Source: an optimization exercise on an open RTL-to-GDS flow (aim: small area). Production flows keep margins and buffers that such runs may drop.
RTL that was checked went through simulation tests only; none was proved equivalent to the original.
Not every run is shown, and edits may drop behaviour that the tests do not exercise.
No functional check of the RTL was part of runs 2 and 10.
The clock cells of runs 7 to 10 come from the design's own scripts or RTL, not from TritonCTS.
The clock input has no modelled driver; a real chip could not lean on it and would need a root buffer or a full tree.

==> design.v <==
module parking_meter(clk, rst, rst1, rst2, add1, add2, add3, add4, led_seg, a1, a2, a3, a4, val1, val2, val3, val4);
    input clk, rst, rst1, rst2, add1, add2, add3, add4;
    output [6:0] led_seg;
    output a1, a2, a3, a4;
    output [3:0] val1, val2, val3, val4;
    localparam S_IDLE = 4'd0, S_P16 = 4'd1, S_P150 = 4'd2, S_A60 = 4'd3, S_A120 = 4'd4,
               S_A180 = 4'd5, S_A300 = 4'd6, S_RUN = 4'd7, S_EXP = 4'd9;
    reg [3:0] st;
    reg [6:0] cnt;
    reg [3:0] d3, d2, d1, d0;      
    reg [5:0] fc;
    reg fclk;
    reg [1:0] ap;                  
    reg first;                     
    reg blank;
    reg [3:0] dig;                 
    wire tick = (cnt == 7'd100);
    wire zero = ({d3, d2, d1, d0} == 16'd0);
    wire lt180 = (d3 == 4'd0) && ((d2 == 4'd0) || (d2 == 4'd1 && d1 < 4'd8));
    wire anyadd = add1 | add2 | add3 | add4;
    wire [3:0] addst = add1 ? S_A60 : add2 ? S_A120 : add3 ? S_A180 : S_A300;
    reg [3:0] nst;
    always @(*) begin
        case (st)
            S_IDLE:                          nst = anyadd ? addst : S_IDLE;
            S_P16, S_P150:                   nst = anyadd ? addst : S_RUN;
            S_A60, S_A120, S_A180, S_A300:   nst = S_RUN;
            S_RUN:                           nst = anyadd ? addst : (zero ? S_EXP : S_RUN);
            default:                         nst = anyadd ? addst : S_IDLE;
        endcase
    end
    always @(posedge clk) begin
        if (rst) st <= S_IDLE;
        else if (rst1) st <= S_P16;
        else if (rst2) st <= S_P150;
        else st <= nst;
    end
    always @(posedge clk) begin
        if (rst || tick) cnt <= 7'd1;
        else if (st == S_IDLE) cnt <= 7'd0;
        else if (st == S_P16 || st == S_P150) cnt <= 7'd1;
        else cnt <= cnt + 7'd1;
    end
    reg [3:0] k2, k1;
    always @(*) begin
        case (st)
            S_A60:   begin k2 = 4'd0; k1 = 4'd6; end
            S_A120:  begin k2 = 4'd1; k1 = 4'd2; end
            S_A180:  begin k2 = 4'd1; k1 = 4'd8; end
            S_A300:  begin k2 = 4'd3; k1 = 4'd0; end
            default: begin k2 = 4'd0; k1 = 4'd0; end
        endcase
    end
    wire [4:0] t1 = d1 + k1;
    wire c1 = t1 > 5'd9;
    wire [3:0] s1 = c1 ? t1 - 5'd10 : t1[3:0];
    wire [4:0] t2 = d2 + k2 + c1;
    wire c2 = t2 > 5'd9;
    wire [3:0] s2 = c2 ? t2 - 5'd10 : t2[3:0];
    wire [4:0] t3 = d3 + c2;
    wire c3 = t3 > 5'd9;
    wire [3:0] s3 = c3 ? 4'd0 : t3[3:0];
    reg [15:0] x;
    always @(*) begin
        case (st)
            S_P16:  x = 16'h0016;
            S_P150: x = 16'h0150;
            S_A60, S_A120, S_A180, S_A300: x = {s3, s2, s1, d0};
            default: x = {d3, d2, d1, d0};
        endcase
    end
    wire b0 = tick && x[3:0] == 4'd0;
    wire b1 = b0 && x[7:4] == 4'd0;
    wire b2 = b1 && x[11:8] == 4'd0;
    wire [3:0] y0 = !tick ? x[3:0] : (x[3:0] == 4'd0 ? 4'd9 : x[3:0] - 4'd1);
    wire [3:0] y1 = !b0 ? x[7:4] : (x[7:4] == 4'd0 ? 4'd9 : x[7:4] - 4'd1);
    wire [3:0] y2 = !b1 ? x[11:8] : (x[11:8] == 4'd0 ? 4'd9 : x[11:8] - 4'd1);
    wire [3:0] y3 = !b2 ? x[15:12] : x[15:12] - 4'd1;
    wire isadd = (st == S_A60 || st == S_A120 || st == S_A180 || st == S_A300);
    always @(posedge clk) begin
        if (st == S_IDLE || st == S_EXP) {d3, d2, d1, d0} <= 16'd0;
        else if (isadd && c3) {d3, d2, d1, d0} <= 16'h9999;
        else {d3, d2, d1, d0} <= {y3, y2, y1, y0};
    end
    always @(posedge clk) begin
        if (rst || st == S_EXP || fc == 6'd49) fc <= 6'd0;
        else fc <= fc + 6'd1;
        if (rst) fclk <= 1'b1;
        else if (fc == 6'd49) fclk <= ~fclk;
    end
    wire nblank = zero ? !fclk : (lt180 && d0[0]);
    wire [1:0] ap_n = first ? ap : ap + 2'd1;
    reg [3:0] seld;
    always @(*) begin
        case (ap_n)
            2'd0: seld = d3;
            2'd1: seld = d2;
            2'd2: seld = d1;
            default: seld = d0;
        endcase
    end
    always @(posedge clk) begin
        if (rst) begin
            ap <= 2'd0;
            first <= 1'b1;
            blank <= 1'b0;
            dig <= 4'd0;
        end else begin
            ap <= ap_n;
            first <= 1'b0;
            blank <= nblank;
            if (!nblank) dig <= seld;
        end
    end
    assign a1 = blank | (ap != 2'd0);
    assign a2 = blank | (ap != 2'd1);
    assign a3 = blank | (ap != 2'd2);
    assign a4 = blank | (ap != 2'd3);
    reg [6:0] seg;
    always @(*) begin
        case (dig)
            4'd0: seg = 7'b0000001;
            4'd1: seg = 7'b1001111;
            4'd2: seg = 7'b0010010;
            4'd3: seg = 7'b0000110;
            4'd4: seg = 7'b1001100;
            4'd5: seg = 7'b0100100;
            4'd6: seg = 7'b0100000;
            4'd7: seg = 7'b0001111;
            4'd8: seg = 7'b0000000;
            4'd9: seg = 7'b0000100;
            default: seg = 7'bxxxxxxx;
        endcase
    end
    assign led_seg = seg;
    assign val1 = d3;
    assign val2 = d2;
    assign val3 = d1;
    assign val4 = d0;
endmodule
==> run.sh <==
#!/bin/bash
# synth_recipe.tcl (not shown) runs the flow's synth.tcl, then flattens the netlist and writes it again
# the make line also repeats each setting of config.mk as NAME=value (left out here)
make -C /OpenROAD-flow-scripts/flow DESIGN_CONFIG=/design/flow/config.mk WORK_HOME=/design/flow/orfs CLKGATE_MAP_FILE= SYNTH_SCRIPT=/design/flow/synth_recipe.tcl finish
==> config.mk <==
export PLATFORM = sky130hd
export DESIGN_NAME = parking_meter
export DESIGN_NICKNAME = parking_meter
export VERILOG_FILES = /design/flow/design.v
export SDC_FILE = /design/flow/constraint.sdc
export NUM_CORES = 4
export LEC_CHECK = 0
export CAP_MARGIN = 20
export CORE_MARGIN = 2
export CORE_UTILIZATION = 40
export SLEW_MARGIN = 20
==> constraint.sdc <==
create_clock -name core_clock -period 60.0 [get_ports {clk}]
set_input_delay 12.0000 -clock core_clock [delete_from_list [all_inputs] [get_ports {clk}]]
set_output_delay 12.0000 -clock core_clock [all_outputs]
set_load 0.01 [all_outputs]
Figure 1. Sequential cells grouped by signal name (run 1).
The bar under the picture is 20 um long. Other sequential cells in the stronger gray, the rest of the logic in the fainter gray.
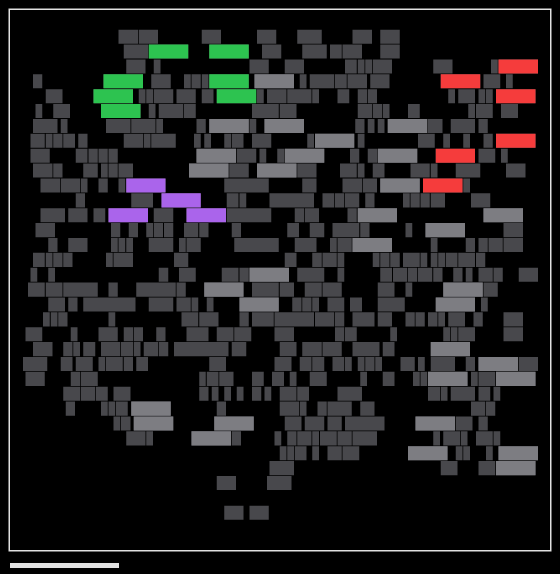
purple -> d3  # flops 4
red -> fc  # flops 6, where north-east
green -> led_seg  # flops 7
Seq area share: 24.0%
Layout Utilization: 46.8%
storage element area: 981 sq um

Figure 2. M2 wires (run 1).
Cells faint in the background.
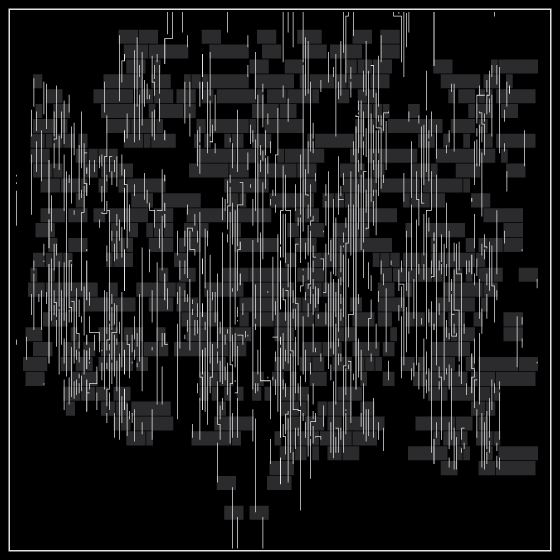
longest straight run = 47.9 um
main direction = vertical
wire length on this layer = 4200 um
Total Routed Length: 8.91 mm
vias post-DR: 3301
grt met2 use: 32.9%

==> impl_results.md, run 1 <==
* Hold bufs inserted after CTS at 0
* Crit Path Class: input pin to flip-flop
* Post-synth cell types at 66
* Worst Max-Slew Pin Slew at 0.919 ns
* Syn nets at 473
* Pre-CTS WS at 46.03 ns
* R2R Path End: d3[2]$_SDFF_PP0_
* Commonest cells after routing, fill and taps aside: nor2_1, dfxtp_1, clkdlybuf4s50_1, nand2_1, a21oi_1
* Nets at 496
* Max_cap viols at 0
* Synth Area per Inst at 8.17 sq um
* Initial antenna violation count at 0
* Root Driver: clkbuf_8
* Crit path arrival time at 13.89 ns
* Vias/cell at 5.78
* RD Place Congestion at 0.844
* Vias in the first global route at 3126
* Predominant post-synthesis flop cell: dfxtp_1
* Critical Path End: st[1]$_SDFF_PP0_
* Most common cell after layout, fill and taps aside: nor2_1
* # DRC at 0
* Non-filler cells, final at 571
* CTS tree: built
* HP Class: flip-flop to flip-flop
* Max-slew violations at 0
* FILL cells at 862
* Outcome: timing/DRC/antenna clean
* Worst Hold Launch: fc[0]$_SDFF_PP0_
* Core footprint at 8720 sq um
* Largest net degree at the start of global routing at 24
* Hold Path End: fc[0]$_SDFF_PP0_
* Final global-route overflow total at 0
* Setup Skew at 0.00790 ns
* Worst setup SP type: input pin
* Layout cells sized above 1 at 6.48%
* Cell count of the worst reg-to-reg path at 28
* R2R Path Start: st[1]$_SDFF_PP0_
* Setup slack, reg-to-reg at 53.14 ns
* Final setup viols at 0
* Synth Register Bits at 49
* Hold WS at 0.491 ns
* Min setup slack post-route at 46.32 ns
* Period minus WS final at 13.68 ns
* Post-Synthesis Cells at 439
* Post-DP Area at 3980 sq um
* Area delta synth->final at 13.8%
* First-pass GRT wire length at 15.4 mm
* Placed Cells at 563
* GRT Overall Usage at 19.1%
* Yosys warnings at 1
* Fmax at 73.1 MHz
* Crit path capture type: flip-flop
* CTS Buf Count at 5
* Worst slew margin at 38.6%
* Ant. Diodes at 0
* EDFF count, synth at 0
* # port buffers at 34
* Asr flop ratio synth at 0%
* Register clock-pin slew on the reported worst setup and hold paths at 0.10 ns
* Crit path required time at 60.21 ns
* Number of cells on the worst hold path at 1
* WL per Instance at 15.6 um
* Hold Vio Cnt, Final at 0
* Unrepaired setup endpoints after global routing: no
* Area taken by multi-input logic gates at 2420 sq um
Figure 3. Final layout (run 1).
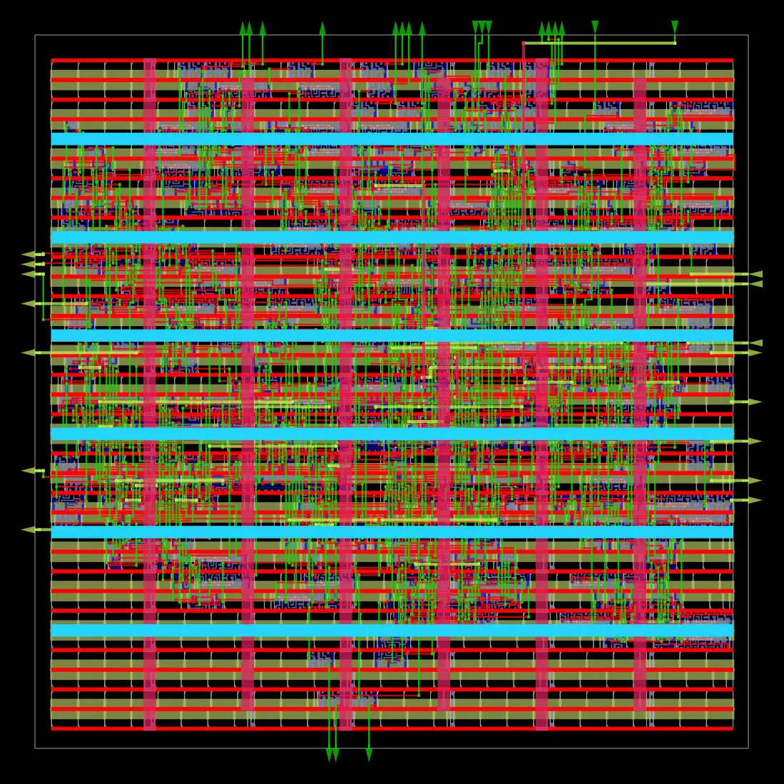
die height: 98.7 um
num ports: 35
fin area: 4080 sq um
Die ar.: 9740 sq um
Die Wd: 98.7 um

run 1: area by class of cell:
cell class | count | area share (%)
clock buffer | 5 | 1.69
clock inverter | 3 | 0.644
inverter | 25 | 2.30
multi-input combinational | 345 | 59.3
sequential | 49 | 24.0
tap | 108 | 3.31
timing repair buffer | 36 | 8.70
run 1: critical path: stages:
cell             delay [ns]
clkdlybuf4s50_1        0.44
nor3_1                 0.29
nor4b_1                0.24
nor4bb_1               0.43
o21ai_0                0.14
o21ai_0                0.10
a21oi_1                0.09
o21a_1                 0.17
run 1: kinds of logic after synthesis:
family / share of synthesized area (%)
compound gates: 22.1
xor+xnor: 4.64
fa+ha+maj: 10.5
buf+inv: 5.26
flops: 27.3
mux: 7.04
simple gates: 23.0
run 1: layer usage:
metal | share of wire, % | up-vias | global-route usage [%]
met5 | 0 | - | 0
met2 | 47 | 69 | 32.9
met1 | 48 | 1586 | 26.1
li1 | - | 1639 | -
met4 | 0.88 | 0 | 3.58
met3 | 3.8 | 7 | 2.41
run 1: flip-flops by register name, indices dropped and copies added (netlist names):
name     cells
first        1
cnt          7
fclk         1
ap           2
st           4
led_seg      7
blank        1
dig          4
d0           4
d2           4
d3           4
d1           4
fc           6
run 1: synth_stat cells, types with 5 or more instances:
cell | n | share of area (%)
xor2_1 | 9 | 2.2
inv_1 | 25 | 2.6
mux2i_1 | 14 | 3.9
and2_1 | 6 | 1.0
nand3_1 | 14 | 2.0
nand2b_1 | 8 | 1.4
and3_1 | 5 | 0.87
xnor2_1 | 10 | 2.4
ha_1 | 23 | 8.0
o21ai_0 | 22 | 3.1
nor3_1 | 15 | 2.1
dfxtp_1 | 49 | 27
nand2_1 | 32 | 3.3
clkbuf_1 | 13 | 1.4
nor2_1 | 54 | 5.6
o32ai_1 | 5 | 1.2
a21oi_1 | 29 | 4.0
a211oi_1 | 8 | 1.7
Figure 4. Wires after detailed routing (run 1).
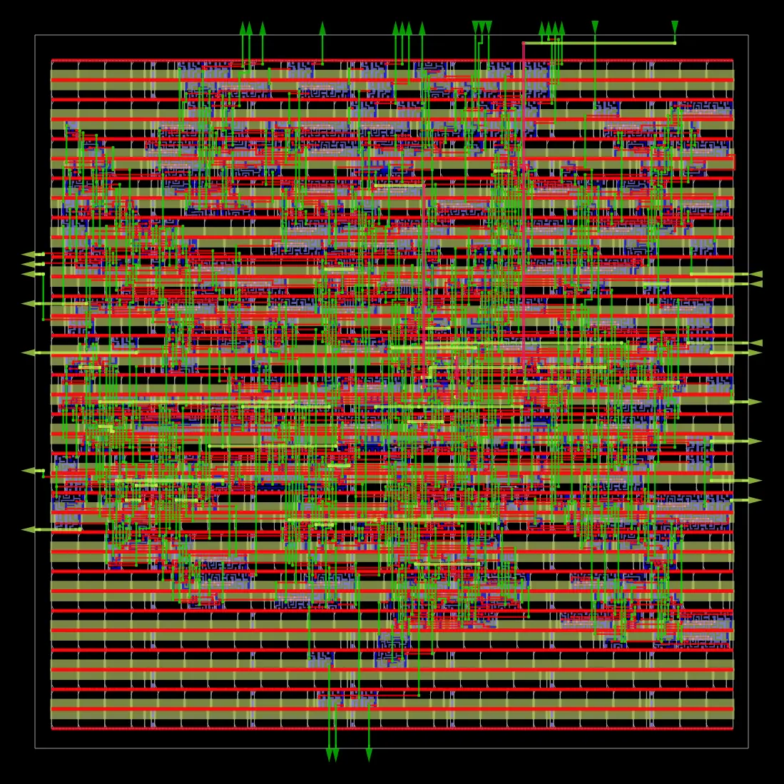

--- run 2 (changed files replaced; the others as in run 1) ---
removed: run.sh
==> design.v <==
module parking_meter(clk, rst, rst1, rst2, add1, add2, add3, add4, led_seg, a1, a2, a3, a4, val1, val2, val3, val4);
    input clk, rst, rst1, rst2, add1, add2, add3, add4;
    output [6:0] led_seg;
    output a1, a2, a3, a4;
    output [3:0] val1, val2, val3, val4;
    reg [3:0] st;
    wire isadd = st[3];
    wire run   = st[2];
    wire pre   = ~st[3] & st[1];
    wire zst   = ~st[3] & ~st[2] & ~st[1];      
    wire idle  = zst & ~st[0];
    wire expd  = zst & st[0];
    wire tick, zero;
    wire [3:0] d3, d2, d1, d0;
    wire anyadd = add1 | add2 | add3 | add4;
    wire [1:0] k = add1 ? 2'd0 : add2 ? 2'd1 : add3 ? 2'd2 : 2'd3;
    always @(posedge clk) begin
        if (rst) st <= 4'b0000;
        else if (rst1) st <= 4'b0010;
        else if (rst2) st <= 4'b0011;
        else if (anyadd && !isadd) st <= {2'b10, k};
        else if (isadd || pre || (run && !zero)) st <= 4'b0100;
        else if (run) st <= 4'b0001;
        else st <= 4'b0000;
    end
    pm_tick u_tick(.clk(clk), .rst(rst), .load1(pre), .load0(idle), .tick(tick));
    pm_secs u_secs(.clk(clk), .tick(tick), .zst(zst), .pre(pre), .p150(st[0]), .isadd(isadd), .k(st[1:0]),
                   .d3(d3), .d2(d2), .d1(d1), .d0(d0), .zero(zero));
    pm_disp u_disp(.clk(clk), .rst(rst), .expd(expd), .zero(zero), .d3(d3), .d2(d2), .d1(d1), .d0(d0),
                   .led_seg(led_seg), .a1(a1), .a2(a2), .a3(a3), .a4(a4));
    assign val1 = d3;
    assign val2 = d2;
    assign val3 = d1;
    assign val4 = d0;
endmodule
module pm_tick(input clk, input rst, input load1, input load0, output tick);
    reg [6:0] cnt;
    assign tick = (cnt == 7'b1001011);
    always @(posedge clk) begin
        if (rst || tick || load1) cnt <= 7'b0000000;
        else if (load0) cnt <= 7'b1000000;
        else cnt <= {cnt[5:0], ~(cnt[6] ^ cnt[5])};
    end
endmodule
module pm_secs(input clk, input tick, input zst, input pre, input p150, input isadd, input [1:0] k,
               output reg [3:0] d3, output reg [3:0] d2, output reg [3:0] d1, output reg [3:0] d0,
               output zero);
    assign zero = ({d3, d2, d1, d0} == 16'd0);
    reg [3:0] k2, k1;
    always @(*) begin
        case (k)
            2'd0: begin k2 = 4'd0; k1 = 4'd6; end
            2'd1: begin k2 = 4'd1; k1 = 4'd2; end
            2'd2: begin k2 = 4'd1; k1 = 4'd8; end
            default: begin k2 = 4'd3; k1 = 4'd0; end
        endcase
        if (!isadd) begin k2 = 4'd0; k1 = 4'd0; end
    end
    wire [4:0] t1 = d1 + k1;
    wire c1 = t1 > 5'd9;
    wire [3:0] s1 = c1 ? t1 - 5'd10 : t1[3:0];
    wire [4:0] t2 = d2 + k2 + c1;
    wire c2 = t2 > 5'd9;
    wire [3:0] s2 = c2 ? t2 - 5'd10 : t2[3:0];
    wire c3 = c2 && d3 == 4'd9;
    wire [3:0] s3 = c2 ? d3 + 4'd1 : d3;
    wire [15:0] x = pre ? (p150 ? 16'h0150 : 16'h0016) : {s3, s2, s1, d0};
    wire b0 = tick && x[3:0] == 4'd0;
    wire b1 = b0 && x[7:4] == 4'd0;
    wire b2 = b1 && x[11:8] == 4'd0;
    wire [3:0] y0 = !tick ? x[3:0] : (x[3:0] == 4'd0 ? 4'd9 : x[3:0] - 4'd1);
    wire [3:0] y1 = !b0 ? x[7:4] : (x[7:4] == 4'd0 ? 4'd9 : x[7:4] - 4'd1);
    wire [3:0] y2 = !b1 ? x[11:8] : (x[11:8] == 4'd0 ? 4'd9 : x[11:8] - 4'd1);
    wire [3:0] y3 = !b2 ? x[15:12] : x[15:12] - 4'd1;
    always @(posedge clk) begin
        if (zst) {d3, d2, d1, d0} <= 16'd0;
        else if (c3) {d3, d2, d1, d0} <= 16'h9999;
        else {d3, d2, d1, d0} <= {y3, y2, y1, y0};
    end
endmodule
module pm_disp(input clk, input rst, input expd, input zero, input [3:0] d3, input [3:0] d2,
               input [3:0] d1, input [3:0] d0, output [6:0] led_seg, output a1, output a2,
               output a3, output a4);
    reg [5:0] fc;
    reg fclk;
    wire fwrap = (fc == 6'b001001);
    always @(posedge clk) begin
        if (rst || expd || fwrap) fc <= 6'd0;
        else fc <= {fc[4:0], ~(fc[5] ^ fc[4])};
        if (rst) fclk <= 1'b1;
        else if (fwrap) fclk <= ~fclk;
    end
    wire lt180 = (d3 == 4'd0) && ((d2 == 4'd0) || (d2 == 4'd1 && !d1[3]));
    wire nblank = zero ? !fclk : (lt180 && d0[0]);
    reg [1:0] ap;                  
    reg first;                     
    reg blank;
    reg [3:0] dig;                 
    wire [1:0] ap_n = first ? ap : ap + 2'd1;
    wire [3:0] seld = ap_n[1] ? (ap_n[0] ? d0 : d1) : (ap_n[0] ? d2 : d3);
    always @(posedge clk) begin
        if (rst) begin
            ap <= 2'd0;
            first <= 1'b1;
            blank <= 1'b0;
            dig <= 4'd0;
        end else begin
            ap <= ap_n;
            first <= 1'b0;
            blank <= nblank;
            if (!nblank) dig <= seld;
        end
    end
    assign a1 = blank | (ap != 2'd0);
    assign a2 = blank | (ap != 2'd1);
    assign a3 = blank | (ap != 2'd2);
    assign a4 = blank | (ap != 2'd3);
    assign led_seg = (dig == 4'd0) ? 7'b0000001 :
                     (dig == 4'd1) ? 7'b1001111 :
                     (dig == 4'd2) ? 7'b0010010 :
                     (dig == 4'd3) ? 7'b0000110 :
                     (dig == 4'd4) ? 7'b1001100 :
                     (dig == 4'd5) ? 7'b0100100 :
                     (dig == 4'd6) ? 7'b0100000 :
                     (dig == 4'd7) ? 7'b0001111 :
                     (dig == 4'd8) ? 7'b0000000 : 7'b0000100;
endmodule
==> flow/run.sh <==
#!/bin/bash
# ORFS layout via standard.sh, with: an area-oriented ABC script and no adder
# extraction in synthesis (registers untouched), the smallest buffer on each port,
# and a small clock tree without dummy loads.
set -euo pipefail
W=$(pwd)
export FLOW_WORK=$W
export FLOW_ABC_SCRIPT=$W/flow/area.abc
bash standard.sh \
  SYNTH_SCRIPT=$W/flow/synth.tcl \
  BUFFER_PORTS_ARGS="-buffer_cell sky130_fd_sc_hd__buf_1" \
  CTS_ARGS="-sink_clustering_enable -repair_clock_nets -dont_use_dummy_load -buf_list {sky130_fd_sc_hd__clkbuf_8}" \
  finish > standard_flow.log 2>&1
==> flow/area.abc <==
strash
&get -n
&deepsyn -T 120
&put
&get -n
&dch -f
&nf -a
&put
==> flow/synth.tcl <==
# The standard synthesis (synth_recipe.tcl, sourced below) with two changes:
# no half/full-adder extraction, and an area-oriented ABC script of our own.
proc extract_fa {args} { }
proc abc {args} {
  set i [lsearch -exact $args -script]
  if { $i >= 0 } { lset args [expr {$i + 1}] $::env(FLOW_ABC_SCRIPT) }
  set j [lsearch -exact $args -D]
  if { $j >= 0 } { set args [lreplace $args $j [expr {$j + 1}]] }
  yosys abc {*}$args
}
source $::env(FLOW_WORK)/synth_recipe.tcl
==> standard.sh <==
#!/bin/bash
# synth_recipe.tcl (not shown) runs the flow's synth.tcl, then flattens the netlist and writes it again
# the make line also repeats each setting of config.mk as NAME=value (left out here)
make -C /OpenROAD-flow-scripts/flow DESIGN_CONFIG=/design/flow/config.mk WORK_HOME=/design/flow/orfs CLKGATE_MAP_FILE= SYNTH_SCRIPT=/design/flow/synth_recipe.tcl "${@:-finish}"
==> config.mk <==
export PLATFORM = sky130hd
export DESIGN_NAME = parking_meter
export DESIGN_NICKNAME = parking_meter
export VERILOG_FILES = /design/flow/design.v
export SDC_FILE = /design/flow/constraint.sdc
export NUM_CORES = 4
export LEC_CHECK = 0
export CAP_MARGIN = 20
export CORE_MARGIN = 2
export CORE_UTILIZATION = 70
export SLEW_MARGIN = 20
Figure 5. Wires after detailed routing (run 2).
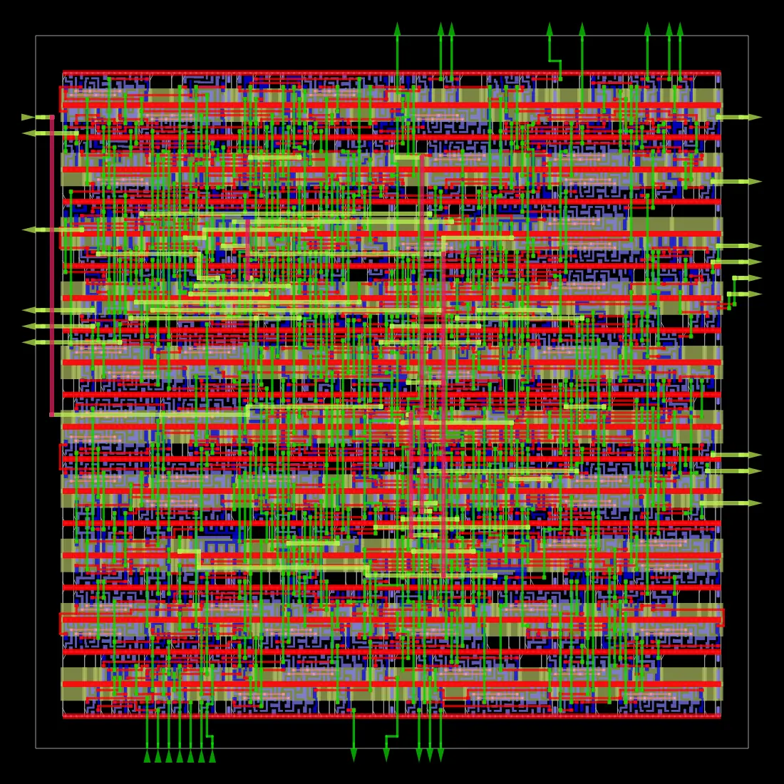
Total Routed Length: 4.98 mm
Max Used Layer: met4
routed wl met2: 2.23 mm
met3 wire len: 366 um

Figure 6. Met3 routing (run 2).
Cells faint in the background.
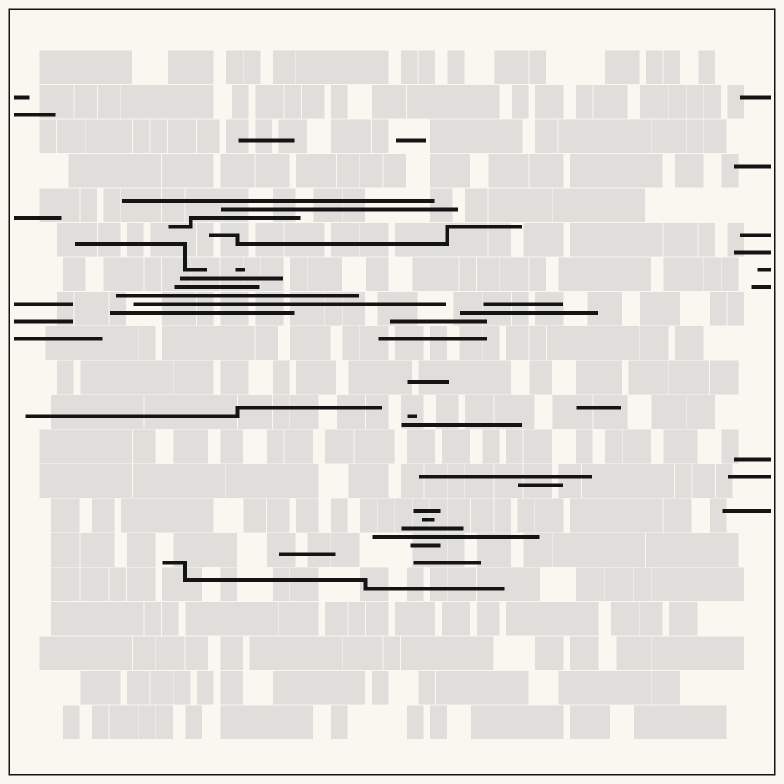
share of all routed wire = 7.4%
longest straight run = 24.4 um
wire length on this layer = 367 um
main direction = horizontal
GR met3 Demand/Resource: 7.79%
vias post-DR: 2179

==> run 2 against run 1 <==
- design area decreased by 40%
- synthesized cell count fell by 37%
- critical path depth fell by 1
- critical endpoint is now led_seg[1]
- count of clock-buffer cells in the layout unchanged
- clock skew increased by 0.0049 ns
- hold slack lost 0.031 ns
- largest cell class unchanged
- die area is 63% lower
==> impl_results.md, run 2 <==
* GR Util met1 at 40.4% (+14 points)
* Crit Path Class: flip-flop to primary output
* Predominant post-synthesis flop cell: dfxtp_1
* Vias in the first global route at 1833 (-41%)
* Setup Skew at 0.0128 ns (+0.00489 ns)
* Post-synth cell types at 43 (-35%)
* Post-DP HPWL at 3.72 mm
* CTS Buf Count at 5 (unchanged)
* Fin crit share at 22.7%
* Area leader, netlist: dfxtp_1
* Num ports at 35 (unchanged)
* Post-DP Area at 2400 sq um (-40%)
* Seq/Total Area, Yosys at 37.9%
* Largest register FFs at 7
* H-tree levels at 2
* Vias/cell at 6.05 (+4.7%)
* Crit path required time at 48.00 ns (-12.21 ns)
* Final setup viols at 0 (unchanged)
* Asr flop ratio synth at 0% (unchanged)
* Worst Max-Slew Pin Slew at 0.830 ns (-0.0883 ns)
* Pre-CTS WS at 46.58 ns (+0.549 ns)
* Final global-route overflow total at 0 (unchanged)
* Most common cell after layout, fill and taps aside: dfxtp_1
* Fmax at 73.6 MHz (+0.68%)
* Largest net degree at the start of global routing at 16 (-33%)
* Root Driver: clkbuf_8
* Outcome: timing/DRC/antenna clean
* Fin area at 2470 sq um (-40%)
* Synth Area per Inst at 8.00 sq um (-2.1%)
* Post-CTS setup buffers at 0
* CTS max path bufs at 2
* Worst slew margin at 44.1% (+5.4 points)
* Worst setup SP type: flip-flop
* GRT Overall Usage at 30.1% (+11 points)
* Layout cells sized above 1 at 1.58% (-4.9 points)
* Nets at 326 (-34%)
* Max-slew violations at 0 (unchanged)
* Largest reg by FF count: u_tick.cnt
* First-pass GRT wire length at 8.04 mm (-48%)
* Synth top area share at 37.9% (+11 points)
* Post-Synthesis Cells at 277 (-37%)
* Commonest cells after routing, fill and taps aside: dfxtp_1, buf_1, nor2_1, nand2_1, o21ai_0
* Most instantiated library cell after synthesis: dfxtp_1
* Syn nets at 285 (-40%)
* Crit path capture type: primary output
* Top cells by area, synth: dfxtp_1, nor2_1, and2_0
* DRT antenna net count at 0
* Die height at 60.3 um (-39%)
* # port buffers at 34 (unchanged)
* Hold bufs inserted after CTS at 0 (unchanged)
* Pre-Repair DR Iteration Count at 5
* Number of cells on the worst hold path at 1 (unchanged)
* Die ar. at 3630 sq um (-63%)
* # DRC at 0 (unchanged)
* Area delta synth->final at 11.3%
* Hold Vio Cnt, Final at 0 (unchanged)
* WL per Instance at 13.8 um (-11%)
* EDFF count, synth at 0 (unchanged)
* Post-cts gate resize count at 0
* Die Wd at 60.3 um (-39%)
* Netlist Area Pre-Place at 2220 sq um
* Core footprint at 3030 sq um (-65%)
* HP Class: flip-flop to flip-flop
* Grt met2 use at 46.7% (+14 points)
* Most used routing layer: met2
* Yosys warnings at 4 (+3)
* CTS tree: built
* Initial antenna violation count at 0 (unchanged)
* Max_cap viols at 0 (unchanged)
* Synth Register Bits at 42 (-14%)
* Unrepaired setup endpoints after global routing: no
* Cell count of the worst reg-to-reg path at 10 (-64%)
* Ant. Diodes at 0 (unchanged)
* Min setup slack post-route at 46.41 ns (+0.0928 ns)
* FILL cells at 224 (-74%)
* RD Place Congestion at 0.962 (+14%)
* Critical path fanouts, max at 10
* Row cnt at 20
* TNS Setup at 0 ns
* Register clock-pin slew on the reported worst setup and hold paths at 0.07 ns (-0.03 ns)
* TritonCTS Sinks at 42
* DR iter-0 viols at 200
* Worst skew pair latency at 0.30 ns
* Initial Utilization at 73.2%
* Post-synth top cells: dfxtp_1, nor2_1, nand2_1, o21ai_0, and2_0
* Crit path arrival time at 1.59 ns (-12.30 ns)
* Period minus WS final at 13.59 ns (-0.0928 ns)
==> run 2: changes by cell type in the layout (fill, tap and decap cells not counted), sizes merged, moves of 15 or more <==
cell / before / now
a21oi: 29 / 14
buf: 2 / 34
clkdlybuf4s50: 34 / 0
ha: 23 / 0
inv: 26 / 0
nor2: 54 / 32
==> run 2: through the flow <==
step | util, % | hold WS, ns | std cells
floorplan | - | 0.422 | 277
global placement | 79.3 | 0.439 | 355
detailed placement | 79.3 | 0.448 | 355
CTS | 81.5 | 0.465 | 360
global route | 81.5 | 0.493 | 360
finish | 81.5 | 0.460 | 360
==> run 2: logic make-up after synthesis <==
group / Yosys count / synth area share, %
buffers and inverters: 10 / 1.69
DFF: 42 / 37.9
muxes: 3 / 1.35
and+or+nand+nor: 134 / 31.6
AOI/OAI and AO/OA: 75 / 22.3
xor gates and xnor gates: 13 / 5.14
==> run 2: worst paths after layout <==
check | from | endpoint | slack, ns
max | u_disp.dig[2]$_SDFFE_PP0N_ | led_seg[1] | 46.41
min | u_tick.cnt[3]$_SDFF_PP0_ | u_tick.cnt[4]$_SDFF_PP0_ | 0.46
min reg2reg | u_tick.cnt[3]$_SDFF_PP0_ | u_tick.cnt[4]$_SDFF_PP0_ | 0.46
max reg2reg | st[3]$_SDFF_PP0_ | u_secs.d3[3]$_SDFF_PP0_ | 56.39
==> run 2: worst max-delay path, stage by stage (launching register included) <==
cell and delay (ns):
dfxtp_1 0.50, a211oi_1 0.12, o21a_1 0.13, a31oi_1 0.18, nand2_1 0.09, nand2_1 0.08, o21ai_0 0.07, buf_1 0.13
==> run 2: metal layers <==
layer  routed length [um]  up-vias
li1                     -     1095
met1                 2280     1001
met2                 2230       72
met3                  366       11
met4                   97        0
met5                    0        -
==> run 2: layout make-up <==
cell class              count  area, sq um  share of cell area, %
well taps                  44         55.1                   2.23
multi-input cells         225         1340                   54.2
inverters                  10         37.5                   1.52
flip-flops and latches     42          841                   34.1
clock buffers               5         68.8                   2.79
repair buffers             34          128                   5.17
==> run 2 -> run 3 <==
--- a/design.v
+++ b/design.v
@@ -101,13 +101,6 @@
     always @(posedge clk) begin
-        if (rst) begin
-            ap <= 2'd0;
-            first <= 1'b1;
-            blank <= 1'b0;
-            dig <= 4'd0;
-        end else begin
-            ap <= ap_n;
-            first <= 1'b0;
-            blank <= nblank;
-            if (!nblank) dig <= seld;
-        end
+        ap <= rst ? 2'd0 : ap_n;
+        first <= rst;
+        blank <= nblank;
+        if (!nblank) dig <= seld;
     end
@@ -117,11 +110,9 @@
     assign a4 = blank | (ap != 2'd3);
-    assign led_seg = (dig == 4'd0) ? 7'b0000001 :
-                     (dig == 4'd1) ? 7'b1001111 :
-                     (dig == 4'd2) ? 7'b0010010 :
-                     (dig == 4'd3) ? 7'b0000110 :
-                     (dig == 4'd4) ? 7'b1001100 :
-                     (dig == 4'd5) ? 7'b0100100 :
-                     (dig == 4'd6) ? 7'b0100000 :
-                     (dig == 4'd7) ? 7'b0001111 :
-                     (dig == 4'd8) ? 7'b0000000 : 7'b0000100;
+    assign led_seg[0] = (~dig[1] & ~dig[2] & ~dig[3]) | (dig[0] & dig[1] & dig[2]);
+    assign led_seg[1] = (dig[0] & ~dig[2] & ~dig[3]) | (dig[1] & ~dig[2]) | (dig[0] & dig[1]);
+    assign led_seg[2] = dig[0] | (~dig[1] & dig[2]);
+    assign led_seg[3] = (dig[0] & ~dig[1] & ~dig[2] & ~dig[3]) | (~dig[0] & ~dig[1] & dig[2]) | (dig[0] & dig[1] & dig[2]);
+    assign led_seg[4] = ~dig[0] & dig[1] & ~dig[2];
+    assign led_seg[5] = (dig[0] & ~dig[1] & dig[2]) | (~dig[0] & dig[1] & dig[2]);
+    assign led_seg[6] = (dig[0] & ~dig[1] & ~dig[2] & ~dig[3]) | (~dig[0] & ~dig[1] & dig[2]);
 endmodule
--- a/flow/run.sh
+++ b/flow/run.sh
@@ -11,3 +11,3 @@
   BUFFER_PORTS_ARGS="-buffer_cell sky130_fd_sc_hd__buf_1" \
-  CTS_ARGS="-sink_clustering_enable -repair_clock_nets -dont_use_dummy_load -buf_list {sky130_fd_sc_hd__clkbuf_8}" \
+  CTS_ARGS="-sink_clustering_enable -repair_clock_nets -dont_use_dummy_load -sink_clustering_size 50 -sink_clustering_max_diameter 300 -buf_list {sky130_fd_sc_hd__clkbuf_16}" \
   finish > standard_flow.log 2>&1
--- a/config.mk
+++ b/config.mk
@@ -9,3 +9,3 @@
 export CORE_MARGIN = 2
-export CORE_UTILIZATION = 70
+export CORE_UTILIZATION = 85
 export SLEW_MARGIN = 20
==> run 3 against run 2 <==
- area after synthesis down 1.4%
- the flow now stops in global placement without I/O (3_1_place_gp_skip_io)
- synthesized cell count down 7.2%
==> impl_results.md, run 3 <==
* Predominant post-synthesis flop cell: dfxtp_1
* Synth top area share at 34.8% (-3.1 points)
* Netlist Area Pre-Place at 2190 sq um (-1.4%)
* Outcome: aborted with a tool error
* Synth Area per Inst at 8.51 sq um (+6.3%)
* Synth Register Bits at 42 (unchanged)
* Initial Utilization at 89.0% (+16 points)
* EDFF count, synth at 4 (+4)
* Row cnt at 18 (-10%)
* Stop err: [ERROR GPL-0301] Utilization 101.198 % exceeds 100%.
* Die height at 54.7 um (-9.2%)
* Asr flop ratio synth at 0% (unchanged)
* Die Wd at 54.7 um (-9.2%)
* Top cells by area, synth: dfxtp_1, edfxtp_1, nor2_1
* Seq/Total Area, Yosys at 40.3% (+2.4 points)
* Post-Synthesis Cells at 257 (-7.2%)
* Post-synth cell types at 40 (-7.0%)
* Failing step: global placement without I/O (3_1_place_gp_skip_io)
* Yosys warnings at 4 (unchanged)
* Area leader, netlist: dfxtp_1
* Post-synth top cells: dfxtp_1, nor2_1, nand2_1, a21oi_1, o21ai_0
* Most instantiated library cell after synthesis: dfxtp_1
* Syn nets at 265 (-7.0%)
[run 3: changes by cell type after synthesis, sizes merged, moves of 4 or more]
cell,delta
a21oi,+4
mux4,+4
nor2b,-7
o21ai,-4
nor2,-4
dfxtp,-4
edfxtp,+4
a31oi,+4
nand2b,-4
[run 3: logic make-up after synthesis]
family / Yosys count / share of synthesized area [%]
compound gates: 63 / 17.8
flops: 42 / 40.3
xor+xnor: 14 / 5.61
simple gates: 126 / 30.8
mux: 4 / 4.12
buf+inv: 8 / 1.37
==> run 3 -> run 4 <==
--- a/config.mk
+++ b/config.mk
@@ -9,3 +9,3 @@
 export CORE_MARGIN = 2
-export CORE_UTILIZATION = 85
+export CORE_UTILIZATION = 75
 export SLEW_MARGIN = 20
Figure 7. Wires after detailed routing (run 4).
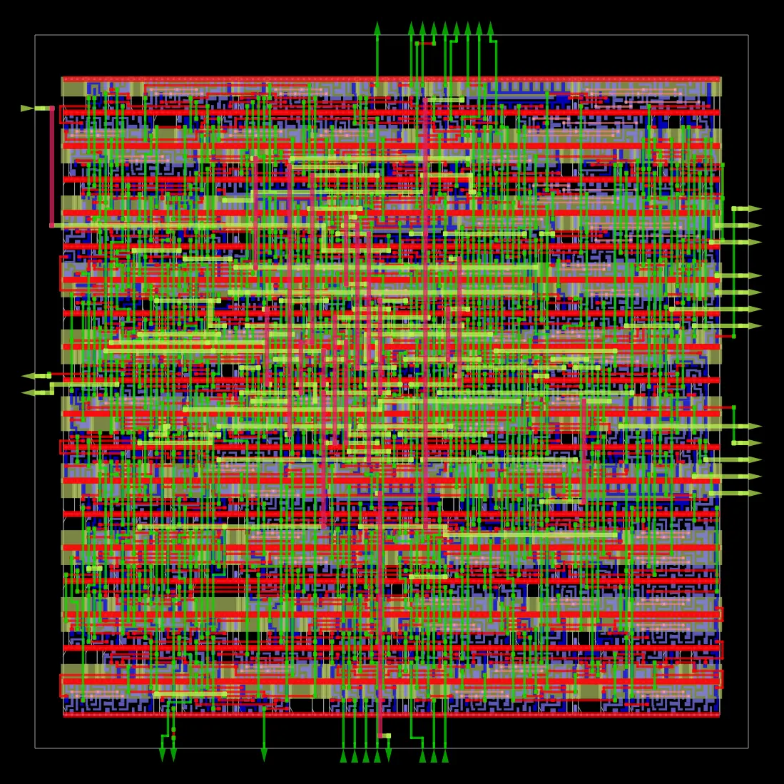
routed wl met2: 2.86 mm
WL per Instance: 17.8 um
GRT Overall Usage: 37.8%
met3 wire len: 534 um

Figure 8. M4 wires (run 4).
Cells faint in the background.
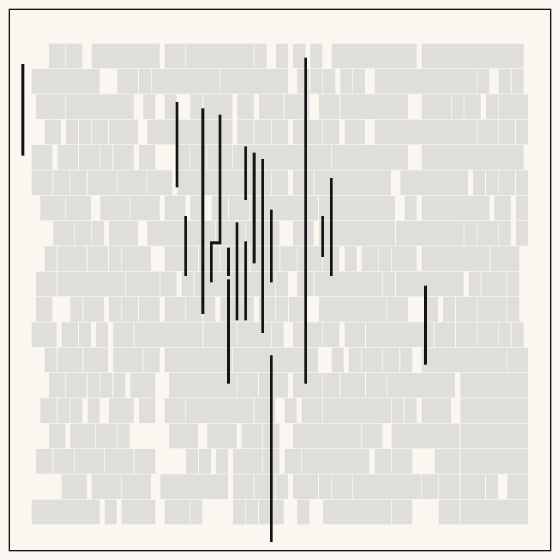
longest straight run = 34.7 um
wire length on this layer = 217 um
nets with wire on the layer = 17
share of all routed wire = 3.7%
main direction = vertical
Total Routed Length: 5.81 mm
vias post-DR: 2227

==> run 4 against run 3 <==
- now clean on timing, DRC and antenna
- synthesized cell count stayed put
- area after synthesis stayed put
==> impl_results.md, run 4 <==
* Outcome: timing/DRC/antenna clean
* Crit path required time at 48.00 ns
* Die height at 58.0 um (+6.0%)
* CP max-delay cell: edfxtp_1
* Predominant post-synthesis flop cell: dfxtp_1
* Core footprint at 2760 sq um
* Area leader, netlist: dfxtp_1
* Max-slew violations at 0
* CTS max path bufs at 2
* Non-filler cells, final at 327
* Crit path arrival time at 1.84 ns
* Num ports at 35
* TritonCTS Sinks at 42
* CTS tree: built
* Seq/Total Area, Yosys at 40.3% (unchanged)
* Hold Vio Cnt, Final at 0
* Post-synth cell types at 40 (unchanged)
* Fmax at 72.3 MHz
* Die Wd at 58.0 um (+6.0%)
* Worst setup SP type: flip-flop
* Asr flop ratio synth at 0% (unchanged)
* Worst slew margin at 31.2%
* Synth top area share at 34.8% (unchanged)
* Post-CTS setup buffers at 0
* Post-DP HPWL at 3.92 mm
* Nets at 306
* Commonest cells after routing, fill and taps aside: dfxtp_1, buf_1, nor2_1, nand2_1, a21oi_1
* Critical path fanouts, max at 7
* DR iter-0 viols at 187
* Vias in the first global route at 2132
* Vias/cell at 6.81
* Post-Synthesis Cells at 257 (unchanged)
* Synth Register Bits at 42 (unchanged)
* Synth Area per Inst at 8.51 sq um (unchanged)
* Yosys warnings at 4 (unchanged)
* Netlist Area Pre-Place at 2190 sq um (unchanged)
* Largest stage delay, worst path at 0.50 ns
* Placed Cells at 322
* Max_cap viols at 0
* Post-synth top cells: dfxtp_1, nor2_1, nand2_1, a21oi_1, o21ai_0
* Min setup slack post-route at 46.16 ns
* EDFF count, synth at 4 (unchanged)
* Pre-CTS WS at 46.50 ns
* Final setup viols at 0
* Setup Skew at 0.0117 ns
* Layout Utilization at 90.0%
* Area taken by multi-input logic gates at 1280 sq um
* Row cnt at 19 (+1)
* Syn nets at 265 (unchanged)
* # port buffers at 34
* Area delta synth->final at 13.6%
* Initial Utilization at 79.3% (-9.8 points)
* DRT antenna net count at 0
* Period minus WS final at 13.84 ns
* CTS Buf Count at 5
* Most instantiated library cell after synthesis: dfxtp_1
* Top cells by area, synth: dfxtp_1, edfxtp_1, nor2_1
* Worst Max-Slew Pin Slew at 1.01 ns
* Crit-path cells: or3_1, a21oi_1, o21a_1, buf_1
run 4: cell counts after synthesis:
No cell type changed its count.
run 4: critical path, delay by kind of cell, from the launching register on:
| family | cells | cell delay (ns) |
|---|---|---|
| AO/OA/AOI/OAI | 2 | 0.49 |
| flip-flops | 1 | 0.50 |
| buffers and inverters | 1 | 0.16 |
| AND/OR/NAND/NOR | 1 | 0.42 |
run 4: logic make-up after synthesis:
logic type                after synthesis  share of synthesized area (%)
AOI/OAI and AO/OA                      63                           17.8
buffers and inverters                   8                           1.37
and+or+nand+nor                       126                           30.8
muxes                                   4                           4.12
DFF                                    42                           40.3
xor gates and xnor gates               14                           5.61
run 4: metal layers:
layer | wire length [um] | vias to the layer above | global-route usage (%) | share of wire [%]
li1 | - | 1029 | - | -
met1 | 2190 | 1012 | 45.0 | 38
met2 | 2860 | 147 | 64.3 | 49
met3 | 534 | 39 | 9.15 | 9.2
met4 | 216 | 0 | 17.9 | 3.7
met5 | 0 | - | 0 | 0
run 4: worst paths after layout:
| kind | startpoint | endpoint | slack, ns | cells past startpoint |
|---|---|---|---|---|
| worst min-delay path | u_tick.cnt[0]$_SDFF_PP0_ | u_tick.cnt[1]$_SDFF_PP0_ | 0.47 | 1 |
| worst max register to register | st[3]$_SDFF_PP0_ | u_secs.d3[3]$_SDFF_PP0_ | 55.09 | 12 |
| worst min register to register | u_tick.cnt[0]$_SDFF_PP0_ | u_tick.cnt[1]$_SDFF_PP0_ | 0.47 | 1 |
| worst max-delay path | u_disp.dig[1]$_DFFE_PN_ | led_seg[1] | 46.16 | 4 |
run 4: area by class of cell:
type | count | share of cell area, %
inverters | 8 | 1.21
clock buffers | 5 | 5.04
well taps | 31 | 1.56
flip-flops and latches | 42 | 35.5
repair buffers | 34 | 5.14
multi-input cells | 207 | 51.6
run 4: metrics by stage:
step	cell area (sq um)	hold slack [ns]
after floorplan	2190	0.422
after global placement	2350	0.424
after detailed placement	2350	0.451
after CTS	2480	0.471
after global routing	2480	0.494
final	2480	0.470
Figure 9. Final layout (run 4).
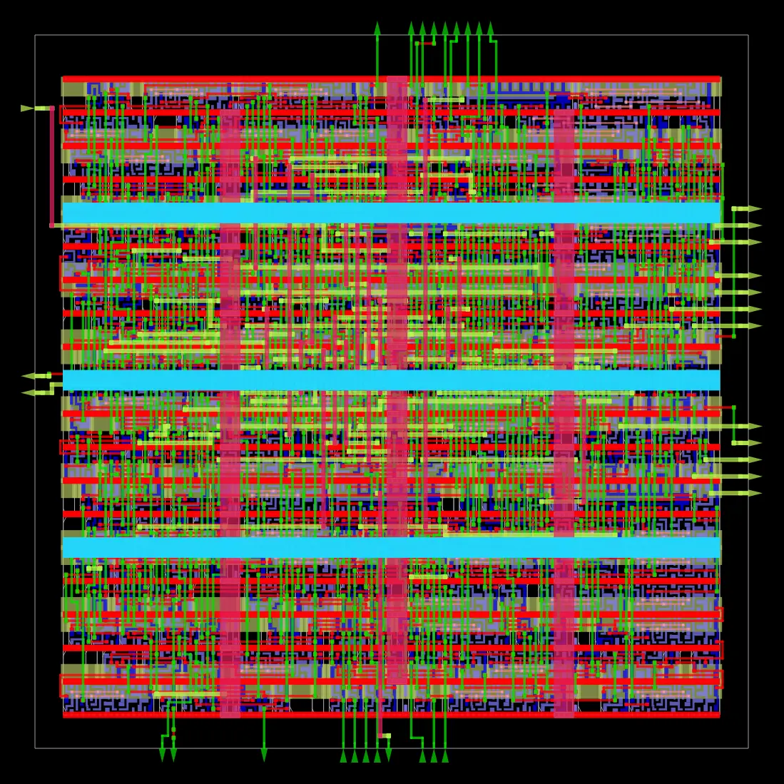

==> run 4 -> run 5 <==
--- a/flow/run.sh
+++ b/flow/run.sh
@@ -11,3 +11,3 @@
   BUFFER_PORTS_ARGS="-buffer_cell sky130_fd_sc_hd__buf_1" \
-  CTS_ARGS="-sink_clustering_enable -repair_clock_nets -dont_use_dummy_load -sink_clustering_size 50 -sink_clustering_max_diameter 300 -buf_list {sky130_fd_sc_hd__clkbuf_16}" \
+  CTS_ARGS="-sink_clustering_enable -repair_clock_nets -dont_use_dummy_load -buf_list {sky130_fd_sc_hd__clkbuf_8}" \
   finish > standard_flow.log 2>&1
--- a/config.mk
+++ b/config.mk
@@ -9,3 +9,3 @@
 export CORE_MARGIN = 2
-export CORE_UTILIZATION = 75
+export CORE_UTILIZATION = 70
 export SLEW_MARGIN = 20
Figure 10. Final layout (run 5).
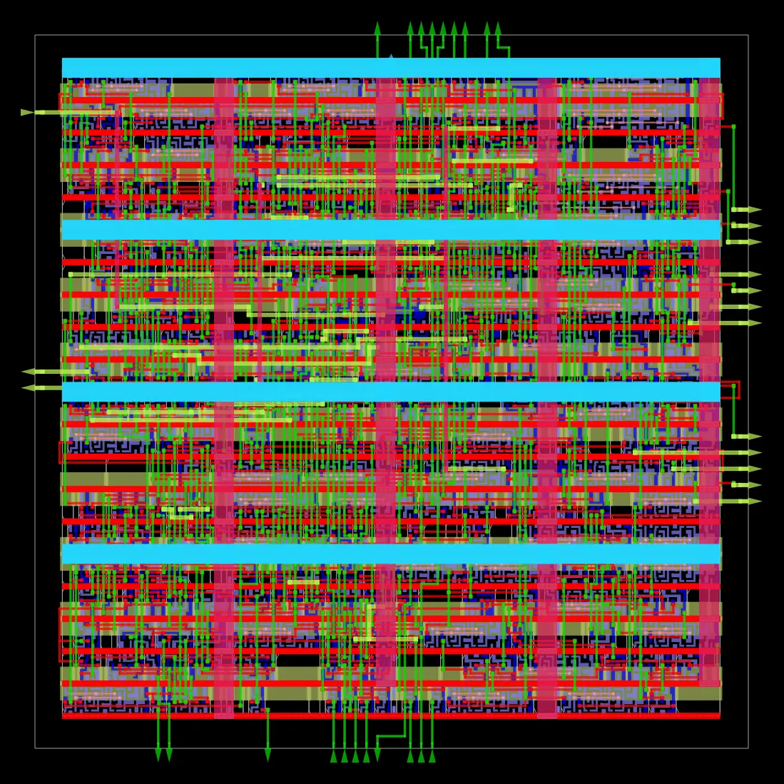
row cnt: 20
die height: 59.9 um
fin area: 2430 sq um
Total Routed Length: 4.82 mm

==> run 5 against run 4 <==
- die area rose by 6.6%
- sequential cell count did not move
- non-clock buffer count rose by 1
- count of clock-buffer cells in the layout did not move
- critical path type unchanged
==> impl_results.md, run 5 <==
* Synth top area share at 34.8% (unchanged)
* Most common cell after layout, fill and taps aside: dfxtp_1
* Worst Max-Slew Pin Slew at 0.758 ns (-0.248 ns)
* Yosys warnings at 4 (unchanged)
* Num ports at 35 (unchanged)
* Post-synth cell types at 40 (unchanged)
* Outcome: timing/DRC/antenna clean
* Synth Area per Inst at 8.51 sq um (unchanged)
* Critical path fanouts, max at 7 (unchanged)
* Crit Path Class: flip-flop to primary output
* Hold bufs inserted after CTS at 0
* Predominant post-synthesis flop cell: dfxtp_1
* Placed Cells at 325 (+0.93%)
* GRT Overall Usage at 29.1% (-8.7 points)
* CTS Buf Count at 5 (unchanged)
* DR iter-0 viols at 95 (-49%)
* Post-DP HPWL at 3.59 mm (-8.5%)
* Post-DP Area at 2360 sq um (+0.32%)
* Post-CTS setup buffers at 0 (unchanged)
* Largest reg by FF count: u_tick.cnt
* TNS Setup at 0 ns
* Top cells by area, synth: dfxtp_1, edfxtp_1, nor2_1
* HP Class: flip-flop to flip-flop
* Non-filler cells, final at 330 (+0.92%)
* CTS tree: built
* Layout Utilization at 80.9% (-9.1 points)
* Period minus WS final at 13.69 ns (-0.144 ns)
* Nets at 307 (+0.33%)
* Max-slew violations at 0 (unchanged)
* Vias in the first global route at 1780 (-17%)
* Crit path required time at 48.00 ns (about the same)
* EDFF count, synth at 4 (unchanged)
* Setup Skew at 0.0210 ns (+0.00936 ns)
* Final global-route overflow total at 0
* WL per Instance at 14.6 um (-18%)
* H-tree levels at 2
* Largest net degree at the start of global routing at 21
* Vias/cell at 6.13 (-10%)
* Most instantiated library cell after synthesis: dfxtp_1
* Post-Synthesis Cells at 257 (unchanged)
* TritonCTS Sinks at 42 (unchanged)
* Final setup viols at 0 (unchanged)
* Netlist Area Pre-Place at 2190 sq um (unchanged)
* Seq/Total Area, Yosys at 40.3% (unchanged)
* Hold Vio Cnt, Final at 0 (unchanged)
* Fmax at 73.0 MHz (+1.1%)
* Post-synth top cells: dfxtp_1, nor2_1, nand2_1, a21oi_1, o21ai_0
* Area delta synth->final at 11.2%
* Worst slew margin at 49.3% (+18 points)
* Fin crit share at 22.8%
* Commonest cells after routing, fill and taps aside: dfxtp_1, buf_1, nor2_1, nand2_1, a21oi_1
* Worst skew pair latency at 0.30 ns
* Crit path capture type: primary output
* Crit-path cells: or3_1, a21oi_1, o21a_1, buf_1
* Register clock-pin slew on the reported worst setup and hold paths at 0.08 ns
* Asr flop ratio synth at 0% (unchanged)
* Largest stage delay, worst path at 0.47 ns (-0.03 ns)
* Die ar. at 3590 sq um
* Crit path arrival time at 1.69 ns (-0.15 ns)
* Synth Register Bits at 42 (unchanged)
* CTS max path bufs at 2 (unchanged)
* Largest register FFs at 7
* Initial Utilization at 72.8% (-6.5 points)
* # port buffers at 34 (unchanged)
* Area leader, netlist: dfxtp_1
* Layout cells sized above 1 at 3.37%
* Initial antenna violation count at 0
* DRT antenna net count at 0 (unchanged)
* CP max-delay cell: edfxtp_1
* Worst setup SP type: flip-flop
* Max_cap viols at 0 (unchanged)
* Die Wd at 59.9 um (+3.3%)
* # DRC at 0
* Syn nets at 265 (unchanged)
* RD Place Congestion at 0.870
* Core footprint at 3000 sq um (+8.9%)
* First-pass GRT wire length at 7.86 mm
Figure 11. Met3 routing (run 5).
Cells faint in the background.
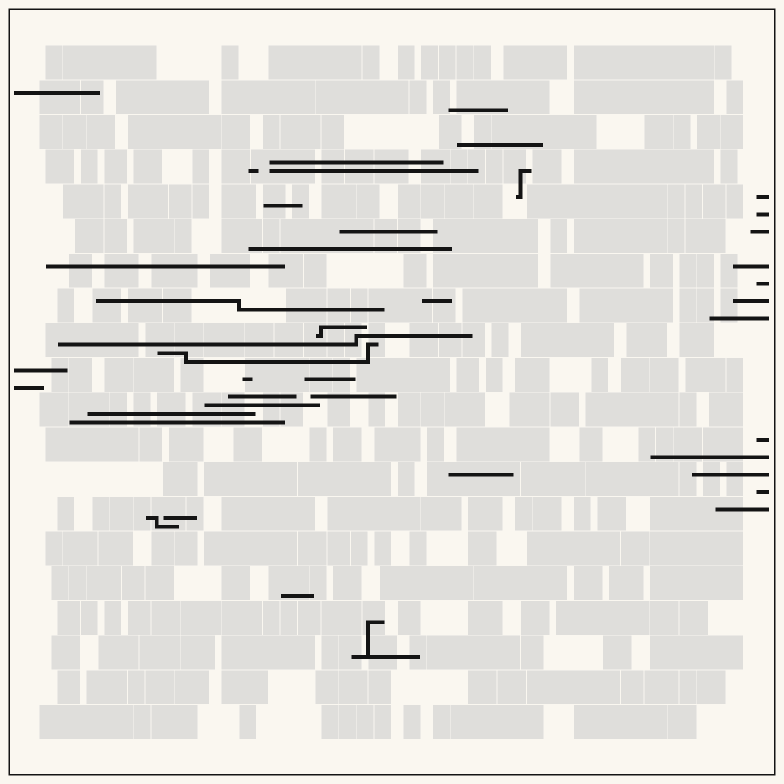
share of all routed wire = 6.0%
nets with wire on the layer = 31
main direction = horizontal
vias post-DR: 2022
GR met3 Demand/Resource: 4.76%

==> run 5: cell count changes in the layout (fill, tap and decap cells not counted) <==
cell	delta
a2111oi_0	-1
a2111oi_1	+1
buf_2	+1
clkbuf_16	-5
clkbuf_8	+5
nor3_1	+1
nor3_2	-1
==> run 5: final timing paths <==
| path | from | to | slack, ns | cells past startpoint |
|---|---|---|---|---|
| worst max-delay path | u_disp.dig[1]$_DFFE_PN_ | led_seg[1] | 46.31 | 4 |
| worst min-delay path | u_tick.cnt[3]$_SDFF_PP0_ | u_tick.cnt[4]$_SDFF_PP0_ | 0.46 | 1 |
| worst max register to register | st[3]$_SDFF_PP0_ | u_secs.d3[3]$_SDFF_PP0_ | 55.19 | 12 |
| worst min register to register | u_tick.cnt[3]$_SDFF_PP0_ | u_tick.cnt[4]$_SDFF_PP0_ | 0.46 | 1 |
==> run 5: cell type report <==
class	instances	area (sq um)
clock buffer	5	68.8
fill	220	573
inverter	8	30.0
multi-input combinational	207	1280
sequential	42	881
tap	33	41.3
timing repair buffer	35	133
==> run 5: cells by family (layout without fill, tap and decap cells) <==
logic type / after synthesis / after routing / share of synthesized area [%]
AND/OR/NAND/NOR: 126 / 126 / 30.8
AO/OA/AOI/OAI: 63 / 63 / 17.8
buffers and inverters: 8 / 48 / 1.37
flip-flops: 42 / 42 / 40.3
multiplexers: 4 / 4 / 4.12
XOR/XNOR: 14 / 14 / 5.61
==> run 5: worst max-delay path: cells and delay by family, from the launching register on <==
family,cells,cell delay [ns]
DFF,1,0.47
and+or+nand+nor,1,0.43
AOI/OAI and AO/OA,2,0.38
buffers and inverters,1,0.14
==> run 5: per-layer routing <==
metal / GRT usage, % / part of all wire, %
met1: 38.1 / 44
met2: 49.1 / 48
met3: 4.76 / 6.0
met4: 8.89 / 1.3
met5: 0 / 0
==> run 5: metrics by stage <==
stage               hold slack [ns]  setup WS (ns)
finish                        0.457          46.31
global route                  0.488          46.18
CTS                           0.462          46.29
detailed placement            0.442          46.56
global placement              0.426          46.65
floorplan                     0.422          46.64
Figure 12. M2 wires (run 5).
Cells faint in the background.
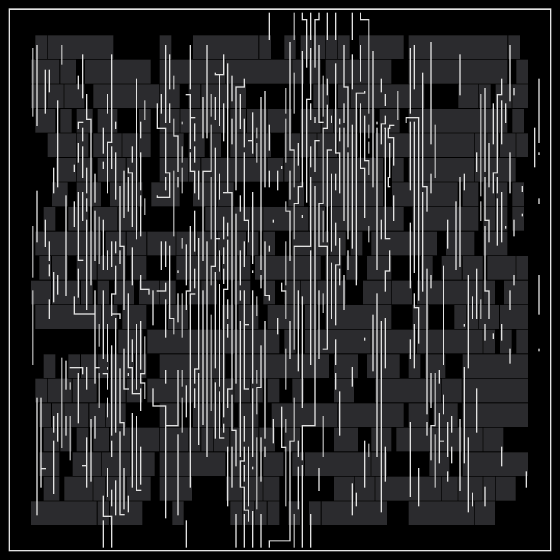

==> run 5 -> run 6 <==
==> flow/area.abc (replaced) <==
strash
balance
rewrite
refactor
balance
rewrite
rewrite -z
balance
refactor -z
rewrite -z
balance
balance
rewrite
refactor
balance
rewrite
rewrite -z
balance
refactor -z
rewrite -z
balance
&get -n
&deepsyn -T 60
&put
dch -f
amap
Figure 13. M2 wires (run 6).
Cells faint in the background.
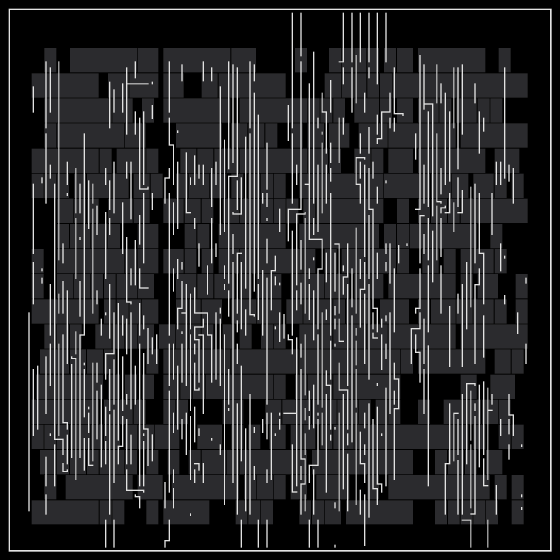
longest straight run = 27.6 um
main direction = vertical
wire length on this layer = 2340 um
share of all routed wire = 47%
grt met2 use: 53.1%
vias post-DR: 2135
Total Routed Length: 4.94 mm

==> run 6 against run 5 <==
- setup slack better by 0.31 ns
- register-to-register slack better by 0.06 ns
- core utilization increased by 2.8 points
- count of clock-buffer cells in the layout stayed put
- global-route usage grew 3.0 points
- routed wire length grew 2.6%
- via count rose by 5.6%
- design area is 4.2% lower
- still clean on timing, DRC and antenna
==> impl_results.md, run 6 <==
* R2R Path End: u_secs.d3[3]$_SDFF_PP0_
* Crit path required time at 48.00 ns (about the same)
* Worst Hold Launch: u_disp.fc[0]$_SDFF_PP0_
* Predominant post-synthesis flop cell: dfxtp_1
* Yosys warnings at 4 (unchanged)
* Post-synth top cells: nor2_1, clkinv_1, dfxtp_1, a21oi_1, nand2_1
* Placed Cells at 353 (+8.6%)
* Vias in the first global route at 1941 (+9.0%)
* Seq/Total Area, Yosys at 42.4% (+2.1 points)
* CTS max path bufs at 2 (unchanged)
* Fin crit share at 22.3% (-0.52 points)
* Post-CTS setup buffers at 0 (unchanged)
* WL met1 at 2.01 mm (-6.0%)
* Top cells by area, synth: dfxtp_1, nor2_1, clkinv_1
* Layout cells sized above 1 at 2.14% (-1.2 points)
* Post-Synthesis Cells at 286 (+11%)
* Largest register FFs at 7 (unchanged)
* GRT Overall Usage at 32.1% (+3.0 points)
* Initial antenna violation count at 0 (unchanged)
* Largest reg by FF count: u_tick.cnt
* Initial Utilization at 74.7% (+1.9 points)
* Hold bufs inserted after CTS at 0 (unchanged)
* Final setup viols at 0 (unchanged)
* Root Driver: clkbuf_8
* Area leader, netlist: dfxtp_1
* TritonCTS Sinks at 42 (unchanged)
* CTS Buf Count at 5 (unchanged)
* Met3 wire len at 443 um (+54%)
* Commonest cells after routing, fill and taps aside: nor2_1, clkinv_1, dfxtp_1, buf_1
* Worst slew margin at 51.7% (+2.3 points)
* Register clock-pin slew on the reported worst setup and hold paths at 0.08 ns (about the same)
* Most common cell after layout, fill and taps aside: nor2_1
* Max_cap viols at 0 (unchanged)
* Fmax at 74.7 MHz (+2.3%)
* Asr flop ratio synth at 0% (unchanged)
* TNS Setup at 0 ns (unchanged)
* Number of cells on the worst hold path at 2 (+1)
* Worst Max-Slew Pin Slew at 0.715 ns (-0.0433 ns)
* HP Class: flip-flop to flip-flop
* Nets at 337 (+9.8%)
* Largest net degree at the start of global routing at 14 (-33%)
* Synth top area share at 36.6% (+1.8 points)
* WL per Instance at 13.8 um (-5.4%)
* Most instantiated library cell after synthesis: nor2_1
* RD Place Congestion at 0.913 (+4.9%)
* H-tree levels at 2 (unchanged)
* Core footprint at 2780 sq um (-7.4%)
* Hold Vio Cnt, Final at 0 (unchanged)
* # DRC at 0 (unchanged)
* EDFF count, synth at 4 (unchanged)
* Area delta synth->final at 12.0%
* CTS tree: built
* Crit path arrival time at 1.38 ns (-0.31 ns)
* Synth Area per Inst at 7.27 sq um (-15%)
* Non-filler cells, final at 358 (+8.5%)
* Netlist Area Pre-Place at 2080 sq um (-4.9%)
* Synth Register Bits at 42 (unchanged)
* DR iter-0 viols at 136 (+43%)
* Crit Path Class: flip-flop to primary output
* Critical path fanouts, max at 5 (-2)
* R2R Path Start: st[0]$_SDFF_PP0_
* Period minus WS final at 13.38 ns (-0.311 ns)
* Setup Skew at 0.0183 ns (-0.00278 ns)
* Worst skew pair latency at 0.30 ns (about the same)
* Outcome: timing/DRC/antenna clean
* First-pass GRT wire length at 8.37 mm (+6.5%)
* Row cnt at 19 (-5.0%)
* Routed wl met2 at 2.34 mm (+0.56%)
* DRT antenna net count at 0 (unchanged)
* # port buffers at 34 (unchanged)
* Syn nets at 294 (+11%)
* Post-synth cell types at 34 (-15%)
* Max-slew violations at 0 (unchanged)
* Cell count of the worst reg-to-reg path at 24 (+12)
* Vias/cell at 5.96 (-2.7%)
* Setup slack, reg-to-reg at 55.25 ns (+0.06 ns)
* Crit path capture type: primary output
* Hold WS at 0.437 ns (-0.0193 ns)
* Max Used Layer: met4
* Num ports at 35 (unchanged)
* Post-DP HPWL at 3.72 mm (+3.6%)
Figure 14. Final layout (run 6).
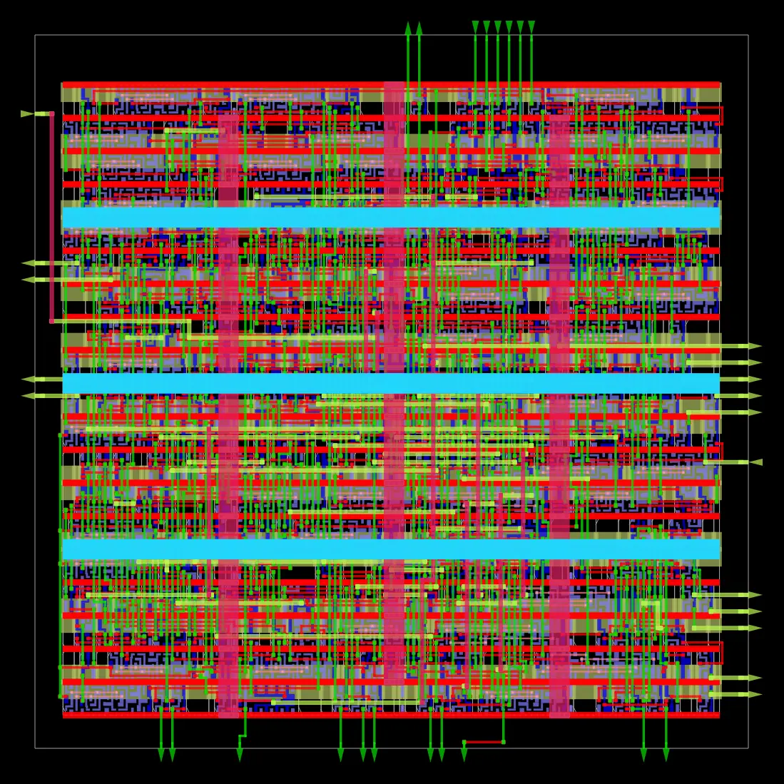
Layout Utilization: 83.7%
Die ar.: 3420 sq um
die height: 58.5 um
fin area: 2330 sq um

## run 6: changes by cell type in the layout (fill, tap and decap cells not counted), moves of 5 or more
| cell | previous run | this run |
|---|---|---|
| clkinv_1 | 8 | 45 |
| nor2_1 | 28 | 62 |
| and2_0 | 13 | 0 |
| xnor2_1 | 9 | 0 |
| a22oi_1 | 0 | 6 |
| nand3_1 | 10 | 4 |
| nor3_1 | 12 | 6 |
| o21ai_0 | 14 | 20 |
| xor2_1 | 5 | 0 |
## run 6: through the flow
stage                     worst slack [ns]  cell area (sq um)
after global routing                 46.52               2330
final                                46.62               2330
after detailed placement             46.87               2260
after CTS                            46.62               2330
after global placement               46.97               2260
after floorplan                      47.02               2080
## run 6: layer usage
metal | global-route usage, % | vias to the layer above
li1 | - | 1080
met1 | 40.3 | 939
met2 | 53.1 | 95
met3 | 6.37 | 21
met4 | 14.6 | 0
met5 | 0 | -
## run 6: worst max-delay path, stage by stage, from the launching register on
cell	delay (ns)
edfxtp_1	0.42
clkinv_1	0.14
o221a_1	0.25
o21bai_1	0.15
buf_1	0.13
## run 6: worst max-delay path by stage
stage	start	endpoint	slack, ns	depth (start not counted)
floorplan	u_disp.dig[0]$_DFFE_PN_	led_seg[3]	47.02	3
global placement	u_disp.dig[0]$_DFFE_PN_	led_seg[3]	46.97	4
detailed placement	rst	u_tick.cnt[0]$_SDFF_PP0_	46.87	4
CTS	u_disp.dig[0]$_DFFE_PN_	led_seg[3]	46.62	4
global route	u_disp.dig[2]$_DFFE_PN_	led_seg[1]	46.52	5
finish	u_disp.dig[0]$_DFFE_PN_	led_seg[3]	46.62	4
## run 6: area by class of cell
cell class	count	area, sq um
clock buffers	5	68.8
fillers	193	453
inverters	45	169
multi-input cells	199	1030
flip-flops and latches	42	881
well taps	31	38.8
repair buffers	36	143
## run 6: cell families after synthesis
family	share of synthesized area, %
buf+inv	8.13
simple gates	25.6
compound gates	23.8
flops	42.4
Figure 15. Met3 routing (run 6).
Cells faint in the background.
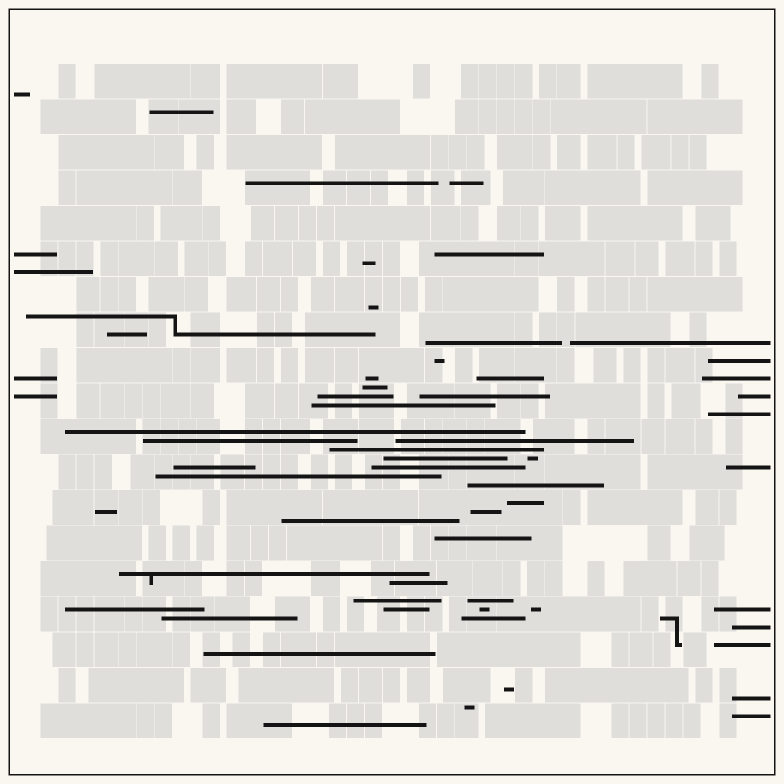

==> run 6 -> run 7 <==
==> flow/run.sh (replaced) <==
#!/bin/bash
# ORFS layout via standard.sh, with: an area-oriented ABC script and no adder
# extraction in synthesis (registers untouched), the smallest buffer on each port,
# and three clock buffers in place of ORFS's clock tree (flow/cts_pre.tcl).
set -euo pipefail
W=$(pwd)
export FLOW_WORK=$W
export FLOW_ABC_SCRIPT=$W/flow/area.abc
export PRE_CTS_TCL=$W/flow/cts_pre.tcl
bash standard.sh \
  SYNTH_SCRIPT=$W/flow/synth.tcl \
  BUFFER_PORTS_ARGS="-buffer_cell sky130_fd_sc_hd__buf_1" \
  finish > standard_flow.log 2>&1
==> flow/clkbuf.tcl (new file) <==
# Drive the clock sinks through K buffers of type CB, one per group of sinks, each group
# a band of sinks sorted by x (K-means-free, simple and deterministic).
proc manual_clock_buffers {cb k} {
  set block [ord::get_db_block]
  set net [$block findNet clk]
  set sinks {}
  foreach it [$net getITerms] {
    set b [[$it getInst] getBBox]
    lappend sinks [list [expr {([$b xMin] + [$b xMax]) / 2}] [expr {([$b yMin] + [$b yMax]) / 2}] [$it getInst] [[$it getMTerm] getName]]
  }
  set sinks [lsort -integer -index 0 $sinks]
  set n [llength $sinks]
  for {set g 0} {$g < $k} {incr g} {
    set lo [expr {$g * $n / $k}]; set hi [expr {($g + 1) * $n / $k - 1}]
    set grp [lrange $sinks $lo $hi]
    set sx 0; set sy 0; set pins {}
    foreach s $grp {
      set sx [expr {$sx + [lindex $s 0]}]; set sy [expr {$sy + [lindex $s 1]}]
      lappend pins [get_pins "[[lindex $s 2] getName]/[lindex $s 3]"]
    }
    set x [expr {$sx / [llength $grp] / 1000.0}]; set y [expr {$sy / [llength $grp] / 1000.0}]
    insert_buffer -buffer_cell $cb -net clk -load_pins $pins -location [list $x $y] -buffer_name clkbuf_$g -net_name clknet_$g
  }
}
==> flow/cts_pre.tcl (new file) <==
# Runs before ORFS's CTS step: replace its clock tree with a few clock buffers that
# each drive one band of the registers straight from the clock port.
source $::env(FLOW_WORK)/flow/clkbuf.tcl
proc clock_tree_synthesis {args} {
  manual_clock_buffers sky130_fd_sc_hd__clkbuf_8 3
  set_propagated_clock [all_clocks]
}
Figure 16. Met3 routing (run 7).
Cells faint in the background.
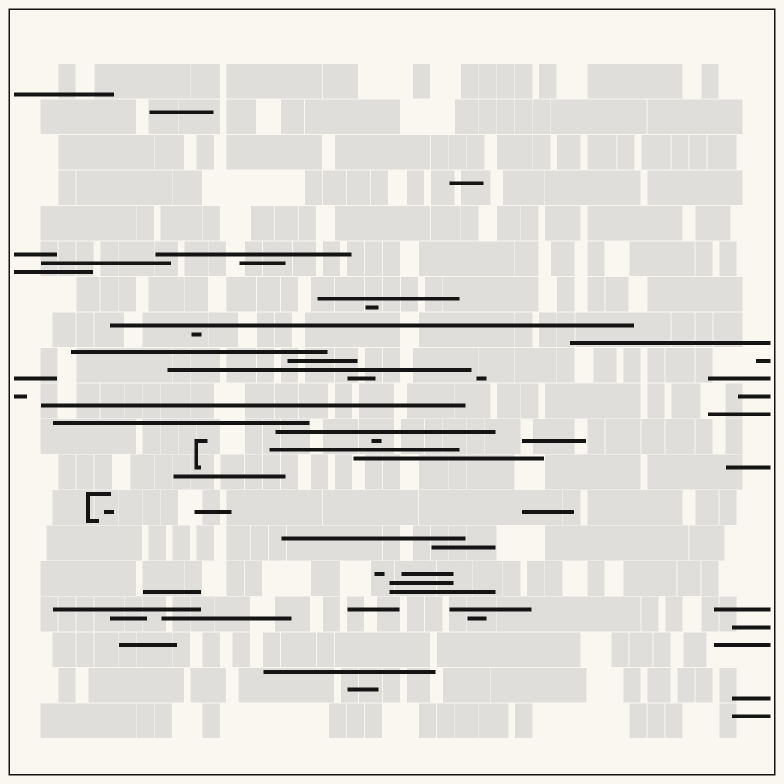
share of all routed wire = 8.5%
main direction = horizontal
longest straight run = 39.8 um
nets with wire on the layer = 44
vias post-DR: 2147
GR met3 Demand/Resource: 2.64%
Total Routed Length: 4.92 mm

Figure 17. Sequential cells grouped by signal name (run 7).
The bar under the picture is 20 um long. Other sequential cells in the stronger gray, the rest of the logic in the fainter gray.
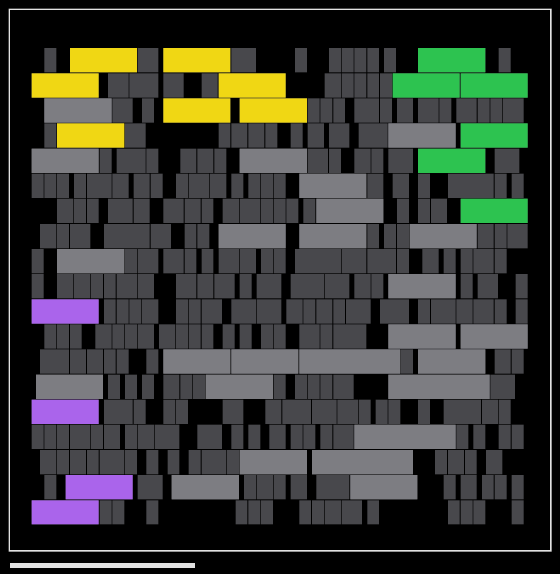
purple -> u_secs.d2  # flops 4, where south-west
yellow -> u_tick.cnt  # flops 7
green -> u_disp.fc  # flops 6, where north-east
Layout Utilization: 82.7%
storage element area: 881 sq um
Seq area share: 38.3%

==> run 7 against run 6 <==
- cell count down 0.56%
- setup slack improved by 0.15 ns
- routed wire length shrank 0.51%
- critical path type unchanged
- highest routed layer unchanged
==> impl_results.md, run 7 <==
* Initial Utilization at 74.7% (unchanged)
* Worst Max-Slew Pin Slew at 0.710 ns (-0.00505 ns)
* Die height at 58.5 um (unchanged)
* Netlist Area Pre-Place at 2080 sq um (unchanged)
* Crit path capture type: primary output
* Nets at 335 (-0.59%)
* Register clock-pin slew on the reported worst setup and hold paths at 0.08 ns (about the same)
* Critical path fanouts, max at 5 (unchanged)
* Post-synth cell types at 34 (unchanged)
* Area leader, netlist: dfxtp_1
* Die ar. at 3420 sq um (unchanged)
* Most instantiated library cell after synthesis: nor2_1
* Pre-Repair DR Iteration Count at 5
* WL per Instance at 13.8 um (about the same)
* RD Place Congestion at 0.913 (unchanged)
* GRT Overall Usage at 30.8% (-1.2 points)
* Largest reg by FF count: u_tick.cnt
* Period minus WS final at 13.24 ns (-0.145 ns)
* Post-DP HPWL at 3.72 mm (unchanged)
* Crit path arrival time at 1.24 ns (-0.14 ns)
* Final setup viols at 0 (unchanged)
* Die Wd at 58.5 um
* Asr flop ratio synth at 0% (unchanged)
* Vias/cell at 6.03 (+1.1%)
* EDFF count, synth at 4 (unchanged)
* DRT antenna net count at 0 (unchanged)
* Worst setup SP type: flip-flop
* Hold Vio Cnt, Final at 0 (unchanged)
* Num ports at 35 (unchanged)
* Synth top area share at 36.6% (unchanged)
* Commonest cells after routing, fill and taps aside: nor2_1, clkinv_1, dfxtp_1, buf_1
* Predominant post-synthesis flop cell: dfxtp_1
* Synth Area per Inst at 7.27 sq um (unchanged)
* Largest register FFs at 7 (unchanged)
* Crit Path Class: flip-flop to primary output
* Hold bufs inserted after CTS at 0 (unchanged)
* Worst slew margin at 52.0% (+0.34 points)
* Seq/Total Area, Yosys at 42.4% (unchanged)
* Worst skew pair latency at 0.15 ns (-0.15 ns)
* Post-cts gate resize count at 0
* Final global-route overflow total at 0
* HP Class: flip-flop to flip-flop
* Core footprint at 2780 sq um (unchanged)
* Row cnt at 19 (unchanged)
* # DRC at 0 (unchanged)
* # port buffers at 34 (unchanged)
* Unrepaired setup endpoints after global routing: no
* Max_cap viols at 0 (unchanged)
* Outcome: timing/DRC/antenna clean
* Fin crit share at 22.1% (-0.24 points)
* Post-synth top cells: nor2_1, clkinv_1, dfxtp_1, a21oi_1, nand2_1
* Fmax at 75.6 MHz (+1.1%)
* Largest net degree at the start of global routing at 15 (+1)
* Vias in the first global route at 1940 (-0.052%)
* Post-Synthesis Cells at 286 (unchanged)
* Synth Register Bits at 42 (unchanged)
* FILL cells at 195 (+1.0%)
* Initial antenna violation count at 0 (unchanged)
* Area delta synth->final at 10.7%
* Setup Skew at 0.00346 ns (-0.0148 ns)
* Max-slew violations at 0 (unchanged)
* Crit path required time at 48.00 ns (about the same)
* First-pass GRT wire length at 8.47 mm (+1.2%)
* Top cells by area, synth: dfxtp_1, nor2_1, clkinv_1
* Syn nets at 294 (unchanged)
* Layout cells sized above 1 at 1.54% (-0.60 points)
* Ant. Diodes at 0
* Most common cell after layout, fill and taps aside: nor2_1
* Post-CTS setup buffers at 0 (unchanged)
* DR iter-0 viols at 108 (-21%)
* TNS Setup at 0 ns (unchanged)
* Yosys warnings at 4 (unchanged)
## run 7: cell counts after synthesis
Identical to the previous run, type by type.
## run 7: final timing paths
| kind | startpoint | end | slack (ns) | depth (start not counted) |
|---|---|---|---|---|
| min | u_disp.fc[3]$_SDFF_PP0_ | u_disp.fc[4]$_SDFF_PP0_ | 0.45 | 2 |
| min reg2reg | u_disp.fc[3]$_SDFF_PP0_ | u_disp.fc[4]$_SDFF_PP0_ | 0.45 | 2 |
| max | u_disp.dig[0]$_DFFE_PN_ | led_seg[3] | 46.76 | 4 |
| max reg2reg | st[0]$_SDFF_PP0_ | u_secs.d3[3]$_SDFF_PP0_ | 55.36 | 24 |
## run 7: cells by family after synthesis
kind of cell    after synthesis  share of synthesized area [%]
simple gates                120                           25.6
compound gates               79                           23.8
buf+inv                      45                           8.13
flops                        42                           42.4
## run 7: per-stage QoR
| stage | hold slack (ns) | instances | setup WS [ns] | instance area (sq um) |
|---|---|---|---|---|
| 5_1_grt | 0.469 | 356 | 46.63 | 2300 |
| 3_3_place_gp | 0.418 | 353 | 46.97 | 2260 |
| 4_1_cts | 0.450 | 356 | 46.76 | 2300 |
| 6_report | 0.446 | 356 | 46.76 | 2300 |
| 3_5_place_dp | 0.424 | 353 | 46.87 | 2260 |
| 2_1_floorplan | 0.403 | 286 | 47.02 | 2080 |
## run 7: metal layers
layer	vias to the layer above	wire, um	global-route usage, %
met5	-	0	0
met4	0	76	7.64
met3	12	416	2.64
met2	97	2360	55.5
met1	960	2070	39.8
li1	1078	-	-
## run 7: worst max-delay path: stages (launching register included)
cell and delay, ns:
edfxtp_1 0.42, clkinv_1 0.14, o221a_1 0.25, o21bai_1 0.15, buf_1 0.13
## run 7: cell type report, clock buffers not listed
class                           count  area (sq um)  area share, %
Inverter                           45           169           7.34
Timing Repair Buffer               36           143           6.20
Sequential cell                    42           881           38.3
Multi-Input combinational cell    199          1030           44.7
Tap cell                           31          38.8           1.69
Figure 18. Met1 routing (run 7).
The bar under the picture is 20 um long.
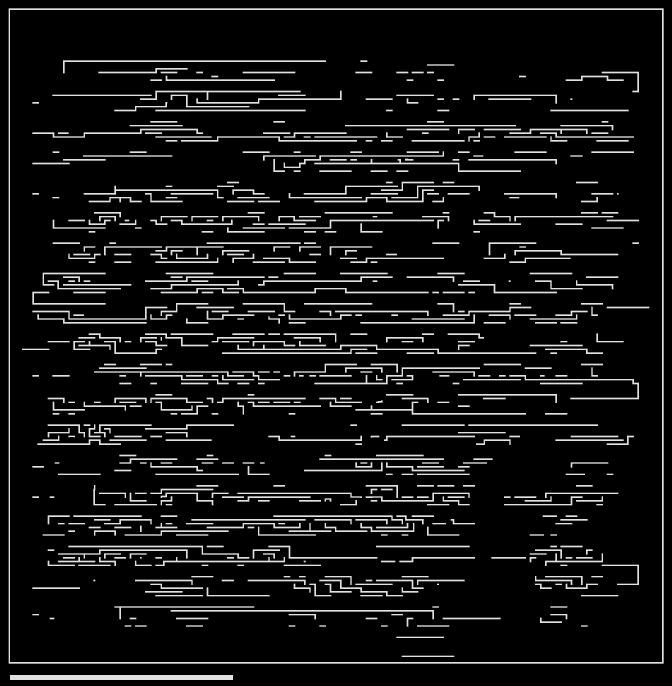

==> run 7 -> run 8 <==
--- a/design.v
+++ b/design.v
@@ -39,3 +39,3 @@
     always @(posedge clk) begin
-        if (rst || tick || load1) cnt <= 7'b0000000;
+        if (tick || load1) cnt <= 7'b0000000;
         else if (load0) cnt <= 7'b1000000;
@@ -98,6 +98,6 @@
     reg [3:0] dig;                 
-    wire [1:0] ap_n = first ? ap : ap + 2'd1;
+    wire [1:0] ap_n = first ? 2'd0 : ap + 2'd1;
     wire [3:0] seld = ap_n[1] ? (ap_n[0] ? d0 : d1) : (ap_n[0] ? d2 : d3);
     always @(posedge clk) begin
-        ap <= rst ? 2'd0 : ap_n;
+        ap <= ap_n;
         first <= rst;
--- a/flow/area.abc
+++ b/flow/area.abc
@@ -25,2 +25,2 @@
 dch -f
-amap
+amap -F 100 -A 100 -C 1000
--- a/config.mk
+++ b/config.mk
@@ -8,4 +8,4 @@
 export CAP_MARGIN = 20
-export CORE_MARGIN = 2
-export CORE_UTILIZATION = 70
+export CORE_AREA = 2.3 2.72 57.5 57.12
+export DIE_AREA = 0 0 59.88 59.88
 export SLEW_MARGIN = 20
Figure 19. Met1 routing (run 8).
The bar under the picture is 20 um long.
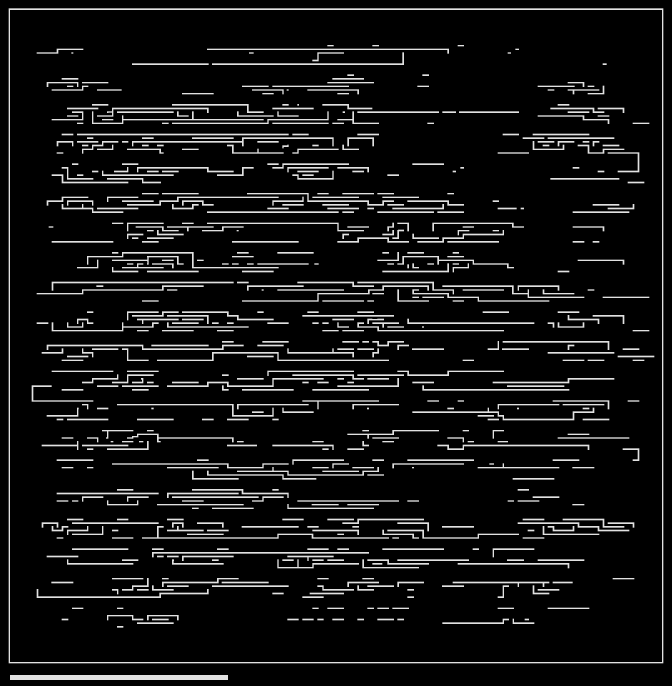
share of all routed wire = 45%
longest straight run = 22.1 um
nets with wire on the layer = 294
Total Routed Length: 4.56 mm
GR Util met1: 35.2%
vias post-DR: 2017

Figure 20. Met3 routing (run 8).
Cells faint in the background.
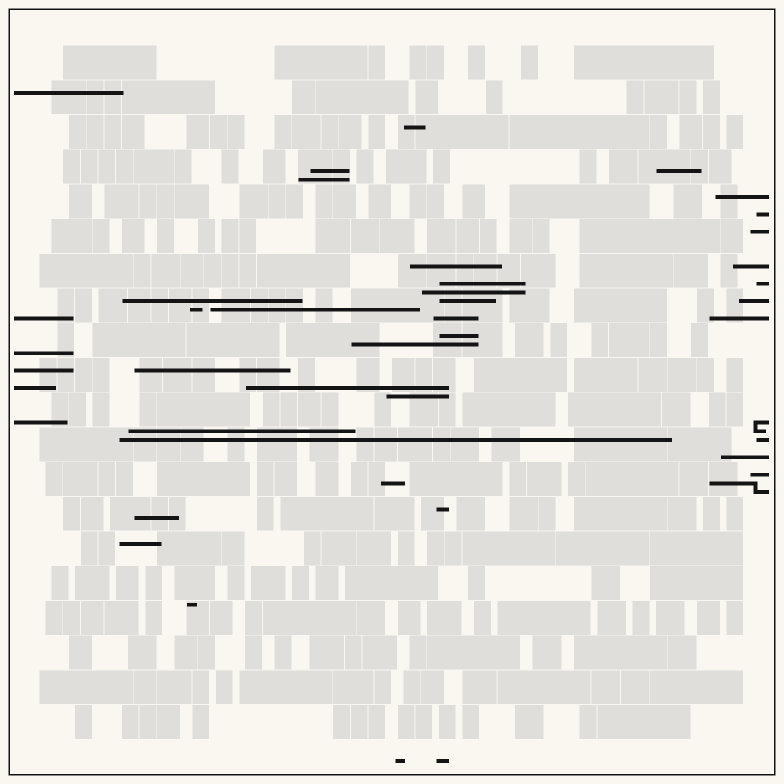
share of all routed wire = 5.3%
longest straight run = 43.0 um
nets with wire on the layer = 38
GR met3 Demand/Resource: 1.95%

==> run 8 against run 7 <==
- first-iteration DRC count fell by 1.9%
- synthesized cell count fell by 4.5%
- register-to-register slack improved by 0.10 ns
- setup slack got worse by 0.13 ns
- routed wire length fell by 7.2%
- design area fell by 1.3%
- core utilization fell by 7.1 points
- critical path depth fell by 1
- sequential cell count did not move
- largest cell class unchanged
==> impl_results.md, run 8 <==
* Outcome: timing/DRC/antenna clean
* DRT antenna net count at 0 (unchanged)
* Setup Skew at 0.0109 ns (+0.00744 ns)
* Period minus WS final at 13.36 ns (+0.129 ns)
* Die ar. at 3590 sq um (+4.8%)
* Final setup viols at 0 (unchanged)
* Crit Path Class: flip-flop to primary output
* Synth top area share at 37.3% (+0.72 points)
* DR iter-0 viols at 106 (-1.9%)
* Crit path required time at 48.00 ns (about the same)
* Hold WS at 0.433 ns (-0.0132 ns)
* Largest net degree at the start of global routing at 15 (unchanged)
* Vias in the first global route at 1822 (-6.1%)
* TNS Setup at 0 ns (unchanged)
* Num ports at 35 (unchanged)
* WL per Instance at 13.2 um (-4.6%)
* Critical path fanouts, max at 8 (+3)
* Die Wd at 59.9 um (+2.4%)
* Asr flop ratio synth at 0% (unchanged)
* Predominant post-synthesis flop cell: dfxtp_1
* Ant. Diodes at 0 (unchanged)
* Area delta synth->final at 11.4%
* Non-filler cells, final at 346 (-2.8%)
* Fin crit share at 22.3% (+0.21 points)
* Post-synth cell types at 33 (-2.9%)
* Seq/Total Area, Yosys at 43.2% (+0.83 points)
* First-pass GRT wire length at 7.85 mm (-7.4%)
* Layout cells sized above 1 at 1.92% (+0.38 points)
* Worst skew pair latency at 0.15 ns (about the same)
* Layout Utilization at 75.6% (-7.1 points)
* Crit path arrival time at 1.36 ns (+0.12 ns)
* Worst Max-Slew Pin Slew at 0.660 ns (-0.0499 ns)
* Row cnt at 20 (+1)
* Synth Register Bits at 42 (unchanged)
* Hold bufs inserted after CTS at 0 (unchanged)
* Post-cts gate resize count at 0 (unchanged)
* # DRC at 0 (unchanged)
* Initial Utilization at 67.9% (-6.8 points)
* Post-DP HPWL at 3.51 mm (-5.5%)
* EDFF count, synth at 4 (unchanged)
* Number of cells on the worst hold path at 2 (unchanged)
* Yosys warnings at 4 (unchanged)
* Unrepaired setup endpoints after global routing: no
* Post-CTS setup buffers at 0 (unchanged)
* Pre-CTS WS at 46.59 ns (-0.280 ns)
* Most common cell after layout, fill and taps aside: nor2_1
* Vias/cell at 5.83 (-3.3%)
* Initial antenna violation count at 0 (unchanged)
* Netlist Area Pre-Place at 2040 sq um (-1.9%)
* Max_cap viols at 0 (unchanged)
* Area leader, netlist: dfxtp_1
* Synth Area per Inst at 7.47 sq um (+2.7%)
* Register clock-pin slew on the reported worst setup and hold paths at 0.08 ns (about the same)
* HP Class: flip-flop to flip-flop
* Min setup slack post-route at 46.64 ns (-0.129 ns)
* Fmax at 74.8 MHz (-0.96%)
* Nets at 323 (-3.6%)
* Worst setup SP type: flip-flop
* RD Place Congestion at 0.835 (-8.5%)
* Hold Vio Cnt, Final at 0 (unchanged)
* Core footprint at 3000 sq um (+8.0%)
* Placed Cells at 343 (-2.8%)
* Commonest cells after routing, fill and taps aside: nor2_1, clkinv_1, dfxtp_1, buf_1, o21ai_0
* Max-slew violations at 0 (unchanged)
* FILL cells at 246 (+26%)
* Die height at 59.9 um (+2.4%)
* Crit path capture type: primary output
* Syn nets at 281 (-4.4%)
* Most instantiated library cell after synthesis: nor2_1
* Largest reg by FF count: u_tick.cnt
* Post-Synthesis Cells at 273 (-4.5%)
* Post-synth top cells: nor2_1, clkinv_1, dfxtp_1, o21ai_0, a21oi_1
* Largest register FFs at 7 (unchanged)
* Pre-Repair DR Iteration Count at 4 (-1)
* Top cells by area, synth: dfxtp_1, nor2_1, clkinv_1
* Cell count of the worst reg-to-reg path at 24 (unchanged)
* GRT Overall Usage at 27.5% (-3.3 points)
* Worst slew margin at 55.4% (+3.4 points)
* Final global-route overflow total at 0 (unchanged)
* # port buffers at 34 (unchanged)
run 8: cell count changes after synthesis, moves of 4 or more:
cell	delta
nor2_1	-6
nand2_1	-5
a31oi_1	-4
clkinv_1	-4
run 8: path summary, 6_finish.rpt:
kind                            start                        to  slack, ns
max              u_disp.ap[1]$_DFF_P_                        a4      46.64
min          u_tick.cnt[2]$_SDFF_PP0_  u_tick.cnt[3]$_SDFF_PP0_       0.43
max reg2reg          st[3]$_SDFF_PP0_   u_secs.d3[3]$_SDFF_PP0_      55.46
min reg2reg  u_tick.cnt[2]$_SDFF_PP0_  u_tick.cnt[3]$_SDFF_PP0_       0.43
run 8: final cells by class, clock buffers not listed:
cell class | count | area, sq um | area share, %
Multi-Input combinational cell | 190 | 1000 | 44.2
Sequential cell | 42 | 881 | 38.8
Inverter | 41 | 154 | 6.78
Timing Repair Buffer | 37 | 150 | 6.61
Tap cell | 33 | 41.3 | 1.82
run 8: critical path, cell delays in order, from the launching register on:
cell and delay (ns):
dfxtp_1 0.45, clkinv_1 0.22, or3_1 0.41, buf_1 0.14
run 8: per-stage QoR:
| stage | area (sq um) |
|---|---|
| floorplan | 2040 |
| detailed placement | 2230 |
| CTS | 2270 |
| global placement | 2230 |
| global route | 2270 |
| finish | 2270 |
run 8: logic make-up (layout without fill, tap and decap cells):
logic type | after synthesis | in the layout | synth area share [%]
buffers and inverters | 41 | 81 | 7.55
and+or+nand+nor | 112 | 112 | 24.9
DFF | 42 | 42 | 43.2
AOI/OAI and AO/OA | 78 | 78 | 24.3
run 8: layer usage:
metal,up-vias,track usage [%],share of wire [%]
met2,64,50.3,47
met4,0,5.71,2.2
met5,-,0,0
met3,9,1.95,5.3
li1,1042,-,-
met1,902,35.2,45
Figure 21. Sequential cells grouped by signal name (run 8).
The bar under the picture is 20 um long. Other sequential cells in the stronger gray, the rest of the logic in the fainter gray.
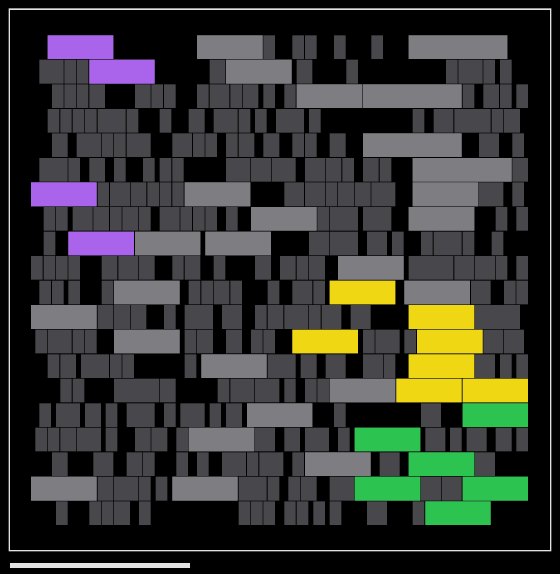

==> run 8 -> run 9 <==
--- a/flow/run.sh
+++ b/flow/run.sh
@@ -1,3 +1,3 @@
 #!/bin/bash
-# ORFS layout via standard.sh, with: an area-oriented ABC script and no adder
+# ORFS layout via standard.sh, with: several area-oriented ABC scripts (the smallest kept) and no adder
 # extraction in synthesis (registers untouched), the smallest buffer on each port,
@@ -7,3 +7,2 @@
 export FLOW_WORK=$W
-export FLOW_ABC_SCRIPT=$W/flow/area.abc
 export PRE_CTS_TCL=$W/flow/cts_pre.tcl
==> flow/area1.abc (new file) <==
strash
balance
rewrite
refactor
balance
rewrite
rewrite -z
balance
refactor -z
rewrite -z
balance
balance
rewrite
refactor
balance
rewrite
rewrite -z
balance
refactor -z
rewrite -z
balance
&get -n
&deepsyn -T 30
&put
dch -f
amap -F 100 -A 100 -C 1000
==> flow/area2.abc (new file) <==
strash
balance
rewrite
refactor
balance
rewrite
rewrite -z
balance
refactor -z
rewrite -z
balance
balance
rewrite
refactor
balance
rewrite
rewrite -z
balance
refactor -z
rewrite -z
balance
&get -n
&deepsyn -T 30 -S 1
&put
dch -f
amap -F 100 -A 100 -C 1000
==> flow/area3.abc (new file) <==
strash
balance
rewrite
refactor
balance
rewrite
rewrite -z
balance
refactor -z
rewrite -z
balance
balance
rewrite
refactor
balance
rewrite
rewrite -z
balance
refactor -z
rewrite -z
balance
&get -n
&deepsyn -T 30 -S 2
&put
dch -f
amap -F 100 -A 100 -C 1000
==> flow/area4.abc (new file) <==
strash
balance
rewrite
refactor
balance
rewrite
rewrite -z
balance
refactor -z
rewrite -z
balance
balance
rewrite
refactor
balance
rewrite
rewrite -z
balance
refactor -z
rewrite -z
balance
dch -f
amap -F 100 -A 100 -C 1000
==> flow/area5.abc (new file) <==
strash
balance
rewrite
refactor
balance
rewrite
rewrite -z
balance
refactor -z
rewrite -z
balance
balance
rewrite
refactor
balance
rewrite
rewrite -z
balance
refactor -z
rewrite -z
balance
dch -f
amap
==> flow/area6.abc (new file) <==
strash
&get -n
&deepsyn -T 30
&put
dch -f
amap -F 100 -A 100 -C 1000
==> flow/synth.tcl (replaced) <==
# The standard synthesis (synth_recipe.tcl, sourced below) with two changes:
# no half/full-adder extraction, and technology mapping by several area-oriented ABC
# scripts (flow/area*.abc), keeping the smallest result. Registers are untouched.
proc extract_fa {args} { }
proc abc_area_of {lib} {
  set f $::env(FLOW_WORK)/abc_stat.txt
  yosys tee -q -o $f stat -liberty $lib
  set fh [open $f]; set txt [read $fh]; close $fh
  if {[regexp {Chip area for module '[^']*': ([0-9.]+)} $txt -> a]} { return $a }
  return 1e12
}
proc abc {args} {
  set j [lsearch -exact $args -D]
  if { $j >= 0 } { set args [lreplace $args $j [expr {$j + 1}]] }
  set i [lsearch -exact $args -script]
  yosys design -save flow_pre_abc
  set best 1e12
  foreach s [lsort [glob $::env(FLOW_WORK)/flow/area*.abc]] {
    yosys design -load flow_pre_abc
    lset args [expr {$i + 1}] $s
    yosys abc {*}$args
    set a [abc_area_of [lindex $args [expr {[lsearch -exact $args -liberty] + 1}]]]
    puts "flow: ABC script [file tail $s] gives area $a"
    if { $a < $best } { set best $a; yosys design -save flow_best_abc }
  }
  yosys design -load flow_best_abc
  puts "flow: kept area $best"
}
source $::env(FLOW_WORK)/synth_recipe.tcl
removed: flow/area.abc
Figure 22. Sequential cells grouped by signal name (run 9).
The bar under the picture is 20 um long. Other sequential cells in the stronger gray, the rest of the logic in the fainter gray.
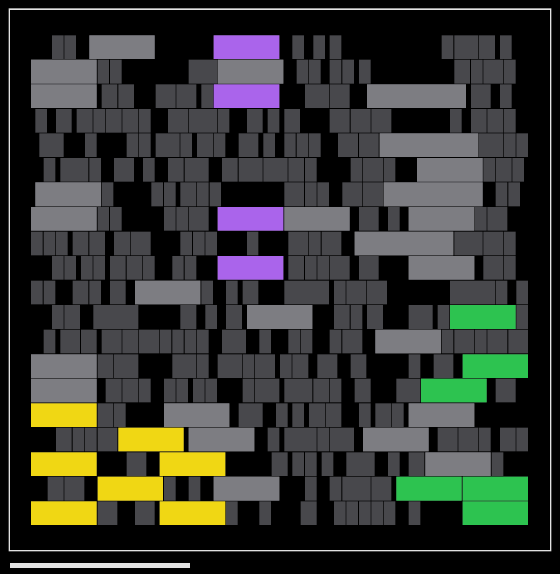
purple -> u_secs.d2  # flops 4
green -> u_disp.fc  # flops 6, where south-east
yellow -> u_tick.cnt  # flops 7, where south-west
Layout Utilization: 74.8%
Seq area share: 39.2%

==> run 9 against run 8 <==
- sequential cell count stayed put
- design area shrank 1.0%
- critical path depth is 2 higher
- first-iteration DRC count shrank 17%
- maximum frequency grew 1.2%
- cell count down 0.87%
- synthesized cell count decreased by 0.37%
- area after synthesis fell by 0.68%
==> impl_results.md, run 9 <==
* EDFF count, synth at 4 (unchanged)
* Post-cts gate resize count at 0 (unchanged)
* Area delta synth->final at 11.0%
* Synth Area per Inst at 7.44 sq um (-0.31%)
* Predominant post-synthesis flop cell: dfxtp_1
* Pre-Repair DR Iteration Count at 6 (+2)
* Number of cells on the worst hold path at 2 (unchanged)
* Fmax at 75.8 MHz (+1.2%)
* FILL cells at 263 (+6.9%)
* Crit path required time at 48.00 ns (about the same)
* Post-synth top cells: nor2_1, dfxtp_1, clkinv_1, nand2_1, a21oi_1
* Crit path capture type: primary output
* Final setup viols at 0 (unchanged)
* Crit path arrival time at 1.20 ns (-0.16 ns)
* Largest net degree at the start of global routing at 15 (unchanged)
* TNS Setup at 0 ns (unchanged)
* Post-Synthesis Cells at 272 (-0.37%)
* Syn nets at 280 (-0.36%)
* Period minus WS final at 13.20 ns (-0.163 ns)
* Largest register FFs at 7 (unchanged)
* Worst Max-Slew Pin Slew at 0.716 ns (+0.0556 ns)
* Pre-CTS WS at 46.65 ns (+0.0601 ns)
* Top cells by area, synth: dfxtp_1, nor2_1, clkinv_1
* Cell count of the worst reg-to-reg path at 16 (-33%)
* Max-slew violations at 0 (unchanged)
* HP Class: flip-flop to flip-flop
* Initial antenna violation count at 0 (unchanged)
* WL per Instance at 13.1 um (-0.74%)
* Crit Path Class: flip-flop to primary output
* Netlist Area Pre-Place at 2020 sq um (-0.68%)
* DR iter-0 viols at 88 (-17%)
* Post-CTS setup buffers at 0 (unchanged)
* Ant. Diodes at 0 (unchanged)
* Layout cells sized above 1 at 1.61% (-0.30 points)
* Largest reg by FF count: u_tick.cnt
* Worst slew margin at 51.7% (-3.8 points)
* RD Place Congestion at 0.888 (+6.3%)
* Commonest cells after routing, fill and taps aside: nor2_1, dfxtp_1, clkinv_1, buf_1, nand2_1
* # DRC at 0 (unchanged)
* Row cnt at 20 (unchanged)
* Core footprint at 3000 sq um (unchanged)
* Most common cell after layout, fill and taps aside: nor2_1
* Setup Skew at 0.0112 ns (+0.000339 ns)
* Die ar. at 3590 sq um (unchanged)
* Nets at 320 (-0.93%)
* Post-synth cell types at 33 (unchanged)
* Synth Register Bits at 42 (unchanged)
* DRT antenna net count at 0 (unchanged)
* Fin area at 2250 sq um (-1.0%)
* Synth top area share at 37.6% (+0.25 points)
* Hold Vio Cnt, Final at 0 (unchanged)
* Most instantiated library cell after synthesis: nor2_1
* Seq/Total Area, Yosys at 43.5% (+0.29 points)
* Post-DP HPWL at 3.48 mm (-0.81%)
* Critical path fanouts, max at 5 (-3)
* Vias/cell at 5.89 (+0.97%)
* Setup slack, reg-to-reg at 55.78 ns (+0.32 ns)
* # port buffers at 34 (unchanged)
* Num ports at 35 (unchanged)
* Worst skew pair latency at 0.15 ns (about the same)
* Post-DP Area at 2200 sq um (-1.3%)
* Max_cap viols at 0 (unchanged)
* Fin crit share at 22.0% (-0.27 points)
* Outcome: timing/DRC/antenna clean
* Min setup slack post-route at 46.80 ns (+0.163 ns)
* Register clock-pin slew on the reported worst setup and hold paths at 0.09 ns (about the same)
* Hold bufs inserted after CTS at 0 (unchanged)
* Area leader, netlist: dfxtp_1
* Worst setup SP type: flip-flop
* Initial Utilization at 67.4% (-0.46 points)
* GRT Overall Usage at 25.3% (-2.2 points)
* Asr flop ratio synth at 0% (unchanged)
* Die height at 59.9 um (unchanged)
* Final global-route overflow total at 0 (unchanged)
* Unrepaired setup endpoints after global routing: no
* Die Wd at 59.9 um (unchanged)
* First-pass GRT wire length at 7.20 mm (-8.2%)
* Hold WS at 0.446 ns (+0.0132 ns)
* Vias in the first global route at 1739 (-4.6%)
* Yosys warnings at 4 (unchanged)
Figure 23. M2 wires (run 9).
Cells faint in the background.
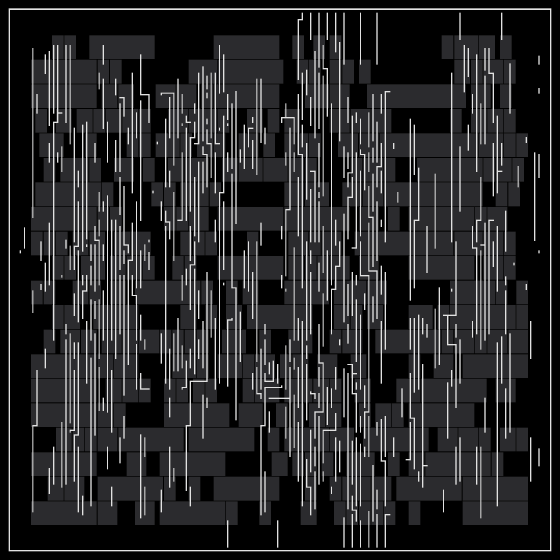
wire length on this layer = 2280 um
longest straight run = 24.1 um
nets with wire on the layer = 274
Total Routed Length: 4.49 mm
vias post-DR: 2019
grt met2 use: 47.7%

## run 9: cell count changes in the layout (fill, tap and decap cells not counted), moves of 4 or more
cell | before | now
a31oi_1 | 2 | 6
o221ai_1 | 4 | 0
o21ai_0 | 20 | 16
nor2_1 | 56 | 50
nand2_1 | 17 | 21
clkinv_1 | 41 | 36
o22ai_1 | 7 | 15
nor3_1 | 9 | 15
## run 9: final cells by class, clock buffers not listed
cell class	count	area (sq um)	share of cell area [%]
Inverter	36	135	6.01
Multi-Input combinational cell	194	1010	45.1
Sequential cell	42	881	39.2
Tap cell	33	41.3	1.84
Timing Repair Buffer	35	135	6.01
## run 9: per-layer routing
metal | track usage [%] | up-vias | wire (um)
met2 | 47.7 | 57 | 2280
met5 | 0 | - | 0
met4 | 3.17 | 0 | 46
met3 | 2.60 | 4 | 212
met1 | 31.6 | 912 | 1950
li1 | - | 1046 | -
## run 9: kinds of logic (layout without fill, tap and decap cells)
logic type / count (synthesis) / in the layout / share of synthesized area (%)
AND/OR/NAND/NOR: 117 / 117 / 26.3
AO/OA/AOI/OAI: 76 / 76 / 23.1
flip-flops: 42 / 42 / 43.5
buffers and inverters: 36 / 74 / 6.67
XOR/XNOR: 1 / 1 / 0.433
## run 9: final timing paths
path / from / to
max: u_disp.dig[0]$_DFFE_PN_ / led_seg[3]
min: u_tick.cnt[3]$_SDFF_PP0_ / u_tick.cnt[4]$_SDFF_PP0_
max reg2reg: st[0]$_SDFF_PP0_ / u_secs.d0[1]$_SDFF_PP0_
min reg2reg: u_tick.cnt[3]$_SDFF_PP0_ / u_tick.cnt[4]$_SDFF_PP0_
## run 9: worst max-delay path, cell delays in order (launching register included)
cell and delay [ns]:
edfxtp_1 0.36, clkinv_1 0.12, nor3_1 0.18, a21oi_1 0.08, o21ai_0 0.14, buf_1 0.17
## run 9: through the flow
| step | std cells | util (%) |
|---|---|---|
| 3_3_place_gp | 340 | 73.3 |
| 2_1_floorplan | 272 | - |
| 5_1_grt | 343 | 74.8 |
| 3_5_place_dp | 340 | 73.3 |
| 4_1_cts | 343 | 74.7 |
| 6_report | 343 | 74.8 |
Figure 24. Wires after detailed routing (run 9).
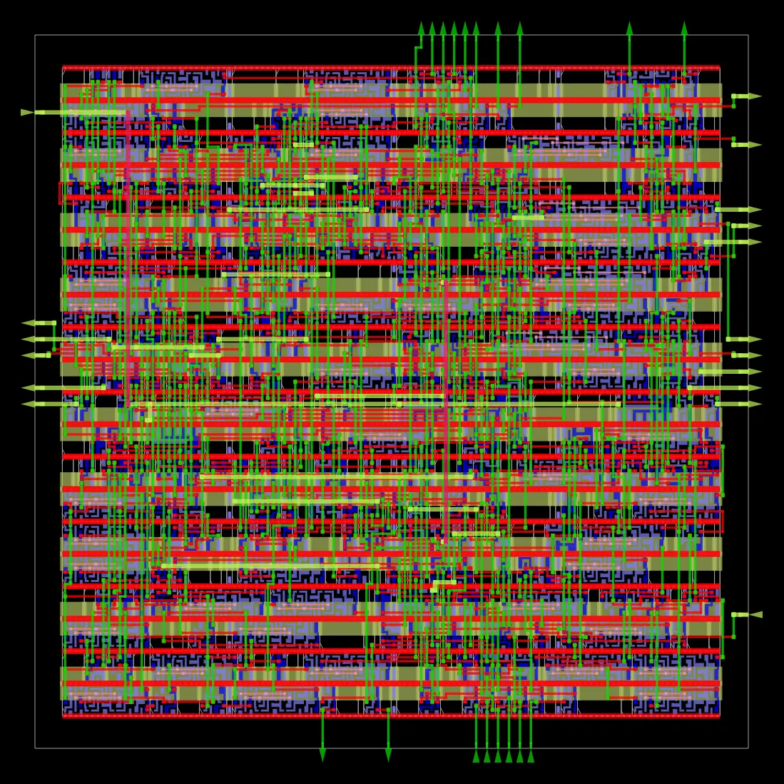

==> run 9 -> run 10 <==
--- a/design.v
+++ b/design.v
@@ -58,21 +58,18 @@
     end
-    wire [4:0] t1 = d1 + k1;
-    wire c1 = t1 > 5'd9;
-    wire [3:0] s1 = c1 ? t1 - 5'd10 : t1[3:0];
-    wire [4:0] t2 = d2 + k2 + c1;
-    wire c2 = t2 > 5'd9;
-    wire [3:0] s2 = c2 ? t2 - 5'd10 : t2[3:0];
-    wire c3 = c2 && d3 == 4'd9;
-    wire [3:0] s3 = c2 ? d3 + 4'd1 : d3;
-    wire [15:0] x = pre ? (p150 ? 16'h0150 : 16'h0016) : {s3, s2, s1, d0};
-    wire b0 = tick && x[3:0] == 4'd0;
-    wire b1 = b0 && x[7:4] == 4'd0;
-    wire b2 = b1 && x[11:8] == 4'd0;
-    wire [3:0] y0 = !tick ? x[3:0] : (x[3:0] == 4'd0 ? 4'd9 : x[3:0] - 4'd1);
-    wire [3:0] y1 = !b0 ? x[7:4] : (x[7:4] == 4'd0 ? 4'd9 : x[7:4] - 4'd1);
-    wire [3:0] y2 = !b1 ? x[11:8] : (x[11:8] == 4'd0 ? 4'd9 : x[11:8] - 4'd1);
-    wire [3:0] y3 = !b2 ? x[15:12] : x[15:12] - 4'd1;
+    wire bw0 = tick && d0 == 4'd0;
+    wire [3:0] y0 = bw0 ? 4'd9 : d0 - {3'd0, tick};
+    wire signed [5:0] r1 = $signed({2'b0, d1}) + $signed({2'b0, k1}) - $signed({5'b0, bw0});
+    wire cy1 = r1 > 6'sd9;
+    wire bw1 = r1 < 6'sd0;
+    wire [3:0] y1 = cy1 ? r1[3:0] - 4'd10 : bw1 ? r1[3:0] + 4'd10 : r1[3:0];
+    wire signed [5:0] r2 = $signed({2'b0, d2}) + $signed({2'b0, k2}) + $signed({5'b0, cy1}) - $signed({5'b0, bw1});
+    wire cy2 = r2 > 6'sd9;
+    wire bw2 = r2 < 6'sd0;
+    wire [3:0] y2 = cy2 ? r2[3:0] - 4'd10 : bw2 ? r2[3:0] + 4'd10 : r2[3:0];
+    wire cy3 = cy2 && d3 == 4'd9;
+    wire [3:0] y3 = cy2 ? d3 + 4'd1 : bw2 ? d3 - 4'd1 : d3;
     always @(posedge clk) begin
         if (zst) {d3, d2, d1, d0} <= 16'd0;
-        else if (c3) {d3, d2, d1, d0} <= 16'h9999;
+        else if (pre) {d3, d2, d1, d0} <= p150 ? (tick ? 16'h0149 : 16'h0150) : (tick ? 16'h0015 : 16'h0016);
+        else if (cy3) {d3, d2, d1, d0} <= 16'h9999;
         else {d3, d2, d1, d0} <= {y3, y2, y1, y0};
Figure 25. Wires after detailed routing (run 10).
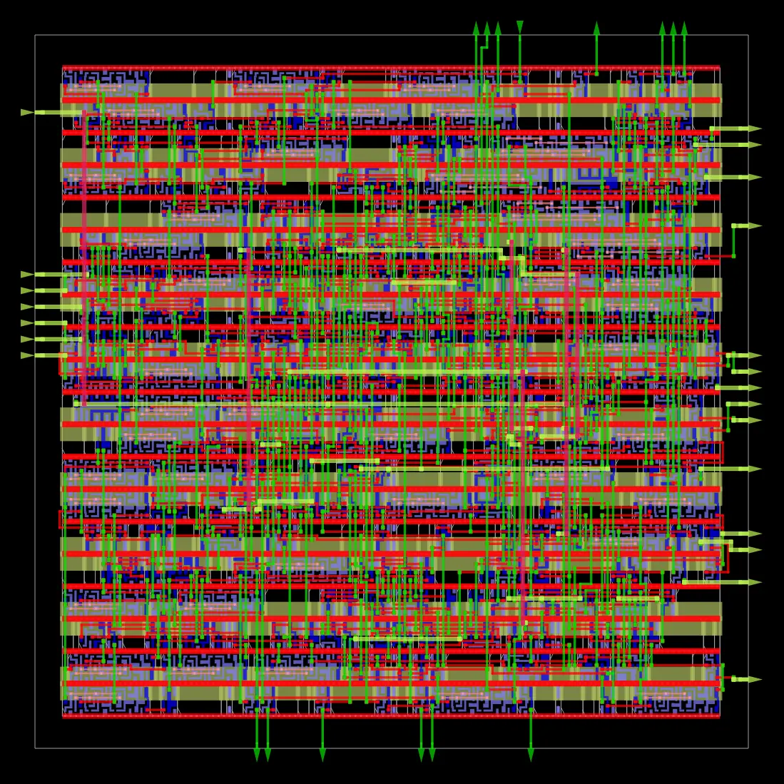
met3 wire len: 200 um
GRT Overall Usage: 24.9%
WL per Instance: 13.3 um
WL met1: 1.95 mm
vias post-DR: 1918

Figure 26. Met1 routing (run 10).
The bar under the picture is 20 um long.
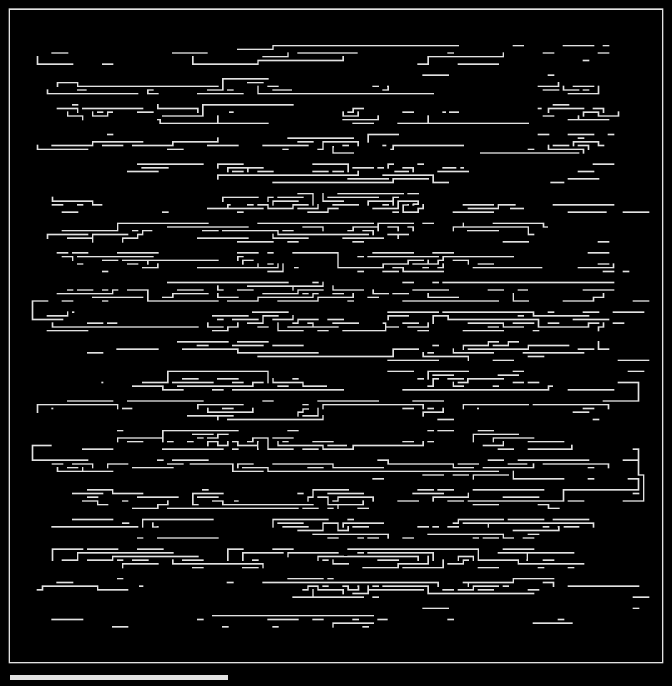
wire length on this layer = 1950 um
nets with wire on the layer = 280
longest straight run = 21.2 um
main direction = horizontal
Total Routed Length: 4.37 mm
GR Util met1: 31.4%

==> run 10 against run 9 <==
- routed wire length is 2.5% lower
- critical path type unchanged
- critical endpoint is now led_seg[6]
- first-iteration DRC count up 1.1%
- setup slack got worse by 0.30 ns
- core utilization shrank 1.6 points
==> impl_results.md, run 10 <==
* Outcome: timing/DRC/antenna clean
* Final setup viols at 0 (unchanged)
* Largest net degree at the start of global routing at 15 (unchanged)
* Core footprint at 3000 sq um (unchanged)
* Non-filler cells, final at 328 (-4.4%)
* TNS Setup at 0 ns (unchanged)
* Hold bufs inserted after CTS at 0 (unchanged)
* # port buffers at 34 (unchanged)
* Vias/cell at 5.85 (-0.66%)
* Critical path fanouts, max at 6 (+1)
* Critical Path End: led_seg[6]
* Post-cts gate resize count at 0 (unchanged)
* Nets at 305 (-4.7%)
* Synth Area per Inst at 7.71 sq um (+3.5%)
* Synth top area share at 38.4% (+0.83 points)
* Crit path capture type: primary output
* WP depth at 4 (-1)
* Ant. Diodes at 0 (unchanged)
* Placed Cells at 325 (-4.4%)
* R2R Path Start: u_tick.cnt[6]$_SDFF_PP0_
* Storage element area at 881 sq um (unchanged)
* # DRC at 0 (unchanged)
* Commonest cells after routing, fill and taps aside: nor2_1, clkinv_1, dfxtp_1, buf_1, o21ai_0
* Netlist Area Pre-Place at 1980 sq um (-2.2%)
* Worst setup SP type: flip-flop
* Synth Register Bits at 42 (unchanged)
* DR iter-0 viols at 89 (+1.1%)
* Largest register FFs at 7 (unchanged)
* Post-synth cell types at 32 (-3.0%)
* Fin crit share at 22.5% (+0.49 points)
* EDFF count, synth at 4 (unchanged)
* Largest reg by FF count: u_tick.cnt
* Top cells by area, synth: dfxtp_1, nor2_1, clkinv_1
* R2R Path End: u_secs.d0[2]$_SDFF_PP0_
* Area leader, netlist: dfxtp_1
* Layout cells sized above 1 at 1.36% (-0.26 points)
* Syn nets at 265 (-5.4%)
* Predominant post-synthesis flop cell: dfxtp_1
* Worst skew pair latency at 0.15 ns (about the same)
* Max_cap viols at 0 (unchanged)
* FILL cells at 260 (-1.1%)
* Asr flop ratio synth at 0% (unchanged)
* Die height at 59.9 um (unchanged)
* RD Place Congestion at 0.960 (+8.1%)
* HP Class: flip-flop to flip-flop
* Vias in the first global route at 1656 (-4.8%)
* CP max-delay cell: edfxtp_1
* Die ar. at 3590 sq um (unchanged)
* Post-Synthesis Cells at 257 (-5.5%)
* Crit-path cells: or3_1, o21ai_0, nor2b_1, buf_1
* First-pass GRT wire length at 7.02 mm (-2.6%)
* DRT antenna net count at 0 (unchanged)
* Most instantiated library cell after synthesis: nor2_1
* Setup slack, reg-to-reg at 54.61 ns (-1.17 ns)
* Crit path arrival time at 1.50 ns (+0.30 ns)
* Crit Path Class: flip-flop to primary output
* Worst Max-Slew Pin Slew at 0.562 ns (-0.153 ns)
* Row cnt at 20 (unchanged)
* Post-synth top cells: nor2_1, clkinv_1, dfxtp_1, o21ai_0
* Initial antenna violation count at 0 (unchanged)
* Period minus WS final at 13.50 ns (+0.296 ns)
* Area taken by multi-input logic gates at 950 sq um (-6.3%)
* Hold Vio Cnt, Final at 0 (unchanged)
* Crit path from: u_disp.dig[2]$_DFFE_PN_
* Unrepaired setup endpoints after global routing: no
* Max-slew violations at 0 (unchanged)
* Crit path max-delay family: simple AND/OR/NAND/NOR gates
* Post-CTS setup buffers at 0 (unchanged)
* Initial Utilization at 66.0% (-1.5 points)
* Seq/Total Area, Yosys at 44.5% (+0.96 points)
* Fmax at 74.1 MHz (-2.2%)
* CP Buf/Inv Count at 1 (-1)
* Area delta synth->final at 11.0% (about the same)
* Register clock-pin slew on the reported worst setup and hold paths at 0.09 ns (about the same)
* Crit path required time at 48.00 ns (about the same)
* Cell count of the worst reg-to-reg path at 29 (+13)
* Pre-Repair DR Iteration Count at 5 (-1)
* Most common cell after layout, fill and taps aside: nor2_1
* Num ports at 35 (unchanged)
* Post-DP HPWL at 3.46 mm (-0.55%)
* Yosys warnings at 4 (unchanged)
* Worst slew margin at 62.2% (+11 points)
* Die Wd at 59.9 um (unchanged)
* Largest stage delay, worst path at 0.47 ns (+0.11 ns)
* Setup Skew at 0.0162 ns (+0.00497 ns)
* Final global-route overflow total at 0 (unchanged)
[run 10: changes by cell type after synthesis, sizes merged, moves of 3 or more]
cell	delta
o221ai	+5
o211ai	-3
or3	+5
a31oi	-5
o22ai	-5
clkinv	+4
o21a	-3
a211oi	+5
nand2	-9
nor2	-4
a21oi	-4
[run 10: worst register-to-register path: cells and delay by family (launching register included)]
kind            cells  cell delay (ns)
simple gates       19             3.23
buf+inv             4             0.77
flops               1             0.37
compound gates      6             0.92
[run 10: routing by layer]
layer	share of wire, %	GRT usage (%)
met5	0	0
met4	2.7	6.35
met3	4.6	2.60
met2	48	45.2
met1	45	31.4
[run 10: worst min-delay path by stage]
stage,depth (start not counted),to,slack (ns),startpoint
floorplan,2,u_tick.cnt[5]$_SDFF_PP0_,0.40,u_tick.cnt[4]$_SDFF_PP0_
global placement,2,u_tick.cnt[2]$_SDFF_PP0_,0.42,u_tick.cnt[1]$_SDFF_PP0_
detailed placement,2,u_tick.cnt[1]$_SDFF_PP0_,0.42,u_tick.cnt[0]$_SDFF_PP0_
CTS,2,u_tick.cnt[1]$_SDFF_PP0_,0.43,u_tick.cnt[0]$_SDFF_PP0_
global route,2,u_tick.cnt[5]$_SDFF_PP0_,0.45,u_tick.cnt[4]$_SDFF_PP0_
finish,2,u_tick.cnt[1]$_SDFF_PP0_,0.43,u_tick.cnt[0]$_SDFF_PP0_
[run 10: per-stage QoR]
step                setup WS, ns  hold WS (ns)  instance area [sq um]  util, %
floorplan                  46.60         0.403                   1980        -
global placement           46.71         0.416                   2160     71.8
detailed placement         46.67         0.419                   2160     71.8
CTS                        46.49         0.433                   2200     73.2
global route               46.39         0.452                   2200     73.2
finish                     46.50         0.430                   2200     73.2
[run 10: layout make-up, clock buffers not listed]
cell class	count	share of cell area [%]
sequential	42	40.1
tap	33	1.88
multi-input combinational	175	43.2
timing repair buffer	35	6.15
inverter	40	6.83
[run 10: cell families (layout without fill, tap and decap cells)]
group	count (synthesis)	in the layout	synth area share, %
and+or+nand+nor	104	104	24.4
AOI/OAI and AO/OA	71	71	23.5
DFF	42	42	44.5
buffers and inverters	40	78	7.58

==> layout pictures side by side <==
M2 wires.
Cells faint in the background.
panel A
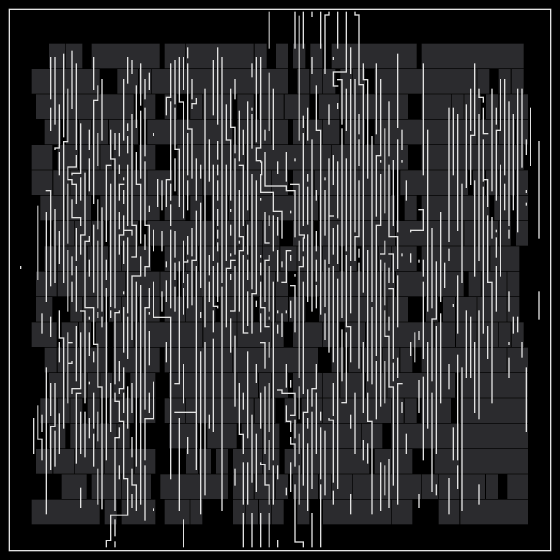
panel B
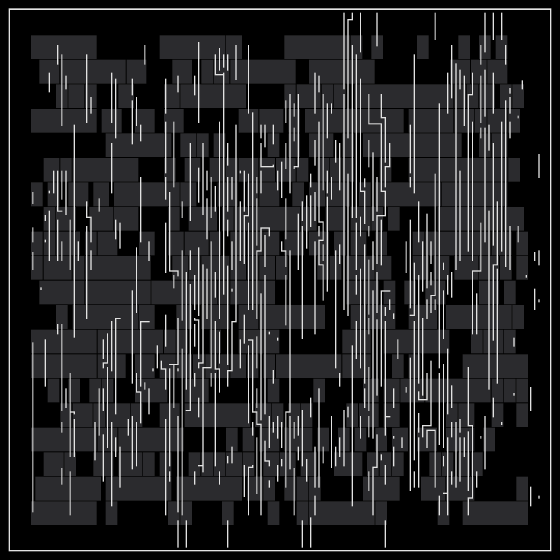
panel C
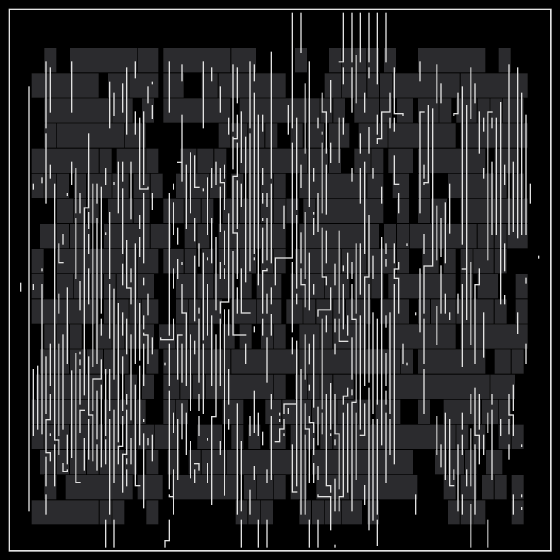
panel D
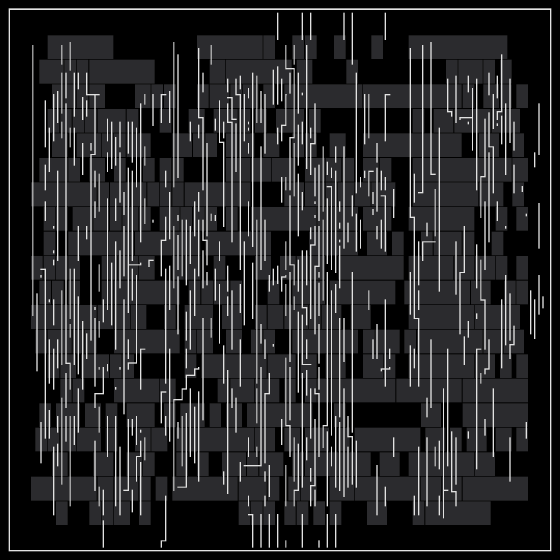
panel E
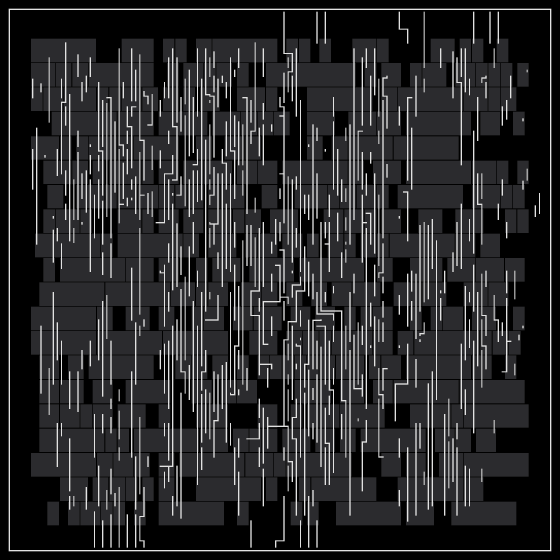
panel A -> run 4
panel C -> run 7
panel E -> run 2
panel B -> run 10
panel D -> run 8


## Gallery

Wires after detailed routing.
Plate I
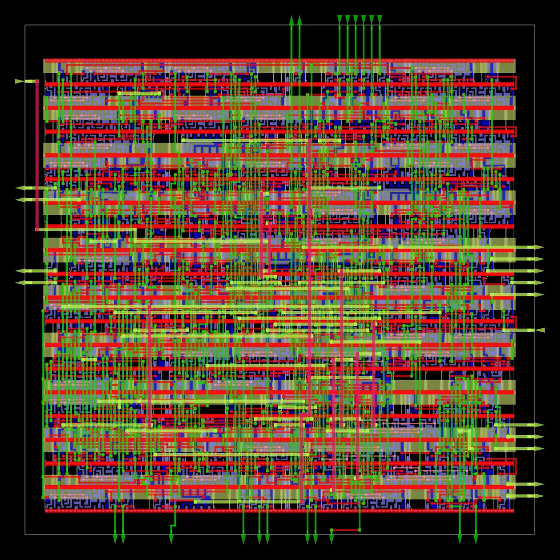
Plate II
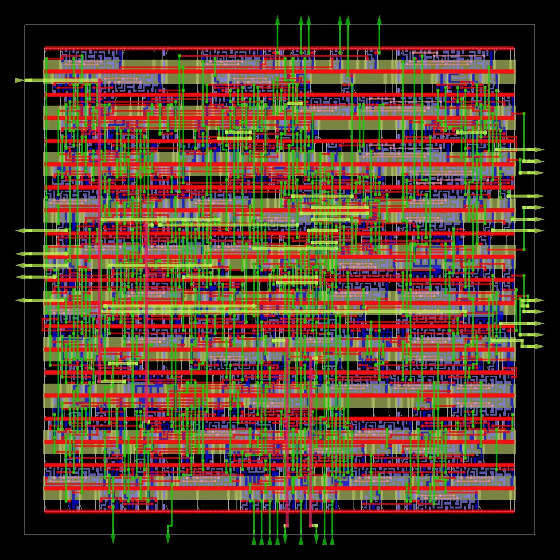
Of these, highest track usage: Plate I
Plate II comes from run 8.
Plate I comes from run 6.

-- afterwards: timing with drivers on the ports --
No port has a modelled driver above. Below, the same layouts with a new extraction and two added sets of constraints. Step 1: set_driving_cell puts a clkbuf_16 on clk and a buf_2 on each other input, an assumption about the parent block. Step 2 moves the port delays by t, midway between the first and last clock arrival at a register: inputs arrive t later, outputs are due t later. That takes back most of the time a late clock gives input paths. Three values: ideal ports, drivers, drivers and shift; two values: the first two.
run	t, ns	setup WS [ns]	clock arrival spread, ns
run 1	0.337	46.317 / 46.317 / 45.985	0.008 / 0.008
run 2	0.316	46.410 / 46.384 / 46.529	0.012 / 0.013
run 4	0.306	46.165 / 46.135 / 46.441	0.011 / 0.012
run 5	0.312	46.309 / 46.284 / 46.555	0.021 / 0.022
run 6	0.314	46.620 / 46.595 / 46.843	0.018 / 0.018
run 7	0.186	46.765 / 46.724 / 46.855	0.004 / 0.004
run 8	0.193	46.636 / 46.589 / 46.618	0.011 / 0.011
run 9	0.190	46.799 / 46.755 / 46.663	0.012 / 0.011
run 10	0.190	46.503 / 46.458 / 46.648	0.016 / 0.016
After both steps every run listed still meets setup and hold. For run 1, which loses most, drivers alone change the setup slack by 0.000 ns; drivers and shift together by -0.332 ns.
